Context: an optimization exercise on an open-source flow, tuned for small area. The choices shown serve that exercise and are no tape-out recipe.
RTL that was checked went through simulation tests only; none was proved equivalent to the original.
Not every run is shown, and edits may drop behaviour that the tests do not exercise.
For run 6, only the layout was checked, not whether the RTL still works.

Figure 1. PDN straps and rails (run 1).
Pins as bars on the die edge.
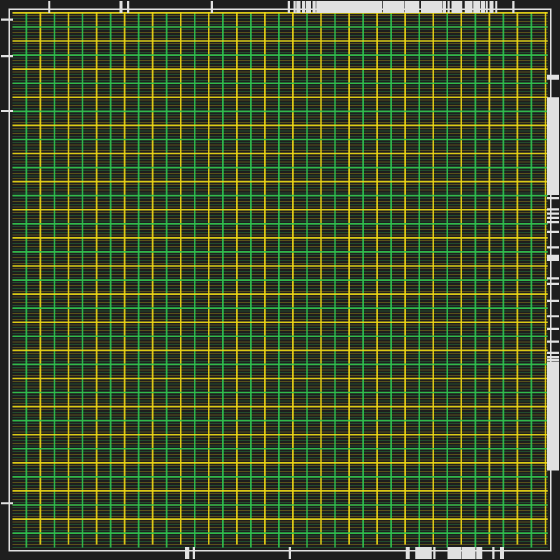
Figure 2. The metal 3 layer (run 1).
The bar under the picture is 200 um long.
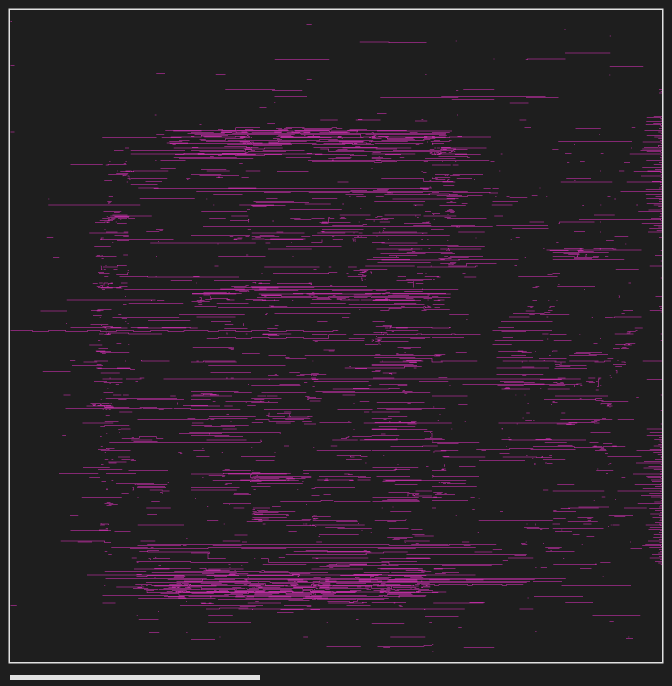
Figure 3. Met4 routing (run 1).
The bar under the picture is 200 um long. Supply wires on this layer in grey.
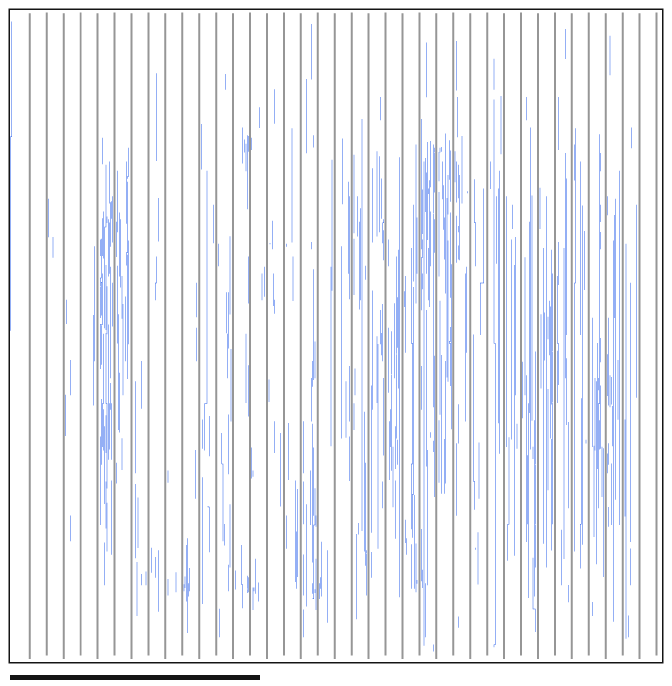
Figure 4. Placement view (run 1).
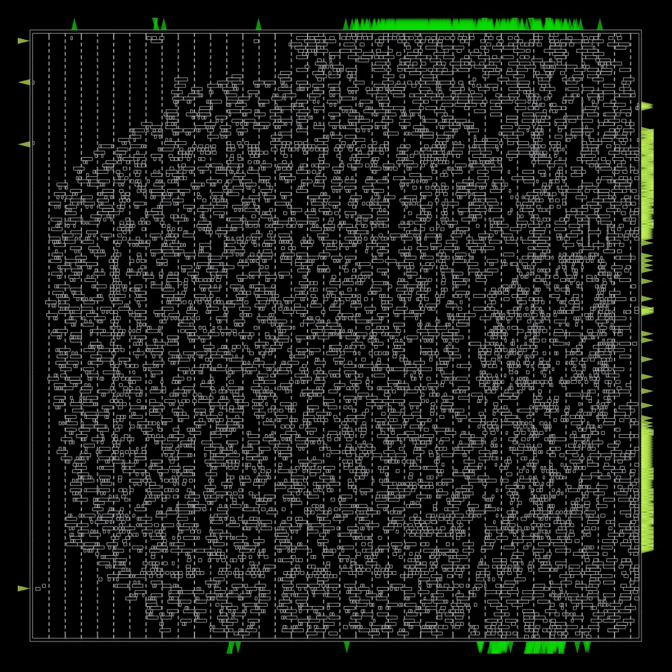
<file path="flow/config.mk">
export PLATFORM = sky130hd
export DESIGN_NAME = Pipeline_CPU
export DESIGN_NICKNAME = Pipeline_CPU
export VERILOG_FILES = /design/flow/design.v
export SDC_FILE = /design/flow/constraint.sdc
export NUM_CORES = 4
export LEC_CHECK = 0
export CAP_MARGIN = 20
export CORE_MARGIN = 2
export CORE_UTILIZATION = 25
export PLACE_DENSITY = 0.32
export SLEW_MARGIN = 20
</file>
<file path="flow/constraint.sdc">
create_clock -name core_clock -period 8.0 [get_ports {clk}]
set_input_delay 1.6000 -clock core_clock [delete_from_list [all_inputs] [get_ports {clk}]]
set_output_delay 1.6000 -clock core_clock [all_outputs]
set_load 0.01 [all_outputs]
</file>
<file path="flow/design.v">
`timescale 1ns / 1ps
module ALU(
        input [31:0] A,
        input [31:0] B,
        input [2:0] ALU_op,
        output reg [31:0] res,
        output wire zero
    );
    always @ (*) begin
        case(ALU_op)
            3'b000: res = A & B;
            3'b001: res = A | B;
            3'b010: res = A + B;
            3'b011: res = A ^ B;
            3'b100: res = ~(A | B);
            3'b101: res = A >> B;
            3'b110: res = A - B;
            3'b111: res = {31'b0, A < B};
        endcase
    end
    assign zero = (res == 0);
endmodule
module Pipeline_EX(
    input [31:0] rs1_data,
    input [31:0] rs2_data,
    input [31:0] Imm_data,
    input ALUSrc_B,
    input [2:0] ALU_Control,
    output [31:0] ALU_res
);
wire [31:0] alu_b_data = ALUSrc_B ? Imm_data : rs2_data;
ALU alu(
    .A(rs1_data),
    .B(alu_b_data),
    .ALU_op(ALU_Control),
    .res(ALU_res),
    .zero()
);
endmodule
module Pipeline_ID(
    input clk,
    input rst,
    input [31:0] inst,
    output [4:0] rs1_addr,
    output [4:0] rs2_addr,
    output [4:0] rd_addr,
    output [31:0] Imm_data,
    output reg ALUSrc_B,
    output reg [1:0] MemtoReg,
    output reg Branch,
    output reg Jump,
    output reg RegWrite,
    output reg MemRW,
    output reg [2:0] ALU_Control
);
    reg [1:0] ALU_op;
    wire [4:0] OPcode = inst[6:2];
    wire [2:0] Fun3 = inst[14:12];
    wire Fun7 = inst[30];
    reg [1:0] ImmSel;
    always @(*) begin
        case(OPcode)
            5'b01100: begin  
                ImmSel = 2'b00;
                ALUSrc_B = 0;
                MemtoReg = 0;
                Jump = 0;
                Branch = 0;
                RegWrite = 1;
                MemRW = 0;
                ALU_op = 2'b10;    
            end
            5'b00100: begin  
                ImmSel = 2'b00;
                ALUSrc_B = 1;
                MemtoReg = 0;
                Jump = 0;
                Branch = 0;
                RegWrite = 1;
                MemRW = 0;
                ALU_op = 2'b10; 
            end
            5'b00000: begin  
                ImmSel = 2'b00;
                ALUSrc_B = 1;
                MemtoReg = 1;
                Jump = 0;
                Branch = 0;
                RegWrite = 1;
                MemRW = 0;
                ALU_op = 2'b00;
            end
            5'b01000: begin  
                ImmSel = 2'b01;
                ALUSrc_B = 1;
                MemtoReg = 2'b00;
                Jump = 0;
                Branch = 0;
                RegWrite = 0;
                MemRW = 1;
                ALU_op = 2'b00; 
            end
            5'b11000: begin  
                ImmSel = 2'b10;
                ALUSrc_B = 0;
                MemtoReg = 2'b00;
                Jump = 0;
                Branch = 1;
                RegWrite = 0;
                MemRW = 0;
                ALU_op = 2'b01;
            end
            5'b11011: begin  
                ImmSel = 2'b11;
                ALUSrc_B = 1'b0;
                MemtoReg = 2'b10;
                Jump = 1;
                Branch = 0;
                RegWrite = 1;
                MemRW = 0;
                ALU_op = 2'b00;
            end
            default: begin
                ImmSel = 2'b00;
                ALUSrc_B = 1'b0;
                MemtoReg = 2'b00;
                Jump = 1'b0;
                Branch = 1'b0;
                RegWrite = 1'b0;
                MemRW = 1'b0;
                ALU_op = 2'b00;
            end
        endcase
    end 
    always @(*) begin
        case(ALU_op)
            2'b00: begin  
                ALU_Control = 3'b010;
            end
            2'b01: begin  
                ALU_Control = 3'b110;
            end
            default: begin  
                case(Fun3) 
                    3'b000: begin  
                        ALU_Control = {Fun7, 2'b10};
                    end
                    3'b010: begin
                        ALU_Control = 3'b111;
                    end
                    3'b100: begin
                        ALU_Control = 3'b011;
                    end
                    3'b101: begin
                        ALU_Control = 3'b101;
                    end
                    3'b110: begin
                        ALU_Control = 3'b001;
                    end
                    3'b111: begin
                        ALU_Control = 3'b000;
                    end
                    default: begin
                        ALU_Control = 3'b010;
                    end
                endcase 
            end
        endcase
    end
    assign Imm_data = ImmSel[1] ? (
        ImmSel[0] ? 
            {{12{inst[31]}}, inst[19:12], inst[20], inst[30:21], 1'b0} : 
            {{20{inst[31]}}, inst[7], inst[30:25], inst[11:8], 1'b0}
    ) : (
        ImmSel[0] ? {{21{inst[31]}}, inst[30:25], inst[11:7]} :
        {{21{inst[31]}}, inst[30:20]}
    );
    assign rs1_addr = inst[19:15];
    assign rs2_addr = inst[24:20];
    assign rd_addr = inst[11:7];
endmodule
module Pipeline_WB(
    input [31:0] ALU_res,
    input [31:0] Mem_res,
    input [31:0] PC,
    input [1:0] MemtoReg,
    output reg [31:0] wb_data
);
    always @ (*) begin
        case(MemtoReg)
        2'b00: begin
            wb_data = ALU_res;
        end
        2'b01: begin
            wb_data = Mem_res;
        end
        2'b10: begin
            wb_data = PC + 4;
        end
        2'b11: begin
            wb_data = PC + 4;
        end
        endcase
    end
endmodule
`timescale 1ns / 1ps
module regs(
    input clk, rst, RegWrite,
    input [4:0] Rs1_addr, Rs2_addr, Wt_addr,
    input [31:0] Wt_data,
    output [31:0] Rs1_data, Rs2_data
    );
    reg[31:0] register[1:31];
    integer i;
    wire Wt_en = (Wt_addr != 0) && (RegWrite == 1);
    assign Rs1_data = (Rs1_addr == 0) ? 0 : (Wt_en && Wt_addr == Rs1_addr) ? Wt_data : register[Rs1_addr];
    assign Rs2_data = (Rs2_addr == 0) ? 0 : (Wt_en && Wt_addr == Rs2_addr) ? Wt_data : register[Rs2_addr];
    always @ (posedge clk or posedge rst) begin
        if(rst == 1) 
            for(i = 1; i < 32; i=i+1) 
                register[i] <= 0;
        else if(Wt_en) 
            register[Wt_addr] <= Wt_data;
    end
endmodule
`timescale 1ns / 1ps
module Pipeline_CPU(
        input clk,
        input rst,
        input [31:0] Data_in,
        input [31:0] inst_in,
        output wire MemRW,
        output reg [31:0] PC_out,
        output [31:0] Addr_out,
        output [31:0] Data_out,
        output [31:0] PC_IF_debug,
        output [31:0] PC_ID_debug,
        output [31:0] PC_EX_debug,
        output [31:0] PC_MEM_debug,
        output [31:0] inst_IF_debug,
        output [31:0] inst_ID_debug,
        output MemRW_EX_debug,
        output MemRW_MEM_debug,
        output [31:0] wb_data_debug
    );
    reg [31:0] inst_IFID;
    reg [31:0] PC_IFID;
    reg [31:0] inst_IF;
    always @ (posedge clk or posedge rst) begin
        if(rst) begin
            PC_out <= 0; 
            inst_IF <= 0;
        end else begin
            PC_out <= PC_out + 4; 
            inst_IF <= inst_in;
        end
    end
    always @ (posedge clk or posedge rst) begin
        if(rst) begin
            inst_IFID <= 0;
            PC_IFID <= 0;
        end
        else begin
            inst_IFID <= inst_in;
            PC_IFID <= PC_out;
        end
    end
    reg [31:0] rs1_data_IDEX;
    reg [31:0] rs2_data_IDEX;
    reg [4:0] rd_addr_IDEX;
    reg [31:0] Imm_data_IDEX;
    reg ALUSrc_B_IDEX;
    reg [1:0] MemtoReg_IDEX;
    reg RegWrite_IDEX;
    reg MemRW_IDEX;
    reg [2:0] ALU_Control_IDEX;
    reg [31:0] PC_IDEX;
    wire [4:0] rs1_addr_IDEX_wire;
    wire [31:0] rs1_data_IDEX_wire;
    wire [4:0] rs2_addr_IDEX_wire;
    wire [31:0] rs2_data_IDEX_wire;
    wire [4:0] rd_addr_IDEX_wire;
    wire [31:0] Imm_data_IDEX_wire;
    wire ALUSrc_B_IDEX_wire;
    wire [1:0] MemtoReg_IDEX_wire;
    wire Branch_IDEX_wire;
    wire Jump_IDEX_wire;
    wire RegWrite_IDEX_wire;
    wire MemRW_IDEX_wire;
    wire [2:0] ALU_Control_IDEX_wire;
    Pipeline_ID ID(
        .clk(clk),
        .rst(rst),
        .inst(inst_IFID),
        .rs1_addr(rs1_addr_IDEX_wire),
        .rs2_addr(rs2_addr_IDEX_wire),
        .rd_addr(rd_addr_IDEX_wire),
        .Imm_data(Imm_data_IDEX_wire),
        .ALUSrc_B(ALUSrc_B_IDEX_wire),
        .MemtoReg(MemtoReg_IDEX_wire),
        .Branch(Branch_IDEX_wire),
        .Jump(Jump_IDEX_wire),
        .RegWrite(RegWrite_IDEX_wire),
        .MemRW(MemRW_IDEX_wire),
        .ALU_Control(ALU_Control_IDEX_wire)
    );
    always @ (posedge clk or posedge rst) begin
        if(rst) begin
            rs1_data_IDEX <= 0;
            rs2_data_IDEX <= 0;
            rd_addr_IDEX <= 0;
            Imm_data_IDEX <= 0;
            ALUSrc_B_IDEX <= 0;
            MemtoReg_IDEX <= 0;
            RegWrite_IDEX <= 0;
            MemRW_IDEX <= 0;
            ALU_Control_IDEX <= 0;
            PC_IDEX <= 0;
        end else begin
            rs1_data_IDEX <= rs1_data_IDEX_wire;
            rs2_data_IDEX <= rs2_data_IDEX_wire;
            rd_addr_IDEX <= rd_addr_IDEX_wire;
            Imm_data_IDEX <= Imm_data_IDEX_wire;
            ALUSrc_B_IDEX <= ALUSrc_B_IDEX_wire;
            MemtoReg_IDEX <= MemtoReg_IDEX_wire;
            RegWrite_IDEX <= RegWrite_IDEX_wire;
            MemRW_IDEX <= MemRW_IDEX_wire;
            ALU_Control_IDEX <= ALU_Control_IDEX_wire;
            PC_IDEX <= PC_IFID;
        end
    end
    reg [4:0] rd_addr_EXMEM;
    reg [1:0] MemtoReg_EXMEM;
    reg RegWrite_EXMEM;
    reg MemRW_EXMEM;
    reg [31:0] PC_EXMEM;
    reg [31:0] ALU_res_EXMEM;
    reg [31:0] rs2_data_EXMEM;
    wire [31:0] ALU_res_EXMEM_wire;
    Pipeline_EX EX(
        .rs1_data(rs1_data_IDEX),
        .rs2_data(rs2_data_IDEX),
        .Imm_data(Imm_data_IDEX),
        .ALUSrc_B(ALUSrc_B_IDEX),
        .ALU_Control(ALU_Control_IDEX),
        .ALU_res(ALU_res_EXMEM_wire)
    );
    always @ (posedge clk or posedge rst) begin
        if(rst) begin
            rd_addr_EXMEM <= 0;
            MemtoReg_EXMEM <= 0;
            RegWrite_EXMEM <= 0;
            MemRW_EXMEM <= 0;
            PC_EXMEM <= 0;
            ALU_res_EXMEM <= 0;
            rs2_data_EXMEM <= 0;
        end
        else begin
            rd_addr_EXMEM <= rd_addr_IDEX;
            MemtoReg_EXMEM <= MemtoReg_IDEX;
            RegWrite_EXMEM <= RegWrite_IDEX;
            MemRW_EXMEM <= MemRW_IDEX;
            PC_EXMEM <= PC_IDEX;
            ALU_res_EXMEM <= ALU_res_EXMEM_wire;
            rs2_data_EXMEM <= rs2_data_IDEX;
        end
    end
    assign Addr_out = ALU_res_EXMEM;
    assign Data_out = rs2_data_EXMEM;
    assign MemRW = MemRW_EXMEM;
    reg [4:0] rd_addr_MEMWB;
    reg [1:0] MemtoReg_MEMWB;
    reg RegWrite_MEMWB;
    reg [31:0] PC_MEMWB;
    reg [31:0] ALU_res_MEMWB;
    reg [31:0] Mem_res_MEMWB;
    always @ (posedge clk or posedge rst) begin
        if(rst) begin
            rd_addr_MEMWB <= 0;
            MemtoReg_MEMWB <= 0;
            RegWrite_MEMWB <= 0;
            PC_MEMWB <= 0;
            ALU_res_MEMWB <= 0;
            Mem_res_MEMWB <= 0;
        end
        else begin
            rd_addr_MEMWB <= rd_addr_EXMEM;
            MemtoReg_MEMWB <= MemtoReg_EXMEM;
            RegWrite_MEMWB <= RegWrite_EXMEM;
            PC_MEMWB <= PC_EXMEM;
            ALU_res_MEMWB <= ALU_res_EXMEM;
            Mem_res_MEMWB <= Data_in;
        end
    end
    wire [31:0] wb_data;
    Pipeline_WB WB(
        .ALU_res(ALU_res_MEMWB),
        .Mem_res(Mem_res_MEMWB),
        .PC(PC_MEMWB),
        .MemtoReg(MemtoReg_MEMWB),
        .wb_data(wb_data)
    );
    regs regfile(
        .clk(clk),
        .rst(rst),
        .RegWrite(RegWrite_MEMWB),
        .Rs1_addr(rs1_addr_IDEX_wire),
        .Rs2_addr(rs2_addr_IDEX_wire),
        .Wt_addr(rd_addr_MEMWB),
        .Wt_data(wb_data),
        .Rs1_data(rs1_data_IDEX_wire),
        .Rs2_data(rs2_data_IDEX_wire)
    );
    assign PC_IF_debug = PC_out;
    assign PC_ID_debug = PC_IFID;
    assign PC_EX_debug = PC_IDEX;
    assign PC_MEM_debug = PC_EXMEM;
    assign inst_IF_debug = inst_in;
    assign inst_ID_debug = inst_IFID;
    assign MemRW_EX_debug = MemRW_IDEX;
    assign MemRW_MEM_debug = MemRW_EXMEM;
    assign wb_data_debug = wb_data;
endmodule
</file>
<file path="flow/run.sh">
#!/bin/bash
# synth_recipe.tcl (not shown) runs the flow's synth.tcl, then flattens the netlist and writes it again
# the make line also repeats each setting of config.mk as NAME=value (left out here)
make -C /OpenROAD-flow-scripts/flow DESIGN_CONFIG=/design/flow/config.mk WORK_HOME=/design/flow/orfs CLKGATE_MAP_FILE= SYNTH_SCRIPT=/design/flow/synth_recipe.tcl finish
</file>
==> results.toml, run 1 <==
[setup_path]
crit_end = "wb_data_debug[26]"
crit_path_max_fanout = 34
cpMostUsedCell = "nand2_1"
reg2reg_from = "ALUSrc_B_IDEX"
startpoint_type = "flip-flop"
crit_start = "PC_MEMWB[2]"
crit_path_top_delay_cell = "clkdlybuf4s50_1"
crit_buf_inv = 3
cp.arrival_ps = 4040
crit_cells = 11
critPathTopFamily = "buffers and inverters"
crit_required_ps = 6400
ff2ff_setup_slack_ps = 3030
reg2reg_depth = 12

[grt]
grt_pass1_vias = 59981
top_usage_layer = "met2"
met3_usage_pct = 6.66
grt_pass1_wl_mm = 580
grt.total_usage_pct = 31.3
grtUsageMet2_pct = 48.8
antenna_found_initial = 45
grt_start_max_net_pins = 152
grt_overflow_total = 0
grt_use_met1_pct = 41.0

[clocking]
clkSlewWorstSetupHoldPaths_ps = 60
cts-root-buf = "clkbuf_16"
hold_buffers = 0
cts_tree = "built"
cts_buffer_depth = 4
cts_setup_buffers = 0
cts-resized-gates = 0
cts_sinks = 1417
cts_buffers = 186

[run_status]
status = "complete, no violations"

[layout]
nNetsFinal = 7275
final_cell_mix = "dfrtp_1 (1,411), nand2_1 (1,160), o21ai_0 (1,088)"
regMostFlops = "regfile.register"
buffers = 631
multiInputGateArea_sq_mm = 0.0291
nClkBuffers = 271
layout_commonest_cell = "dfrtp_1"
seq_area_sq_mm = 0.0355
multi_input_area_share_pct = 35.6
num-nonclk-inverters = 141
drive_above_1_share_pct = 9.87
clock_area_share_pct = 7.42
buf_share_pct = 7.34
stdcell_area_sq_mm = 0.0817
fin_cells = 10833
antenna_cells = 39
num-fill-cells = 27970

[logic_synthesis]
synth_commonest_cells = "dfrtp_1 (1,417), nand2_1 (1,181), o21ai_0 (1,093)"
synth-async-reset-ratio_pct = 100
syn-mean-instance-area_sq_um = 9.63
synth_compound_area_share_pct = 24.7
synth_top_cell_by_area = "dfrtp_1"
ys_seq_elements = 1417
yosysTopAreaCellShare_pct = 52.8
synth_fa_ha_area_share_pct = 1.89
ys_types = 91
ys_seq_area_share_pct = 52.8
synth_top_cells_by_area = "dfrtp_1 (53%), o21ai_0 (8.1%), nand2_1 (6.6%)"
synth_warnings = 6
synth_edf_count = 0
synth-main-ff-cell = "dfrtp_1"
syn_area_sq_mm = 0.0672
synthXorXnorAreaFrac_pct = 1.23
yosys.area_share.simple_pct = 12.2
synth_top_family_by_area = "compound AO/OA/AOI/OAI gates"

[flow_run]
cap_violations = 0

[timing]
fin_setup_tns_ps = 0
post-route-period-util_pct = 70.5
max-slew-margin-rel_pct = 11.4
fin_crit_ps = 5640
setup_viol = 0
tightestPinTransition_ps = 1330
layout_setup_ws_ps = 2360
fmax_ghz = 0.177
hold_violations = 0
rsz0062_at_grt = "no"

[min_path]
min_to = "PC_IDEX[4]"
hp-start = "PC_IFID[4]"
hold_class = "reg2reg"
hold_path_depth = 0

[drt]
drc = 0
drtPass1Iterations = 11
route.met3.wl_mm = 33.5
wl_met1_mm = 184
top_layer_used = "met5"
drtIter0Drc = 8282
met2_wirelength_mm = 195
antenna_left = 0

[placement]
dp.cells = 10471
hpwl_mm = 280
place.gp.congestion = 0.940
place_area_sq_mm = 0.0755
post-place-ws_ps = 2930

[die]
nWellTaps = 3552
dieArea_sq_mm = 0.273
ios = 389
start_util_pct = 25.1
About Figure 1:
- VSS: green
- VDD: yellow
- met5 straps: 38
- met1 rails: 191
- met4 straps: 38
core area: 0.268 sq mm
die width: 522 um
Die Ht: 522 um

About Figure 2:
- nets with wire on the layer: 924
- main direction: horizontal
- share of all routed wire: 7.6%
- wire length on this layer: 33.5 mm
- longest straight run: 334 um
routed wire length: 439 mm
vias: 62,538

About Figure 3:
- wire length on this layer: 25.7 mm
- longest straight run: 388 um
- share of all routed wire: 5.9%

About Figure 4:
sequential cells: 1,417
site row count: 190

==> run 2: a larger rewrite; changed files in full <==
removed: flow/run.sh
==> flow/design.v <==
module rf_nand2(input a, input b, output y);
    assign y = ~(a & b);
endmodule
module rf_o21ai(input a1, input a2, input b1, output y);
    assign y = ~((a1 | a2) & b1);
endmodule
module rf_aoi222(input a0, input b0, input a1, input b1, input a2, input b2, output y);
    assign y = ~((a0 & b0) | (a1 & b1) | (a2 & b2));
endmodule
module rf_nand11(input [10:0] a, output y);
    assign y = ~&a;
endmodule
module rf_rdbit(input [30:0] q, input [30:0] s, output y);
    wire [10:0] t;
    genvar g;
    generate
        for (g = 0; g < 10; g = g + 1) begin : a
            rf_aoi222 u(.a0(q[3*g]), .b0(s[3*g]), .a1(q[3*g+1]), .b1(s[3*g+1]),
                        .a2(q[3*g+2]), .b2(s[3*g+2]), .y(t[g]));
        end
    endgenerate
    rf_nand2 u_l(.a(q[30]), .b(s[30]), .y(t[10]));
    rf_nand11 u_o(.a(t), .y(y));
endmodule
module regs(
    input [31:0] Wt_data,
    input [30:0] nwe,            
    input [30:0] sel1, sel2,     
    input [32*31-1:0] q,         
    output [32*31-1:0] d,        
    output [31:0] Rs1_data, Rs2_data
    );
    wire [31:0] nwd = ~Wt_data;
    wire [30:0] qcol [0:31];
    genvar i, j;
    generate
        for (i = 0; i < 31; i = i + 1) begin : r
            for (j = 0; j < 32; j = j + 1) begin : b
                wire n;
                rf_nand2 u_n(.a(nwe[i]), .b(q[32*i+j]), .y(n));
                rf_o21ai u_o(.a1(nwe[i]), .a2(nwd[j]), .b1(n), .y(d[32*i+j]));
                assign qcol[j][i] = q[32*i+j];
            end
        end
        for (j = 0; j < 32; j = j + 1) begin : c
            rf_rdbit u_r1(.q(qcol[j]), .s(sel1), .y(Rs1_data[j]));
            rf_rdbit u_r2(.q(qcol[j]), .s(sel2), .y(Rs2_data[j]));
        end
    endgenerate
endmodule
module Pipeline_CPU(
        input clk,
        input rst,
        input [31:0] Data_in,
        input [31:0] inst_in,
        output wire MemRW,
        output wire [31:0] PC_out,
        output [31:0] Addr_out,
        output [31:0] Data_out,
        output [31:0] PC_IF_debug,
        output [31:0] PC_ID_debug,
        output [31:0] PC_EX_debug,
        output [31:0] PC_MEM_debug,
        output [31:0] inst_IF_debug,
        output [31:0] inst_ID_debug,
        output MemRW_EX_debug,
        output MemRW_MEM_debug,
        output [31:0] wb_data_debug
    );
    reg [31:2] PC_IF;
    reg [31:0] inst_IFID;
    reg [2:0] v;
    always @(posedge clk or posedge rst) begin
        if (rst) begin
            PC_IF <= 0;
            inst_IFID <= 0;
            v <= 0;
        end else begin
            PC_IF <= PC_IF + 1'b1;
            inst_IFID <= inst_in;
            v <= {v[1:0], 1'b1};
        end
    end
    wire [1:0] a_id = {1'b0, v[0]};
    wire [1:0] a_ex = {v[1], v[0] & ~v[1]};
    wire [1:0] a_mem = {v[1], (v[0] & ~v[1]) | v[2]};
    wire [2:0] l_id = {1'b0, PC_IF[3:2]} - {1'b0, a_id};
    wire [2:0] l_ex = {1'b0, PC_IF[3:2]} - {1'b0, a_ex};
    wire [2:0] l_mem = {1'b0, PC_IF[3:2]} - {1'b0, a_mem};
    wire [31:4] z;       
    assign z[4] = 1'b1;
    genvar k;
    generate
        for (k = 5; k < 32; k = k + 1) begin : zc
            assign z[k] = z[k-1] & ~PC_IF[k-1];
        end
    endgenerate
    wire [31:2] PC_ID = {PC_IF[31:4] ^ (z & {28{l_id[2]}}), l_id[1:0]};
    wire [31:2] PC_EX = {PC_IF[31:4] ^ (z & {28{l_ex[2]}}), l_ex[1:0]};
    wire [31:2] PC_MEM = {PC_IF[31:4] ^ (z & {28{l_mem[2]}}), l_mem[1:0]};
    wire [4:0] opcode = inst_IFID[6:2];
    wire [2:0] funct3 = inst_IFID[14:12];
    wire rd_nz = |inst_IFID[11:7];
    reg [2:0] rop, alu_op_w;
    reg alusrc_w, imms_w, we_w, load_w, jal_w, store_w;
    always @(*) begin
        case (funct3)
            3'b000: rop = {2'b00, inst_IFID[30]};
            3'b001, 3'b011: rop = 3'b000;
            default: rop = funct3;
        endcase
        alu_op_w = 3'b000;
        alusrc_w = 0;
        imms_w = 0;
        we_w = 0;
        load_w = 0;
        jal_w = 0;
        store_w = 0;
        case (opcode)
            5'b01100: begin alu_op_w = rop; we_w = rd_nz; end
            5'b00100: begin alu_op_w = rop; alusrc_w = 1; we_w = rd_nz; end
            5'b00000: begin alusrc_w = 1; we_w = rd_nz; load_w = 1; end
            5'b01000: begin alusrc_w = 1; imms_w = 1; store_w = 1; end
            5'b11000: alu_op_w = 3'b001;
            5'b11011: begin we_w = rd_nz; jal_w = 1; end
            default: ;
        endcase
    end
    reg [2:0] alu_op_IDEX;
    reg alusrc_IDEX, we_IDEX, load_IDEX, jal_IDEX, MemRW_IDEX;
    reg imms_IDEX;
    reg [11:0] hi_IDEX;      
    reg [4:0] rs1_IDEX;
    reg [4:0] rd_IDEX;
    always @(posedge clk or posedge rst) begin
        if (rst) begin
            alu_op_IDEX <= 0;
            alusrc_IDEX <= 0;
            we_IDEX <= 0;
            load_IDEX <= 0;
            jal_IDEX <= 0;
            MemRW_IDEX <= 0;
        end else begin
            alu_op_IDEX <= alu_op_w;
            alusrc_IDEX <= alusrc_w;
            we_IDEX <= we_w;
            load_IDEX <= load_w;
            jal_IDEX <= jal_w;
            MemRW_IDEX <= store_w;
        end
    end
    always @(posedge clk) begin
        imms_IDEX <= imms_w;
        hi_IDEX <= inst_IFID[31:20];
        rs1_IDEX <= inst_IFID[19:15];
        rd_IDEX <= inst_IFID[11:7];
    end
    wire [31:0] rs1_data, rs2_data;
    reg [31:0] wb_data;
    reg [4:0] rd_MEMWB;
    reg we_MEMWB;
    reg [32*31-1:0] rf_q;
    reg [31:1] rf_valid;
    wire [32*31-1:0] rf_d;
    wire [30:0] rf_nwe, rf_sel1, rf_sel2;
    generate
        for (k = 1; k < 32; k = k + 1) begin : rsel
            assign rf_nwe[k-1] = ~(we_MEMWB && (rd_MEMWB == k));
            assign rf_sel1[k-1] = rf_valid[k] && (rs1_IDEX == k);
            assign rf_sel2[k-1] = rf_valid[k] && (hi_IDEX[4:0] == k);
        end
    endgenerate
    always @(posedge clk)
        rf_q <= rf_d;
    always @(posedge clk or posedge rst) begin
        if (rst)
            rf_valid <= 0;
        else
            rf_valid <= rf_valid | ~rf_nwe;
    end
    regs regfile(
        .Wt_data(wb_data),
        .nwe(rf_nwe),
        .sel1(rf_sel1),
        .sel2(rf_sel2),
        .q(rf_q),
        .d(rf_d),
        .Rs1_data(rs1_data),
        .Rs2_data(rs2_data)
    );
    wire [31:0] A = rs1_data;
    wire [31:0] imm = {{20{hi_IDEX[11]}}, hi_IDEX[11:5], imms_IDEX ? rd_IDEX : hi_IDEX[4:0]};
    wire [31:0] B = alusrc_IDEX ? imm : rs2_data;
    wire sub = (alu_op_IDEX == 3'b001) | (alu_op_IDEX == 3'b010);
    wire is_arith = (alu_op_IDEX == 3'b000) | (alu_op_IDEX == 3'b001) | (alu_op_IDEX == 3'b011);
    wire is_sltu = (alu_op_IDEX == 3'b010);
    wire use_p = (alu_op_IDEX == 3'b100) | (alu_op_IDEX == 3'b110);
    wire use_g = (alu_op_IDEX == 3'b111) | (alu_op_IDEX == 3'b110);
    wire is_srl = (alu_op_IDEX == 3'b101) & ~|B[31:5];
    wire [31:0] bx = B ^ {32{sub}};
    wire [31:0] p = A ^ bx;
    wire [31:0] g = A & bx;
    reg [31:0] G, P;
    integer l, i;
    always @(*) begin
        G = g;
        P = p;
        G[0] = g[0] | (p[0] & sub);
        for (l = 0; l < 5; l = l + 1)
            for (i = 0; i < 32; i = i + 1)
                if ((i + 1) % (2 << l) == 0) begin
                    G[i] = G[i] | (P[i] & G[i - (1 << l)]);
                    P[i] = P[i] & P[i - (1 << l)];
                end
        for (l = 3; l >= 0; l = l - 1)
            for (i = 0; i < 32; i = i + 1)
                if ((i + 1) % (2 << l) == (1 << l) && i >= (2 << l)) begin
                    G[i] = G[i] | (P[i] & G[i - (1 << l)]);
                    P[i] = P[i] & P[i - (1 << l)];
                end
    end
    wire [31:0] sum = p ^ {G[30:0], sub};
    wire [3:0] d1 = 4'b1 << B[1:0];
    wire [3:0] d2 = 4'b1 << B[3:2];
    wire [31:0] t1, t2;
    generate
        for (k = 0; k < 32; k = k + 1) begin : sh
            assign t1[k] = (A[k] & d1[0]) | ((k+1 < 32) ? A[(k+1)%32] & d1[1] : 1'b0)
                         | ((k+2 < 32) ? A[(k+2)%32] & d1[2] : 1'b0)
                         | ((k+3 < 32) ? A[(k+3)%32] & d1[3] : 1'b0);
            assign t2[k] = (t1[k] & d2[0]) | ((k+4 < 32) ? t1[(k+4)%32] & d2[1] : 1'b0)
                         | ((k+8 < 32) ? t1[(k+8)%32] & d2[2] : 1'b0)
                         | ((k+12 < 32) ? t1[(k+12)%32] & d2[3] : 1'b0);
        end
    endgenerate
    wire [31:0] s5 = B[4] ? {16'b0, t2[31:16]} : t2;
    wire [31:0] alu_res = (sum & {32{is_arith}}) | (p & {32{use_p}}) | (g & {32{use_g}})
                        | (s5 & {32{is_srl}}) | {31'b0, is_sltu & ~G[31]};
    reg [31:0] ALU_res_EXMEM;
    reg [31:0] rs2_data_EXMEM;
    reg we_EXMEM, load_EXMEM, jal_EXMEM, MemRW_EXMEM;
    reg [4:0] rd_EXMEM;
    always @(posedge clk or posedge rst) begin
        if (rst) begin
            ALU_res_EXMEM <= 0;
            rs2_data_EXMEM <= 0;
            we_EXMEM <= 0;
            load_EXMEM <= 0;
            jal_EXMEM <= 0;
            MemRW_EXMEM <= 0;
        end else begin
            ALU_res_EXMEM <= alu_res;
            rs2_data_EXMEM <= rs2_data;
            we_EXMEM <= we_IDEX;
            load_EXMEM <= load_IDEX;
            jal_EXMEM <= jal_IDEX;
            MemRW_EXMEM <= MemRW_IDEX;
        end
    end
    always @(posedge clk)
        rd_EXMEM <= rd_IDEX;
    wire s_mem = load_EXMEM;
    wire s_pc = ~load_EXMEM & jal_EXMEM;
    wire s_alu = ~load_EXMEM & ~jal_EXMEM;
    wire [31:0] wb_next = (Data_in & {32{s_mem}}) | ({PC_EX, 2'b00} & {32{s_pc}})
                        | (ALU_res_EXMEM & {32{s_alu}});
    always @(posedge clk or posedge rst) begin
        if (rst) begin
            wb_data <= 0;
            we_MEMWB <= 0;
        end else begin
            wb_data <= wb_next;
            we_MEMWB <= we_EXMEM;
        end
    end
    always @(posedge clk)
        rd_MEMWB <= rd_EXMEM;
    assign Addr_out = ALU_res_EXMEM;
    assign Data_out = rs2_data_EXMEM;
    assign MemRW = MemRW_EXMEM;
    assign PC_out = {PC_IF, 2'b00};
    assign PC_IF_debug = {PC_IF, 2'b00};
    assign PC_ID_debug = {PC_ID, 2'b00};
    assign PC_EX_debug = {PC_EX, 2'b00};
    assign PC_MEM_debug = {PC_MEM, 2'b00};
    assign inst_IF_debug = inst_in;
    assign inst_ID_debug = inst_IFID;
    assign MemRW_EX_debug = MemRW_IDEX;
    assign MemRW_MEM_debug = MemRW_EXMEM;
    assign wb_data_debug = wb_data;
endmodule
==> flow/flow/run.sh <==
#!/bin/bash
set -euo pipefail
bash standard.sh \
  'BUFFER_PORTS_ARGS=-buffer_cell sky130_fd_sc_hd__buf_1' \
  'CTS_ARGS=-sink_clustering_enable -repair_clock_nets -dont_use_dummy_load -buf_list {sky130_fd_sc_hd__clkbuf_8} -sink_clustering_size 16 -sink_clustering_max_diameter 60' \
  finish > flow_make.log 2>&1
==> flow/standard.sh <==
#!/bin/bash
# synth_recipe.tcl (not shown) runs the flow's synth.tcl, then flattens the netlist and writes it again
# the make line also repeats each setting of config.mk as NAME=value (left out here)
make -C /OpenROAD-flow-scripts/flow DESIGN_CONFIG=/design/flow/config.mk WORK_HOME=/design/flow/orfs CLKGATE_MAP_FILE= SYNTH_SCRIPT=/design/flow/synth_recipe.tcl "${@:-finish}"
==> flow/config.mk <==
export PLATFORM = sky130hd
export DESIGN_NAME = Pipeline_CPU
export DESIGN_NICKNAME = Pipeline_CPU
export VERILOG_FILES = /design/flow/design.v
export SDC_FILE = /design/flow/constraint.sdc
export NUM_CORES = 4
export LEC_CHECK = 0
export CAP_MARGIN = 20
export CORE_MARGIN = 2
export CORE_UTILIZATION = 45
export CTS_BUF_LIST = sky130_fd_sc_hd__clkbuf_8
export CTS_CLUSTER_DIAMETER = 60
export CTS_CLUSTER_SIZE = 16
export PLACE_DENSITY = 0.55
export SLEW_MARGIN = 20
export SYNTH_HIERARCHICAL = 1
Figure 5. Met4 routing (run 2).
The bar under the picture is 100 um long. Supply wires on this layer in grey.
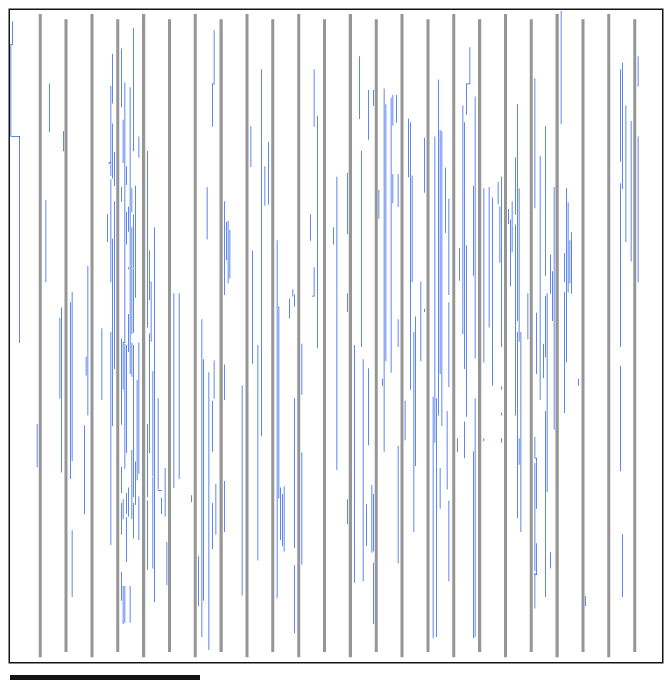
vias: 49,570
routed wire length: 225 mm

Figure 6. Placement view (run 2).
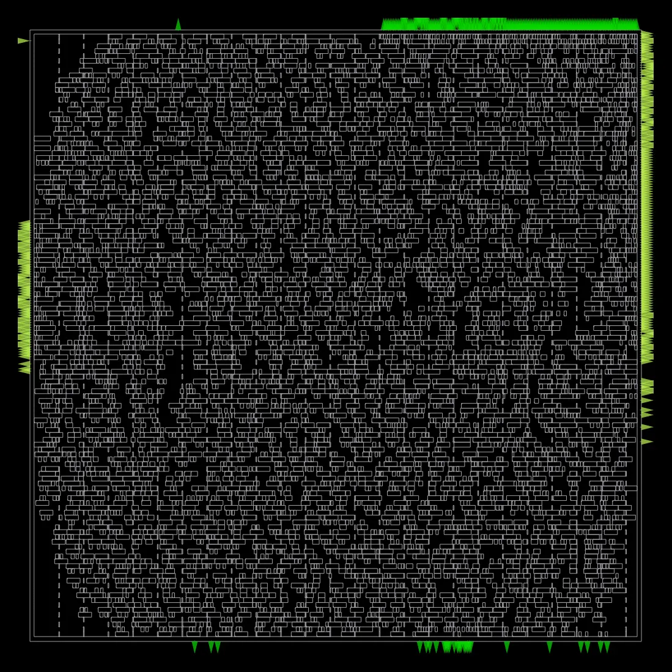
sequential cells: 1,230
filler instances: 11,116

Figure 7. The metal 3 layer (run 2).
The bar under the picture is 100 um long.
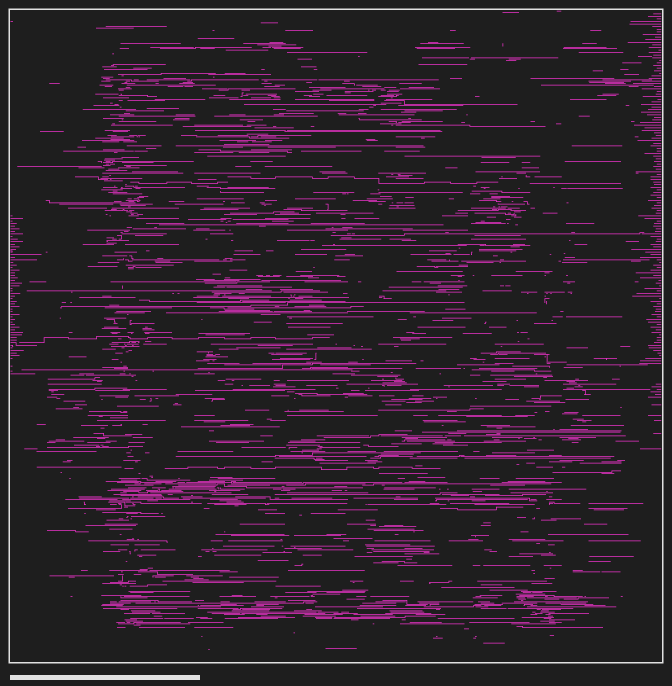
GR met3 Demand/Resource: 7.68%

==> results.toml, run 2 <==
[drt]
top_layer_used = "met5"
route.met3.wl_mm = 24.0
drtPass1Iterations = 20
drc = 0
antenna_left = 0
met2_wirelength_mm = 95.4
drtIter0Drc = 9861
wl_met1_mm = 92.9

[layout]
antenna_cells = 14
buf_share_pct = 4.12
clock_area_share_pct = 2.63
buffers = 494
nClkBuffers = 108
nNetsFinal = 6076
num-nonclk-inverters = 80
regMostFlops = "rf_q"
multi_input_area_share_pct = 43.9
final_cell_mix = "nand2_1 (1,188), dfxtp_1 (1,025), o21ai_1 (1,010)"
stdcell_area_sq_mm = 0.0565
drive_above_1_share_pct = 5.83
fin_cells = 7476

[logic_synthesis]
syn-mean-instance-area_sq_um = 9.35
synth_top_family_by_area = "compound AO/OA/AOI/OAI gates"
synth_commonest_cells = "nand2_1 (1,219), dfxtp_1 (1,025), o21ai_1 (1,009)"
synth_top_cells_by_area = "dfxtp_1 (40%), a222oi_1 (12%), dfrtp_1 (10%)"
synth_compound_area_share_pct = 25.4
yosys.area_share.simple_pct = 15.9
synth_edf_count = 0
ys_types = 77
synth_fa_ha_area_share_pct = 1.67
synth_top_cell_by_area = "dfxtp_1"
ys_seq_area_share_pct = 49.8
yosysTopAreaCellShare_pct = 39.8
synth-main-ff-cell = "dfxtp_1"
synth_warnings = 8
syn_area_sq_mm = 0.0515

[timing]
tightestPinTransition_ps = 1330
fin_setup_tns_ps = 0
max-slew-margin-rel_pct = 10.1
layout_setup_ws_ps = 1140
fmax_ghz = 0.146
rsz0062_at_grt = "no"
fin_crit_ps = 6860
hold_violations = 0
setup_viol = 0
post-route-period-util_pct = 85.7

[clocking]
cts-resized-gates = 0
cts_buffer_depth = 3
cts_buffers = 108
clkSlewWorstSetupHoldPaths_ps = 100
cts_setup_buffers = 0
cts-root-buf = "clkbuf_8"
hold_buffers = 0
cts_tree = "built"
cts_sinks = 1230

[grt]
grtUsageMet2_pct = 54.7
grt_pass1_wl_mm = 317
top_usage_layer = "met2"
grt_pass1_vias = 44523
grt.total_usage_pct = 36.8
grt_start_max_net_pins = 73
antenna_found_initial = 16
grt_overflow_total = 0
grt_use_met1_pct = 50.7

[setup_path]
crit_path_max_fanout = 32
crit_cells = 21
critPathTopFamily = "simple AND/OR/NAND/NOR gates"
crit_path_top_delay_cell = "and3_2"
cp.arrival_ps = 7500
startpoint_type = "flip-flop"
crit_buf_inv = 0
crit_end = "ALU_res_EXMEM[25]"
ff2ff_setup_slack_ps = 1140
cpMostUsedCell = "o21ai_0"

[min_path]
hp-start = "inst_IFID[27]"
hold_path_depth = 0
hold_class = "reg2reg"
min_to = "hi_IDEX[7]"

[die]
core_sq_mm = 0.114
fp-row-count = 124
nWellTaps = 1512
ios = 389
die_y_um = 342
start_util_pct = 45.2
dieArea_sq_mm = 0.117
die_x_um = 342

[placement]
hpwl_mm = 149
place.gp.congestion = 1.03
dp.cells = 7353
post-place-ws_ps = 1560
place_area_sq_mm = 0.0549

[flow_run]
cap_violations = 0

[run_status]
status = "complete, no violations"
==> run 2 -> run 3 <==
==> flow/run.sh (new file) <==
#!/bin/bash
# synth_recipe.tcl (not shown) runs the flow's synth.tcl, then flattens the netlist and writes it again
# the make line also repeats each setting of config.mk as NAME=value (left out here)
make -C /OpenROAD-flow-scripts/flow DESIGN_CONFIG=/design/flow/config.mk WORK_HOME=/design/flow/orfs CLKGATE_MAP_FILE= SYNTH_SCRIPT=/design/flow/synth_recipe.tcl finish
removed: flow/flow/run.sh
removed: flow/standard.sh
Figure 8. The metal 3 layer (run 3).
The bar under the picture is 100 um long.
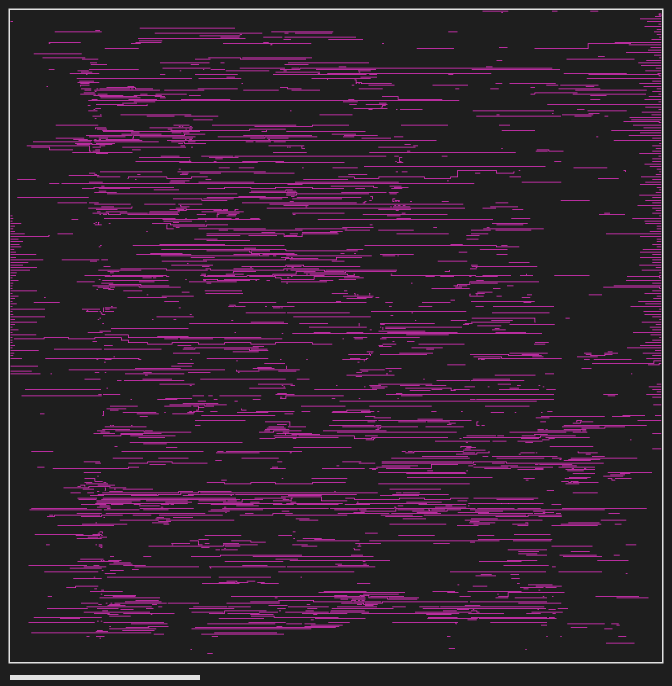
- nets with wire on the layer: 958
- longest straight run: 216 um
- share of all routed wire: 11%
- wire length on this layer: 24.9 mm
- main direction: horizontal

Figure 9. Placement view (run 3).
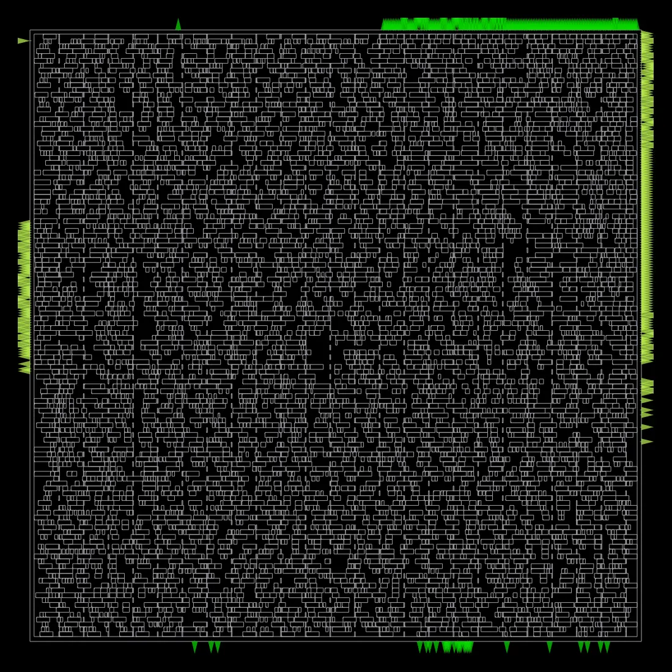
non-filler instance count after layout: 7,586
core area: 0.114 sq mm
TAP cells: 1,512
fin util: 52.6%
site row count: 124

Figure 10. Met4 routing (run 3).
The bar under the picture is 100 um long. Supply wires on this layer in grey.
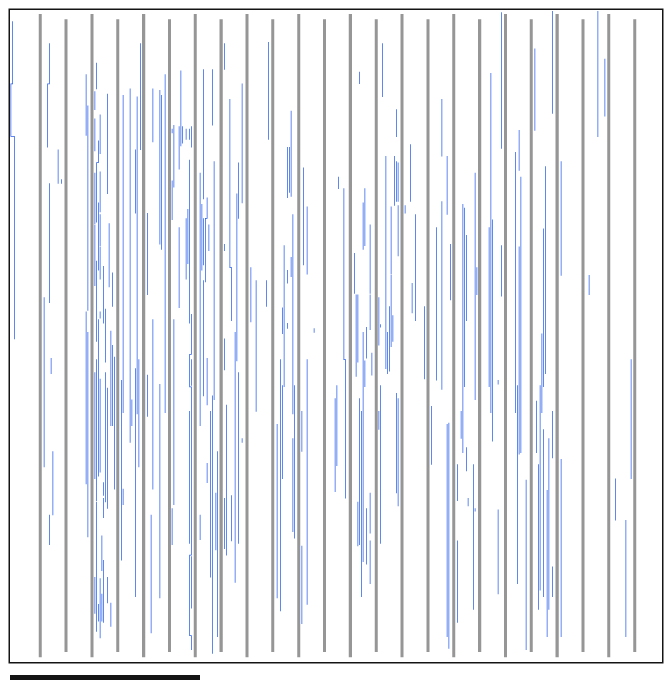
- nets with wire on the layer: 174
- main direction: vertical

==> results.toml, run 3 <==
[clocking]
cts_tree = "built"
cts_setup_buffers = 0
cts_sinks = 1230
hold_buffers = 0
cts_buffers = 109
clkSlewWorstSetupHoldPaths_ps = 100
cts-root-buf = "clkbuf_8"

[logic_synthesis]
ys_types = 77
syn-mean-instance-area_sq_um = 9.35
synth_top_cell_by_area = "dfxtp_1"
yosysTopAreaCellShare_pct = 39.8
synth_top_cells_by_area = "dfxtp_1 (40%), a222oi_1 (12%), dfrtp_1 (10%)"
synth-main-ff-cell = "dfxtp_1"
synth_top_family_by_area = "compound AO/OA/AOI/OAI gates"
ys_seq_area_share_pct = 49.8
syn_area_sq_mm = 0.0515
synth_warnings = 8
synth_compound_area_share_pct = 25.4

[grt]
grtUsageMet2_pct = 56.2
antenna_found_initial = 22
grt.total_usage_pct = 37.8
top_usage_layer = "met2"
grt_start_max_net_pins = 113
grt_pass1_vias = 44654
met3_usage_pct = 7.55
grt_pass1_wl_mm = 325

[setup_path]
crit_buf_inv = 1
cp.arrival_ps = 7870
crit_path_top_delay_cell = "and3_1"
cpMostUsedCell = "o21ai_0"
startpoint_type = "flip-flop"
crit_cells = 22

[drt]
drtIter0Drc = 10580
route.met3.wl_mm = 24.9
drtPass1Iterations = 14
routed_wl_mm = 230
vias = 49677
antenna_left = 0

[layout]
buf_share_pct = 8.05
final_cell_mix = "nand2_1 (1,188), dfxtp_1 (1,025), o21ai_1 (1,011)"
multi_input_area_share_pct = 41.3
regMostFlops = "rf_q"
antenna_cells = 16
clock_area_share_pct = 4.01
buffers = 513
nNetsFinal = 6096

[placement]
dp.cells = 7373
hpwl_mm = 154
post-place-ws_ps = 1310

[timing]
fmax_ghz = 0.139
hold_violations = 0
max-slew-margin-rel_pct = 19.8
fin_crit_ps = 7210
tightestPinTransition_ps = 1200
setup_viol = 0
post-route-period-util_pct = 90.1
rsz0062_at_grt = "no"

[die]
start_util_pct = 45.2
ios = 389
dieArea_sq_mm = 0.117
die_y_um = 342

[min_path]
min_to = "rd_MEMWB[3]"
hold_path_depth = 0

[run_status]
status = "complete, no violations"
==> run 3 -> run 4 <==
==> flow/flow/run.sh (new file) <==
#!/bin/bash
set -euo pipefail
bash standard.sh \
  'BUFFER_PORTS_ARGS=-buffer_cell sky130_fd_sc_hd__buf_1' \
  'CTS_ARGS=-sink_clustering_enable -repair_clock_nets -dont_use_dummy_load -buf_list {sky130_fd_sc_hd__clkbuf_8} -sink_clustering_size 16 -sink_clustering_max_diameter 80' \
  finish > flow_make.log 2>&1
==> flow/standard.sh (new file) <==
#!/bin/bash
# synth_recipe.tcl (not shown) runs the flow's synth.tcl, then flattens the netlist and writes it again
# the make line also repeats each setting of config.mk as NAME=value (left out here)
make -C /OpenROAD-flow-scripts/flow DESIGN_CONFIG=/design/flow/config.mk WORK_HOME=/design/flow/orfs CLKGATE_MAP_FILE= SYNTH_SCRIPT=/design/flow/synth_recipe.tcl "${@:-finish}"
--- a/flow/config.mk
+++ b/flow/config.mk
@@ -9,7 +9,7 @@
 export CORE_MARGIN = 2
 export CORE_UTILIZATION = 45
 export CTS_BUF_LIST = sky130_fd_sc_hd__clkbuf_8
-export CTS_CLUSTER_DIAMETER = 60
+export CTS_CLUSTER_DIAMETER = 80
 export CTS_CLUSTER_SIZE = 16
 export PLACE_DENSITY = 0.55
 export SLEW_MARGIN = 20
removed: flow/run.sh
Figure 11. The metal 3 layer (run 4).
The bar under the picture is 100 um long.
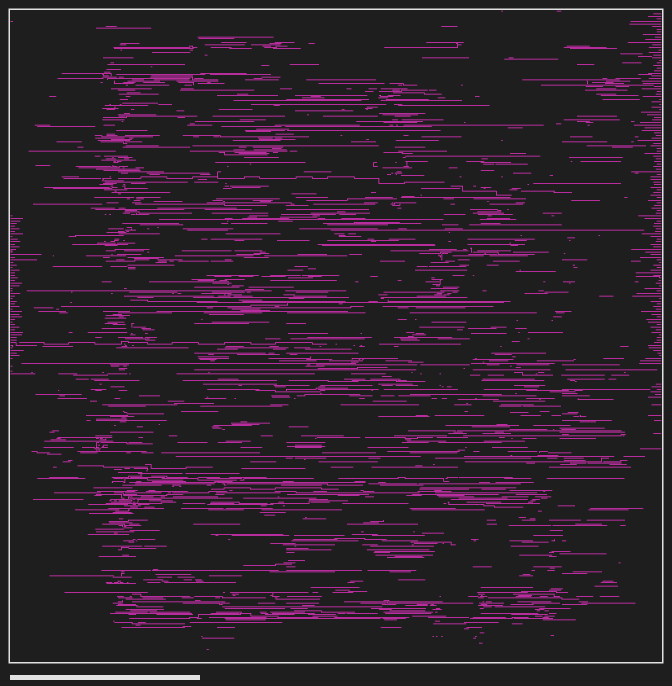
routed wire length: 225 mm
GR met3 Demand/Resource: 7.72%
vias: 49,301

Figure 12. Placement view (run 4).
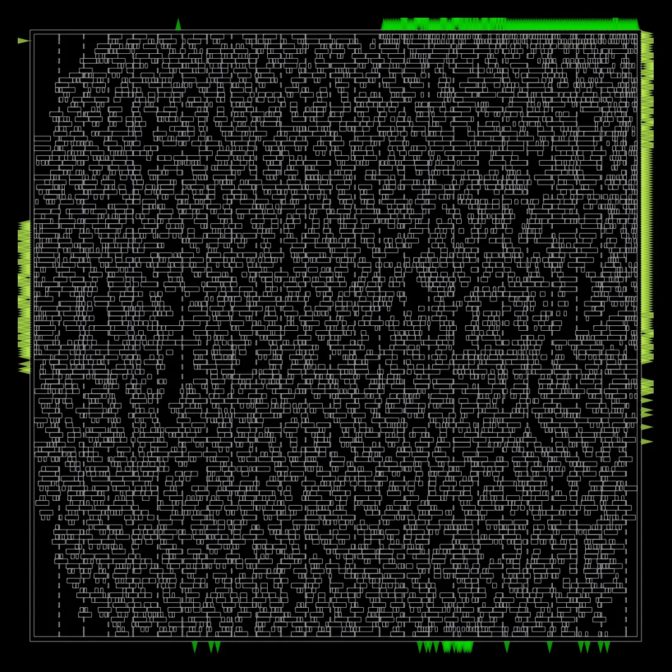
non-filler instance count after layout: 7,453
fin util: 49.3%
Seq/total area: 45.6%
filler instances: 11,120

Figure 13. Layout detail (run 4).
Window x 73 to 98, y 73 to 98 um. Cells in grey, sequential cells in the stronger grey; small squares are vias.
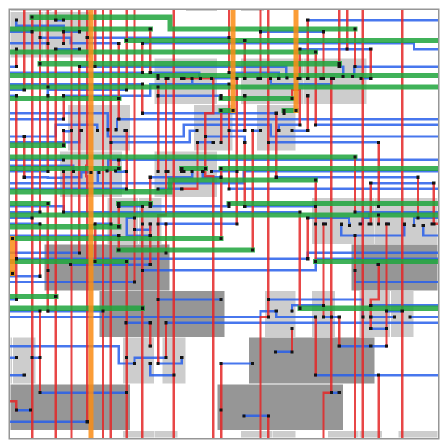
- metal 4: orange
- metal 3: green
- metal 1: blue
- metal 2: red
- netlist names of flops here include: rf_q (6)
- cells with their middle in the window: 27
- most frequent: a222oi_1 (8), dfxtp_1 (6), nand2_1 (5)
- sequential cells in the window: 6

==> results.toml, run 4 <==
[run_status]
status = "complete, no violations"

[logic_synthesis]
syn_area_sq_mm = 0.0515
synth-main-ff-cell = "dfxtp_1"
synth_top_family_by_area = "compound AO/OA/AOI/OAI gates"
synth_compound_area_share_pct = 25.4
syn-mean-instance-area_sq_um = 9.35
ys_types = 77
ys_seq_area_share_pct = 49.8
synth_warnings = 8
synth_top_cells_by_area = "dfxtp_1 (40%), a222oi_1 (12%), dfrtp_1 (10%)"

[timing]
rsz0062_at_grt = "no"
tightestPinTransition_ps = 1350
fmax_ghz = 0.143
max-slew-margin-rel_pct = 8.91
post-route-period-util_pct = 87.4

[grt]
grtUsageMet2_pct = 54.8
grt.total_usage_pct = 36.9
grt_start_max_net_pins = 73
antenna_found_initial = 21
top_usage_layer = "met2"

[placement]
post-place-ws_ps = 1560
dp.cells = 7353
hpwl_mm = 149

[layout]
nNetsFinal = 6057
multi_input_area_share_pct = 44.1
buffers = 495
clock_area_share_pct = 2.16
final_cell_mix = "nand2_1 (1,188), dfxtp_1 (1,025), o21ai_1 (1,010)"
antenna_cells = 10
buf_share_pct = 4.16

[die]
fp-row-count = 124
die_y_um = 342
dieArea_sq_mm = 0.117
nWellTaps = 1512
start_util_pct = 45.2
core_sq_mm = 0.114

[drt]
drtPass1Iterations = 14
route.met3.wl_mm = 23.6
antenna_left = 0

[setup_path]
crit_cells = 21
crit_path_top_delay_cell = "and3_2"
cp.arrival_ps = 7580
crit_buf_inv = 0
startpoint_type = "flip-flop"

[clocking]
cts_buffers = 88
cts_tree = "built"
cts-root-buf = "clkbuf_8"
cts_sinks = 1230
hold_buffers = 0

[min_path]
min_to = "hi_IDEX[7]"
hold_path_depth = 0
==> run 4 -> run 5 <==
--- a/flow/design.v
+++ b/flow/design.v
@@ -3,6 +3,9 @@
 endmodule
 module rf_o21ai(input a1, input a2, input b1, output y);
     assign y = ~((a1 | a2) & b1);
+endmodule
+module rf_nor2(input a, input b, output y);
+    assign y = ~(a | b);
 endmodule
 module rf_aoi222(input a0, input b0, input a1, input b1, input a2, input b2, output y);
     assign y = ~((a0 & b0) | (a1 & b1) | (a2 & b2));
@@ -23,14 +26,14 @@
     rf_nand11 u_o(.a(t), .y(y));
 endmodule
 module regs(
-    input [31:0] Wt_data,
+    input [31:0] Wt_data_n,      
     input [30:0] nwe,            
     input [30:0] sel1, sel2,     
     input [32*31-1:0] q,         
     output [32*31-1:0] d,        
     output [31:0] Rs1_data, Rs2_data
     );
-    wire [31:0] nwd = ~Wt_data;
+    wire [31:0] nwd = Wt_data_n;
     wire [30:0] qcol [0:31];
     genvar i, j;
     generate
@@ -156,7 +159,8 @@
         rd_IDEX <= inst_IFID[11:7];
     end
     wire [31:0] rs1_data, rs2_data;
-    reg [31:0] wb_data;
+    reg [31:0] wb_n;
+    wire [31:0] wb_data;
     reg [4:0] rd_MEMWB;
     reg we_MEMWB;
     reg [32*31-1:0] rf_q;
@@ -179,7 +183,7 @@
             rf_valid <= rf_valid | ~rf_nwe;
     end
     regs regfile(
-        .Wt_data(wb_data),
+        .Wt_data_n(wb_n),
         .nwe(rf_nwe),
         .sel1(rf_sel1),
         .sel2(rf_sel2),
@@ -236,20 +240,26 @@
     wire [31:0] s5 = B[4] ? {16'b0, t2[31:16]} : t2;
     wire [31:0] alu_res = (sum & {32{is_arith}}) | (p & {32{use_p}}) | (g & {32{use_g}})
                         | (s5 & {32{is_srl}}) | {31'b0, is_sltu & ~G[31]};
-    reg [31:0] ALU_res_EXMEM;
+    reg [31:0] alu_n_EXMEM;
+    wire [31:0] ALU_res_EXMEM;
+    wire nv0 = ~v[0];
+    generate
+        for (k = 0; k < 32; k = k + 1) begin : og
+            rf_nor2 u_a(.a(alu_n_EXMEM[k]), .b(nv0), .y(ALU_res_EXMEM[k]));
+            rf_nor2 u_w(.a(wb_n[k]), .b(nv0), .y(wb_data[k]));
+        end
+    endgenerate
     reg [31:0] rs2_data_EXMEM;
     reg we_EXMEM, load_EXMEM, jal_EXMEM, MemRW_EXMEM;
     reg [4:0] rd_EXMEM;
     always @(posedge clk or posedge rst) begin
         if (rst) begin
-            ALU_res_EXMEM <= 0;
             rs2_data_EXMEM <= 0;
             we_EXMEM <= 0;
             load_EXMEM <= 0;
             jal_EXMEM <= 0;
             MemRW_EXMEM <= 0;
         end else begin
-            ALU_res_EXMEM <= alu_res;
             rs2_data_EXMEM <= rs2_data;
             we_EXMEM <= we_IDEX;
             load_EXMEM <= load_IDEX;
@@ -257,8 +267,10 @@
             MemRW_EXMEM <= MemRW_IDEX;
         end
     end
-    always @(posedge clk)
+    always @(posedge clk) begin
+        alu_n_EXMEM <= ~alu_res;
         rd_EXMEM <= rd_IDEX;
+    end
     wire s_mem = load_EXMEM;
     wire s_pc = ~load_EXMEM & jal_EXMEM;
     wire s_alu = ~load_EXMEM & ~jal_EXMEM;
@@ -266,15 +278,15 @@
                         | (ALU_res_EXMEM & {32{s_alu}});
     always @(posedge clk or posedge rst) begin
         if (rst) begin
-            wb_data <= 0;
             we_MEMWB <= 0;
         end else begin
-            wb_data <= wb_next;
             we_MEMWB <= we_EXMEM;
         end
     end
-    always @(posedge clk)
+    always @(posedge clk) begin
+        wb_n <= ~wb_next;
         rd_MEMWB <= rd_EXMEM;
+    end
     assign Addr_out = ALU_res_EXMEM;
     assign Data_out = rs2_data_EXMEM;
     assign MemRW = MemRW_EXMEM;
Figure 14. Met4 routing (run 5).
The bar under the picture is 100 um long. Supply wires on this layer in grey.
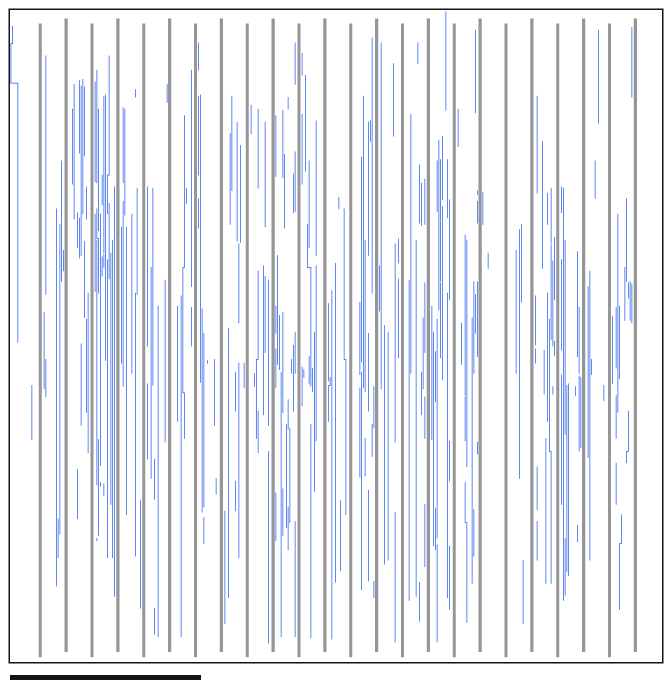
- longest straight run: 216 um
- share of all routed wire: 6.6%
- nets with wire on the layer: 191
- main direction: vertical
- wire length on this layer: 15,500 um

Figure 15. The metal 3 layer (run 5).
The bar under the picture is 100 um long.
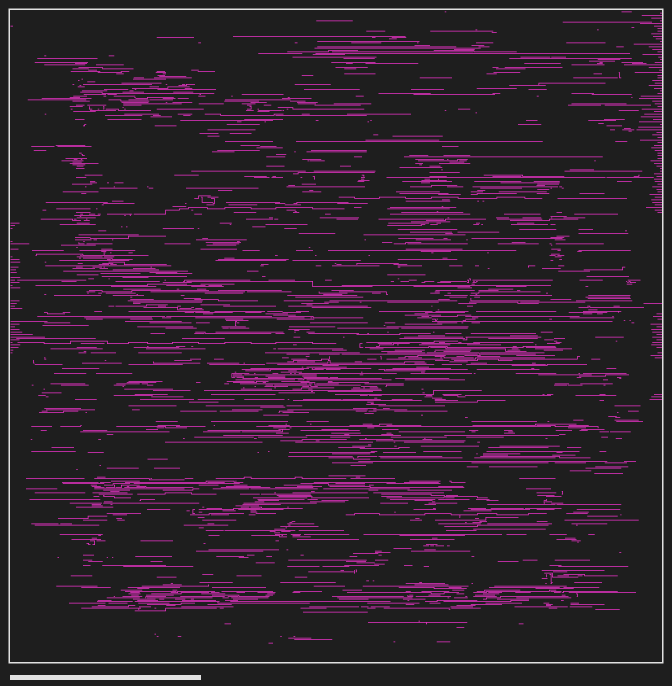
- main direction: horizontal
- longest straight run: 165 um
- wire length on this layer: 25.6 mm
- nets with wire on the layer: 901
- share of all routed wire: 11%
vias: 50,581
routed wire length: 234 mm
GR met3 Demand/Resource: 8.82%

Figure 16. PDN straps and rails (run 5).
Pins as bars on the die edge.
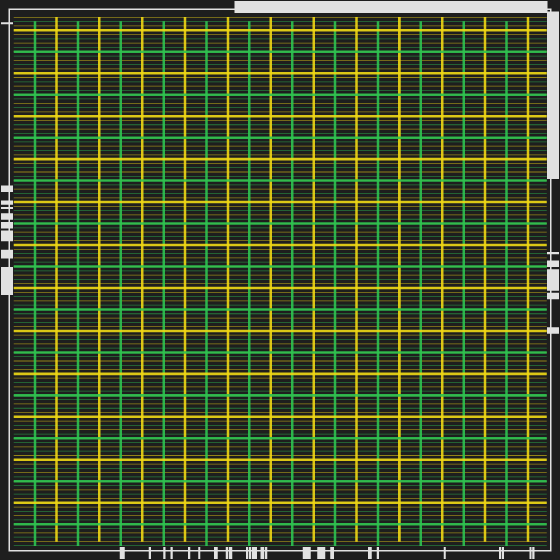
- VDD: yellow
- VSS: green
- met5 straps: 24
- rows: 123
- signal pins: 389
- met1 rails: 124

==> results.toml, run 5 <==
[clocking]
cts_tree = "built"
cts_sinks = 1230
cts_buffers = 89
cts-root-buf = "clkbuf_8"
hold_buffers = 0

[layout]
fin_util_pct = 49.9
antenna_cells = 10
seq_share_pct = 44.9
num-fill-cells = 11104
buf_share_pct = 4.66
fin_cells = 7591
multi_input_area_share_pct = 44.5
buffers = 539
final_cell_mix = "nand2_1 (1,203), dfxtp_1 (1,089), o21ai_1 (999)"

[setup_path]
startpoint_type = "flip-flop"
crit_path_top_delay_cell = "and3_1"
cp.arrival_ps = 7620
endpoint_kind = "flip-flop"
crit_cells = 21

[timing]
post-route-period-util_pct = 86.5
fmax_ghz = 0.144
rsz0062_at_grt = "no"
max-slew-margin-rel_pct = 11.8
tightestPinTransition_ps = 1320

[placement]
post-place-ws_ps = 1450

[min_path]
hold_path_depth = 0
min_to = "rd_MEMWB[1]"

[logic_synthesis]
synth_top_family_by_area = "compound AO/OA/AOI/OAI gates"
ys_seq_area_share_pct = 49.3
synth_compound_area_share_pct = 25.8
syn-mean-instance-area_sq_um = 9.15
ys_types = 73
synth_top_cells_by_area = "dfxtp_1 (42%), a222oi_1 (12%), o21ai_1 (9.7%)"

[die]
nWellTaps = 1500
core_sq_mm = 0.113
die_y_um = 342
start_util_pct = 45.5
fp-row-count = 123

[grt]
grtUsageMet2_pct = 56.7
antenna_found_initial = 13
top_usage_layer = "met2"
grt_start_max_net_pins = 66

[drt]
drtPass1Iterations = 13
antenna_left = 0
route.met3.wl_mm = 25.6

[run_status]
status = "complete, no violations"
## Run 6: files that changed since run 5, shown whole
removed: flow/flow/run.sh
removed: flow/standard.sh
==> flow/design.v <==
module ALU(
        input [31:0] A,
        input [31:0] B,
        input [2:0] ALU_op,
        output [31:0] res
    );
    wire sub = (ALU_op == 3'b001) | (ALU_op == 3'b010);
    wire is_arith = (ALU_op == 3'b000) | (ALU_op == 3'b001) | (ALU_op == 3'b011);
    wire is_sltu = (ALU_op == 3'b010);
    wire use_p = (ALU_op == 3'b100) | (ALU_op == 3'b110);
    wire use_g = (ALU_op == 3'b111) | (ALU_op == 3'b110);
    wire is_srl = (ALU_op == 3'b101) & ~|B[31:5];
    wire [31:0] bx = B ^ {32{sub}};
    wire [31:0] p = A ^ bx;
    wire [31:0] g = A & bx;
    reg [31:0] G, P;
    integer l, i;
    always @(*) begin
        G = g;
        P = p;
        G[0] = g[0] | (p[0] & sub);
        for (l = 0; l < 5; l = l + 1)
            for (i = 0; i < 32; i = i + 1)
                if ((i + 1) % (2 << l) == 0) begin
                    G[i] = G[i] | (P[i] & G[i - (1 << l)]);
                    P[i] = P[i] & P[i - (1 << l)];
                end
        for (l = 3; l >= 0; l = l - 1)
            for (i = 0; i < 32; i = i + 1)
                if ((i + 1) % (2 << l) == (1 << l) && i >= (2 << l)) begin
                    G[i] = G[i] | (P[i] & G[i - (1 << l)]);
                    P[i] = P[i] & P[i - (1 << l)];
                end
    end
    wire [31:0] sum = p ^ {G[30:0], sub};
    wire [31:0] s1 = B[0] ? {1'b0, A[31:1]} : A;
    wire [31:0] s2 = B[1] ? {2'b0, s1[31:2]} : s1;
    wire [31:0] s3 = B[2] ? {4'b0, s2[31:4]} : s2;
    wire [31:0] s4 = B[3] ? {8'b0, s3[31:8]} : s3;
    wire [31:0] s5 = B[4] ? {16'b0, s4[31:16]} : s4;
    assign res = (sum & {32{is_arith}}) | (p & {32{use_p}}) | (g & {32{use_g}})
               | (s5 & {32{is_srl}}) | {31'b0, is_sltu & ~G[31]};
endmodule
module Pipeline_EX(
    input [31:0] rs1_data,
    input [31:0] rs2_data,
    input [31:0] Imm_data,
    input ALUSrc_B,
    input [2:0] ALU_op,
    output [31:0] ALU_res
);
wire [31:0] alu_b_data = ALUSrc_B ? Imm_data : rs2_data;
ALU alu(
    .A(rs1_data),
    .B(alu_b_data),
    .ALU_op(ALU_op),
    .res(ALU_res)
);
endmodule
module Pipeline_ID(
    input [31:0] inst,
    output reg [2:0] ALU_op,
    output reg ALUSrc_B,
    output reg ImmS,
    output reg RegWrite,
    output reg Load,
    output reg Jal,
    output reg MemRW
);
    wire [4:0] OPcode = inst[6:2];
    wire [2:0] Fun3 = inst[14:12];
    wire rd_nz = |inst[11:7];
    reg [2:0] rop;
    always @(*) begin
        case (Fun3)
            3'b000: rop = {2'b00, inst[30]};
            3'b001, 3'b011: rop = 3'b000;
            default: rop = Fun3;
        endcase
    end
    always @(*) begin
        ALU_op = 3'b000;
        ALUSrc_B = 0;
        ImmS = 0;
        RegWrite = 0;
        Load = 0;
        Jal = 0;
        MemRW = 0;
        case (OPcode)
            5'b01100: begin ALU_op = rop; RegWrite = rd_nz; end
            5'b00100: begin ALU_op = rop; ALUSrc_B = 1; RegWrite = rd_nz; end
            5'b00000: begin ALUSrc_B = 1; RegWrite = rd_nz; Load = 1; end
            5'b01000: begin ALUSrc_B = 1; ImmS = 1; MemRW = 1; end
            5'b11000: begin ALU_op = 3'b001; end
            5'b11011: begin RegWrite = rd_nz; Jal = 1; end
            default: ;
        endcase
    end
endmodule
module Pipeline_WB(
    input [31:0] ALU_res,
    input [31:0] Mem_res,
    input [31:0] PC4,
    input Load,
    input Jal,
    output [31:0] wb_next
);
    assign wb_next = Load ? Mem_res : Jal ? PC4 : ALU_res;
endmodule
module rf_nand2(input a, input b, output y);
    assign y = ~(a & b);
endmodule
module rf_o21ai(input a1, input a2, input b1, output y);
    assign y = ~((a1 | a2) & b1);
endmodule
module rf_aoi222(input a0, input b0, input a1, input b1, input a2, input b2, output y);
    assign y = ~((a0 & b0) | (a1 & b1) | (a2 & b2));
endmodule
module rf_nand11(input [10:0] a, output y);
    assign y = ~&a;
endmodule
module rf_rdbit(input [30:0] q, input [30:0] s, output y);
    wire [10:0] t;
    genvar g;
    generate
        for (g = 0; g < 10; g = g + 1) begin : a
            rf_aoi222 u(.a0(q[3*g]), .b0(s[3*g]), .a1(q[3*g+1]), .b1(s[3*g+1]),
                        .a2(q[3*g+2]), .b2(s[3*g+2]), .y(t[g]));
        end
    endgenerate
    rf_nand2 u_l(.a(q[30]), .b(s[30]), .y(t[10]));
    rf_nand11 u_o(.a(t), .y(y));
endmodule
module regs(
    input [31:0] Wt_data,
    input [30:0] wsel,           
    input [30:0] sel1, sel2,     
    input [32*31-1:0] q,         
    output [32*31-1:0] d,        
    output [31:0] Rs1_data, Rs2_data
    );
    wire [30:0] nwe = ~wsel;
    wire [31:0] nwd = ~Wt_data;
    wire [30:0] qcol [0:31];
    genvar i, j;
    generate
        for (i = 0; i < 31; i = i + 1) begin : r
            for (j = 0; j < 32; j = j + 1) begin : b
                wire n;
                rf_nand2 u_n(.a(nwe[i]), .b(q[32*i+j]), .y(n));
                rf_o21ai u_o(.a1(nwe[i]), .a2(nwd[j]), .b1(n), .y(d[32*i+j]));
                assign qcol[j][i] = q[32*i+j];
            end
        end
        for (j = 0; j < 32; j = j + 1) begin : c
            rf_rdbit u_r1(.q(qcol[j]), .s(sel1), .y(Rs1_data[j]));
            rf_rdbit u_r2(.q(qcol[j]), .s(sel2), .y(Rs2_data[j]));
        end
    endgenerate
endmodule
module Pipeline_CPU(
        input clk,
        input rst,
        input [31:0] Data_in,
        input [31:0] inst_in,
        output wire MemRW,
        output wire [31:0] PC_out,
        output [31:0] Addr_out,
        output [31:0] Data_out,
        output [31:0] PC_IF_debug,
        output [31:0] PC_ID_debug,
        output [31:0] PC_EX_debug,
        output [31:0] PC_MEM_debug,
        output [31:0] inst_IF_debug,
        output [31:0] inst_ID_debug,
        output MemRW_EX_debug,
        output MemRW_MEM_debug,
        output [31:0] wb_data_debug
    );
    reg [31:2] PC_IF;
    reg [31:0] inst_IFID;
    reg [31:2] PC_IFID;
    always @(posedge clk or posedge rst) begin
        if (rst) begin
            PC_IF <= 0;
            inst_IFID <= 0;
            PC_IFID <= 0;
        end else begin
            PC_IF <= PC_IF + 1'b1;
            inst_IFID <= inst_in;
            PC_IFID <= PC_IF;
        end
    end
    wire [2:0] alu_op_w;
    wire alusrc_w, imms_w, we_w, load_w, jal_w, store_w;
    Pipeline_ID ID(
        .inst(inst_IFID),
        .ALU_op(alu_op_w),
        .ALUSrc_B(alusrc_w),
        .ImmS(imms_w),
        .RegWrite(we_w),
        .Load(load_w),
        .Jal(jal_w),
        .MemRW(store_w)
    );
    reg [2:0] alu_op_IDEX;
    reg alusrc_IDEX, we_IDEX, load_IDEX, jal_IDEX, MemRW_IDEX;
    reg [31:2] PC_IDEX;
    reg imms_IDEX;
    reg [11:0] hi_IDEX;      
    reg [4:0] rs1_IDEX;
    reg [4:0] rd_IDEX;
    always @(posedge clk or posedge rst) begin
        if (rst) begin
            alu_op_IDEX <= 0;
            alusrc_IDEX <= 0;
            we_IDEX <= 0;
            load_IDEX <= 0;
            jal_IDEX <= 0;
            MemRW_IDEX <= 0;
            PC_IDEX <= 0;
        end else begin
            alu_op_IDEX <= alu_op_w;
            alusrc_IDEX <= alusrc_w;
            we_IDEX <= we_w;
            load_IDEX <= load_w;
            jal_IDEX <= jal_w;
            MemRW_IDEX <= store_w;
            PC_IDEX <= PC_IFID;
        end
    end
    always @(posedge clk) begin
        imms_IDEX <= imms_w;
        hi_IDEX <= inst_IFID[31:20];
        rs1_IDEX <= inst_IFID[19:15];
        rd_IDEX <= inst_IFID[11:7];
    end
    wire [31:0] rs1_data, rs2_data, alu_res;
    reg [31:0] wb_data;
    reg [4:0] rd_MEMWB;
    reg we_MEMWB;
    reg [32*31-1:0] rf_q;
    reg [31:1] rf_valid;
    wire [32*31-1:0] rf_d;
    wire [30:0] rf_wsel, rf_sel1, rf_sel2;
    genvar k;
    generate
        for (k = 1; k < 32; k = k + 1) begin : rsel
            assign rf_wsel[k-1] = we_MEMWB && (rd_MEMWB == k);
            assign rf_sel1[k-1] = rf_valid[k] && (rs1_IDEX == k);
            assign rf_sel2[k-1] = rf_valid[k] && (hi_IDEX[4:0] == k);
        end
    endgenerate
    always @(posedge clk)
        rf_q <= rf_d;
    always @(posedge clk or posedge rst) begin
        if (rst)
            rf_valid <= 0;
        else
            rf_valid <= rf_valid | rf_wsel;
    end
    regs regfile(
        .Wt_data(wb_data),
        .wsel(rf_wsel),
        .sel1(rf_sel1),
        .sel2(rf_sel2),
        .q(rf_q),
        .d(rf_d),
        .Rs1_data(rs1_data),
        .Rs2_data(rs2_data)
    );
    wire [31:0] imm = {{20{hi_IDEX[11]}}, hi_IDEX[11:5], imms_IDEX ? rd_IDEX : hi_IDEX[4:0]};
    Pipeline_EX EX(
        .rs1_data(rs1_data),
        .rs2_data(rs2_data),
        .Imm_data(imm),
        .ALUSrc_B(alusrc_IDEX),
        .ALU_op(alu_op_IDEX),
        .ALU_res(alu_res)
    );
    reg [31:0] ALU_res_EXMEM;
    reg [31:0] rs2_data_EXMEM;
    reg we_EXMEM, load_EXMEM, jal_EXMEM, MemRW_EXMEM;
    reg [31:2] PC_EXMEM;
    reg [4:0] rd_EXMEM;
    always @(posedge clk or posedge rst) begin
        if (rst) begin
            ALU_res_EXMEM <= 0;
            rs2_data_EXMEM <= 0;
            we_EXMEM <= 0;
            load_EXMEM <= 0;
            jal_EXMEM <= 0;
            MemRW_EXMEM <= 0;
            PC_EXMEM <= 0;
        end else begin
            ALU_res_EXMEM <= alu_res;
            rs2_data_EXMEM <= rs2_data;
            we_EXMEM <= we_IDEX;
            load_EXMEM <= load_IDEX;
            jal_EXMEM <= jal_IDEX;
            MemRW_EXMEM <= MemRW_IDEX;
            PC_EXMEM <= PC_IDEX;
        end
    end
    always @(posedge clk)
        rd_EXMEM <= rd_IDEX;
    assign Addr_out = ALU_res_EXMEM;
    assign Data_out = rs2_data_EXMEM;
    assign MemRW = MemRW_EXMEM;
    wire [31:0] wb_next;
    Pipeline_WB WB(
        .ALU_res(ALU_res_EXMEM),
        .Mem_res(Data_in),
        .PC4({PC_IDEX, 2'b00}),
        .Load(load_EXMEM),
        .Jal(jal_EXMEM),
        .wb_next(wb_next)
    );
    always @(posedge clk or posedge rst) begin
        if (rst) begin
            wb_data <= 0;
            we_MEMWB <= 0;
        end else begin
            wb_data <= wb_next;
            we_MEMWB <= we_EXMEM;
        end
    end
    always @(posedge clk)
        rd_MEMWB <= rd_EXMEM;
    assign PC_out = {PC_IF, 2'b00};
    assign PC_IF_debug = {PC_IF, 2'b00};
    assign PC_ID_debug = {PC_IFID, 2'b00};
    assign PC_EX_debug = {PC_IDEX, 2'b00};
    assign PC_MEM_debug = {PC_EXMEM, 2'b00};
    assign inst_IF_debug = inst_in;
    assign inst_ID_debug = inst_IFID;
    assign MemRW_EX_debug = MemRW_IDEX;
    assign MemRW_MEM_debug = MemRW_EXMEM;
    assign wb_data_debug = wb_data;
endmodule
==> flow/run.sh <==
#!/bin/bash
# synth_recipe.tcl (not shown) runs the flow's synth.tcl, then flattens the netlist and writes it again
# the make line also repeats each setting of config.mk as NAME=value (left out here)
make -C /OpenROAD-flow-scripts/flow DESIGN_CONFIG=/design/flow/config.mk WORK_HOME=/design/flow/orfs CLKGATE_MAP_FILE= SYNTH_SCRIPT=/design/flow/synth_recipe.tcl finish
==> flow/config.mk <==
export PLATFORM = sky130hd
export DESIGN_NAME = Pipeline_CPU
export DESIGN_NICKNAME = Pipeline_CPU
export VERILOG_FILES = /design/flow/design.v
export SDC_FILE = /design/flow/constraint.sdc
export NUM_CORES = 4
export LEC_CHECK = 0
export CAP_MARGIN = 20
export CORE_MARGIN = 2
export CORE_UTILIZATION = 25
export PLACE_DENSITY = 0.32
export SLEW_MARGIN = 20
export SYNTH_HIERARCHICAL = 1
Figure 17. Met4 routing (run 6).
The bar under the picture is 100 um long. Supply wires on this layer in grey.
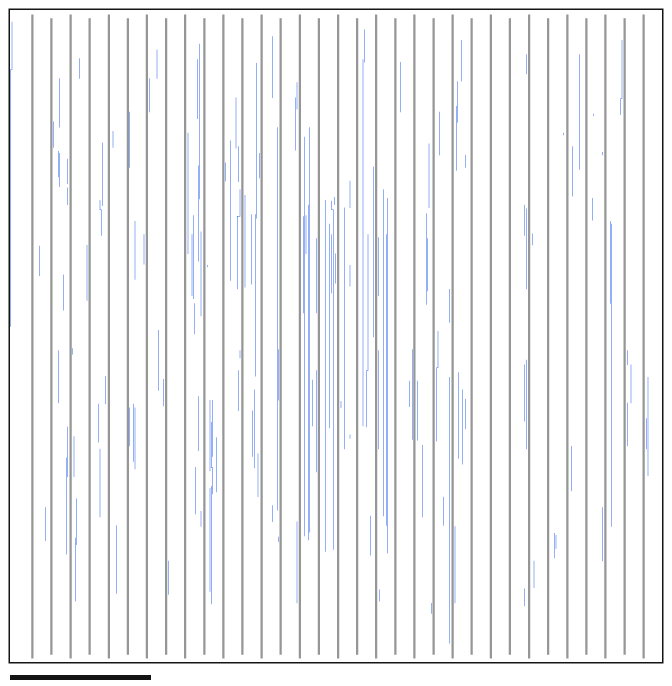
- longest straight run: 288 um
- nets with wire on the layer: 94
- share of all routed wire: 3.1%

Figure 18. Placement view (run 6).
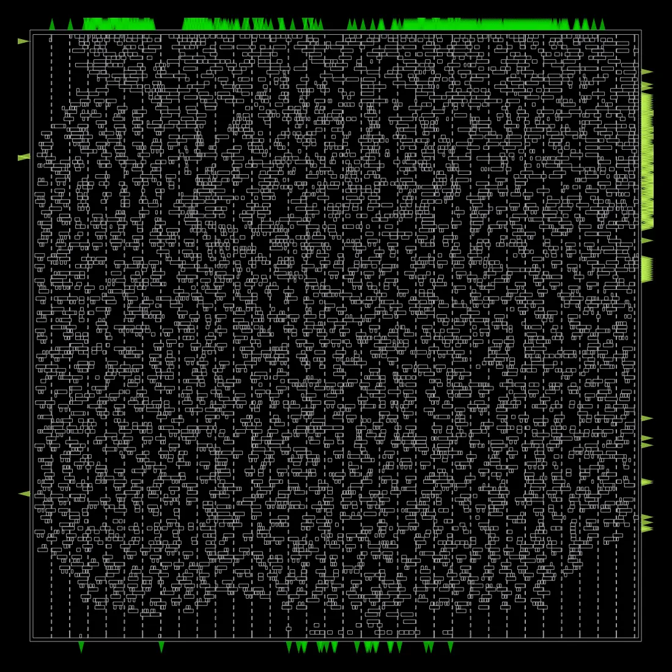
sequential cells: 1,317
TAP cells: 2,805

Figure 19. The metal 3 layer (run 6).
The bar under the picture is 100 um long.
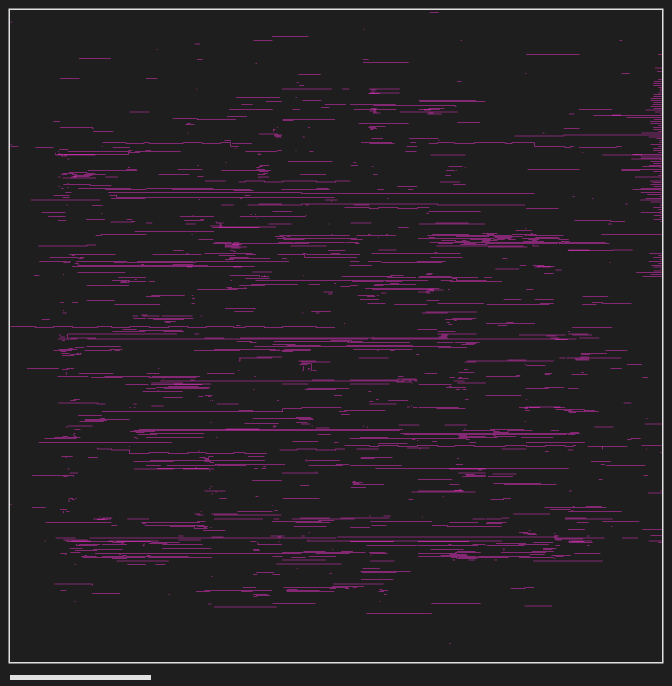
routed wire length: 280 mm
GR met3 Demand/Resource: 4.58%
vias: 48,935

==> results.toml, run 6 <==
[timing]
tightestPinTransition_ps = 1180
skew_ps = 20.3
post-route-period-util_pct = 88.3
fmax_ghz = 0.142
fin_crit_ps = 7070

[clocking]
cts_tree = "built"
cts_sinks = 1317
cts_buffers = 160
hold_buffers = 0
cts_setup_buffers = 0

[layout]
multi_input_gates = 3835
final_cell_mix = "nand2_1 (1,148), dfxtp_1 (1,025), o21ai_1 (1,021)"
seq_share_pct = 42.5
buffers = 520
num-fill-cells = 21844
fin_cells = 8873
multi_input_area_share_pct = 36.1
buf_share_pct = 7.42
antenna_cells = 15
regMostFlops = "rf_q"
fin_util_pct = 31.3

[run_status]
status = "complete, no violations"

[grt]
grtUsageMet2_pct = 40.6
grt.total_usage_pct = 25.3
top_usage_layer = "met2"
grt_start_max_net_pins = 70

[setup_path]
startpoint_type = "flip-flop"
endpoint_kind = "flip-flop"
crit_path_top_delay_cell = "and3_2"
cp.arrival_ps = 7720
crit_cells = 19

[die]
fp-row-count = 168
start_util_pct = 25.1
core_sq_mm = 0.210
die_y_um = 463

[logic_synthesis]
synth_fa_ha_area_share_pct = 1.39
synth_top_cells_by_area = "dfxtp_1 (39%), dfrtp_1 (14%), a222oi_1 (12%)"
yosys.area_share.simple_pct = 14.4
synth_top_family_by_area = "compound AO/OA/AOI/OAI gates"
synthMuxAreaShare_pct = 3.31
ys_types = 79
syn-mean-instance-area_sq_um = 9.81
ys_seq_area_share_pct = 52.8
synth_compound_area_share_pct = 24.4

[drt]
antenna_left = 0
drtPass1Iterations = 15
route.met3.wl_mm = 19.7

[placement]
post-place-ws_ps = 1160

[min_path]
min_to = "rd_MEMWB[0]"
hold_path_depth = 0

## Gallery

PDN straps and rails.
Pins as bars on the die edge.
picture 1
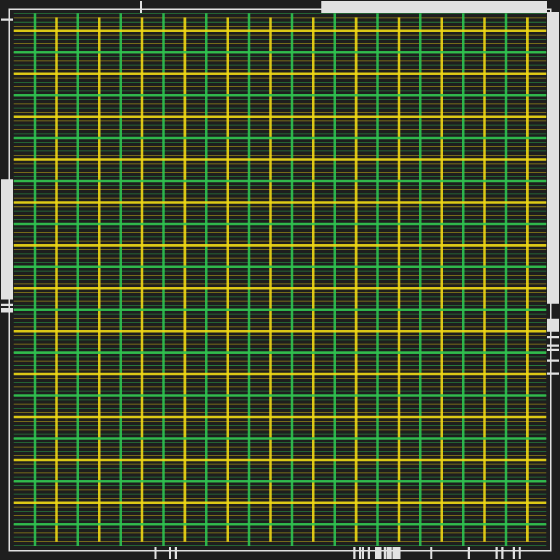
picture 2
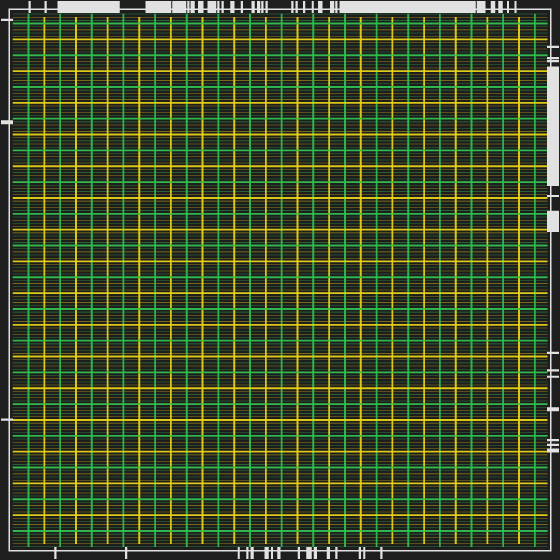
- largest die: picture 2
run 2 -> picture 1
run 6 -> picture 2

Key to picture 2:
- VSS: green
- VDD: yellow
- signal pins: 389
- met4 straps: 33
- rows: 168
- met1 rails: 169

## separate check: timing with driven ports
No port has a modelled driver above. Below, the same layouts with a new extraction and two added sets of constraints. Step 1 (the two cells are an assumption about what drives the block):
set clk [get_ports {clk}]
set_driving_cell -lib_cell sky130_fd_sc_hd__clkbuf_16 $clk
set_driving_cell -lib_cell sky130_fd_sc_hd__buf_2 [delete_from_list [all_inputs] $clk]
Step 2 moves the port delays by t, midway between the first and last clock arrival at a register: inputs arrive t later, outputs are due t later. That takes back most of the time a late clock gives input paths. Slacks: no drivers / after step 1 / after step 2; pairs: no drivers / after step 1.
run | t (ns) | setup slack, ns | worst hold slack (ns) | latest minus earliest clock arrival (ns) | pins driven straight from the clock port
run 1 | 0.955 | 2.363 / 2.264 / 3.035 | 0.326 / 0.326 / 0.326 | 0.059 / 0.059 | 1
run 2 | 0.882 | 1.143 / 1.143 / 1.143 | 0.315 / 0.315 / 0.315 | 0.143 / 0.142 | 1
run 3 | 0.889 | 0.795 / 0.795 / 0.795 | 0.335 / 0.335 / 0.335 | 0.074 / 0.075 | 1
run 4 | 0.844 | 1.007 / 1.007 / 1.007 | 0.294 / 0.294 / 0.294 | 0.134 / 0.134 | 1
run 5 | 0.867 | 1.079 / 1.079 / 1.079 | 0.336 / 0.336 / 0.336 | 0.068 / 0.068 | 1
run 6 | 0.883 | 0.935 / 0.935 / 0.935 | 0.325 / 0.325 / 0.325 | 0.023 / 0.022 | 1
After both steps every run listed still meets setup and hold.
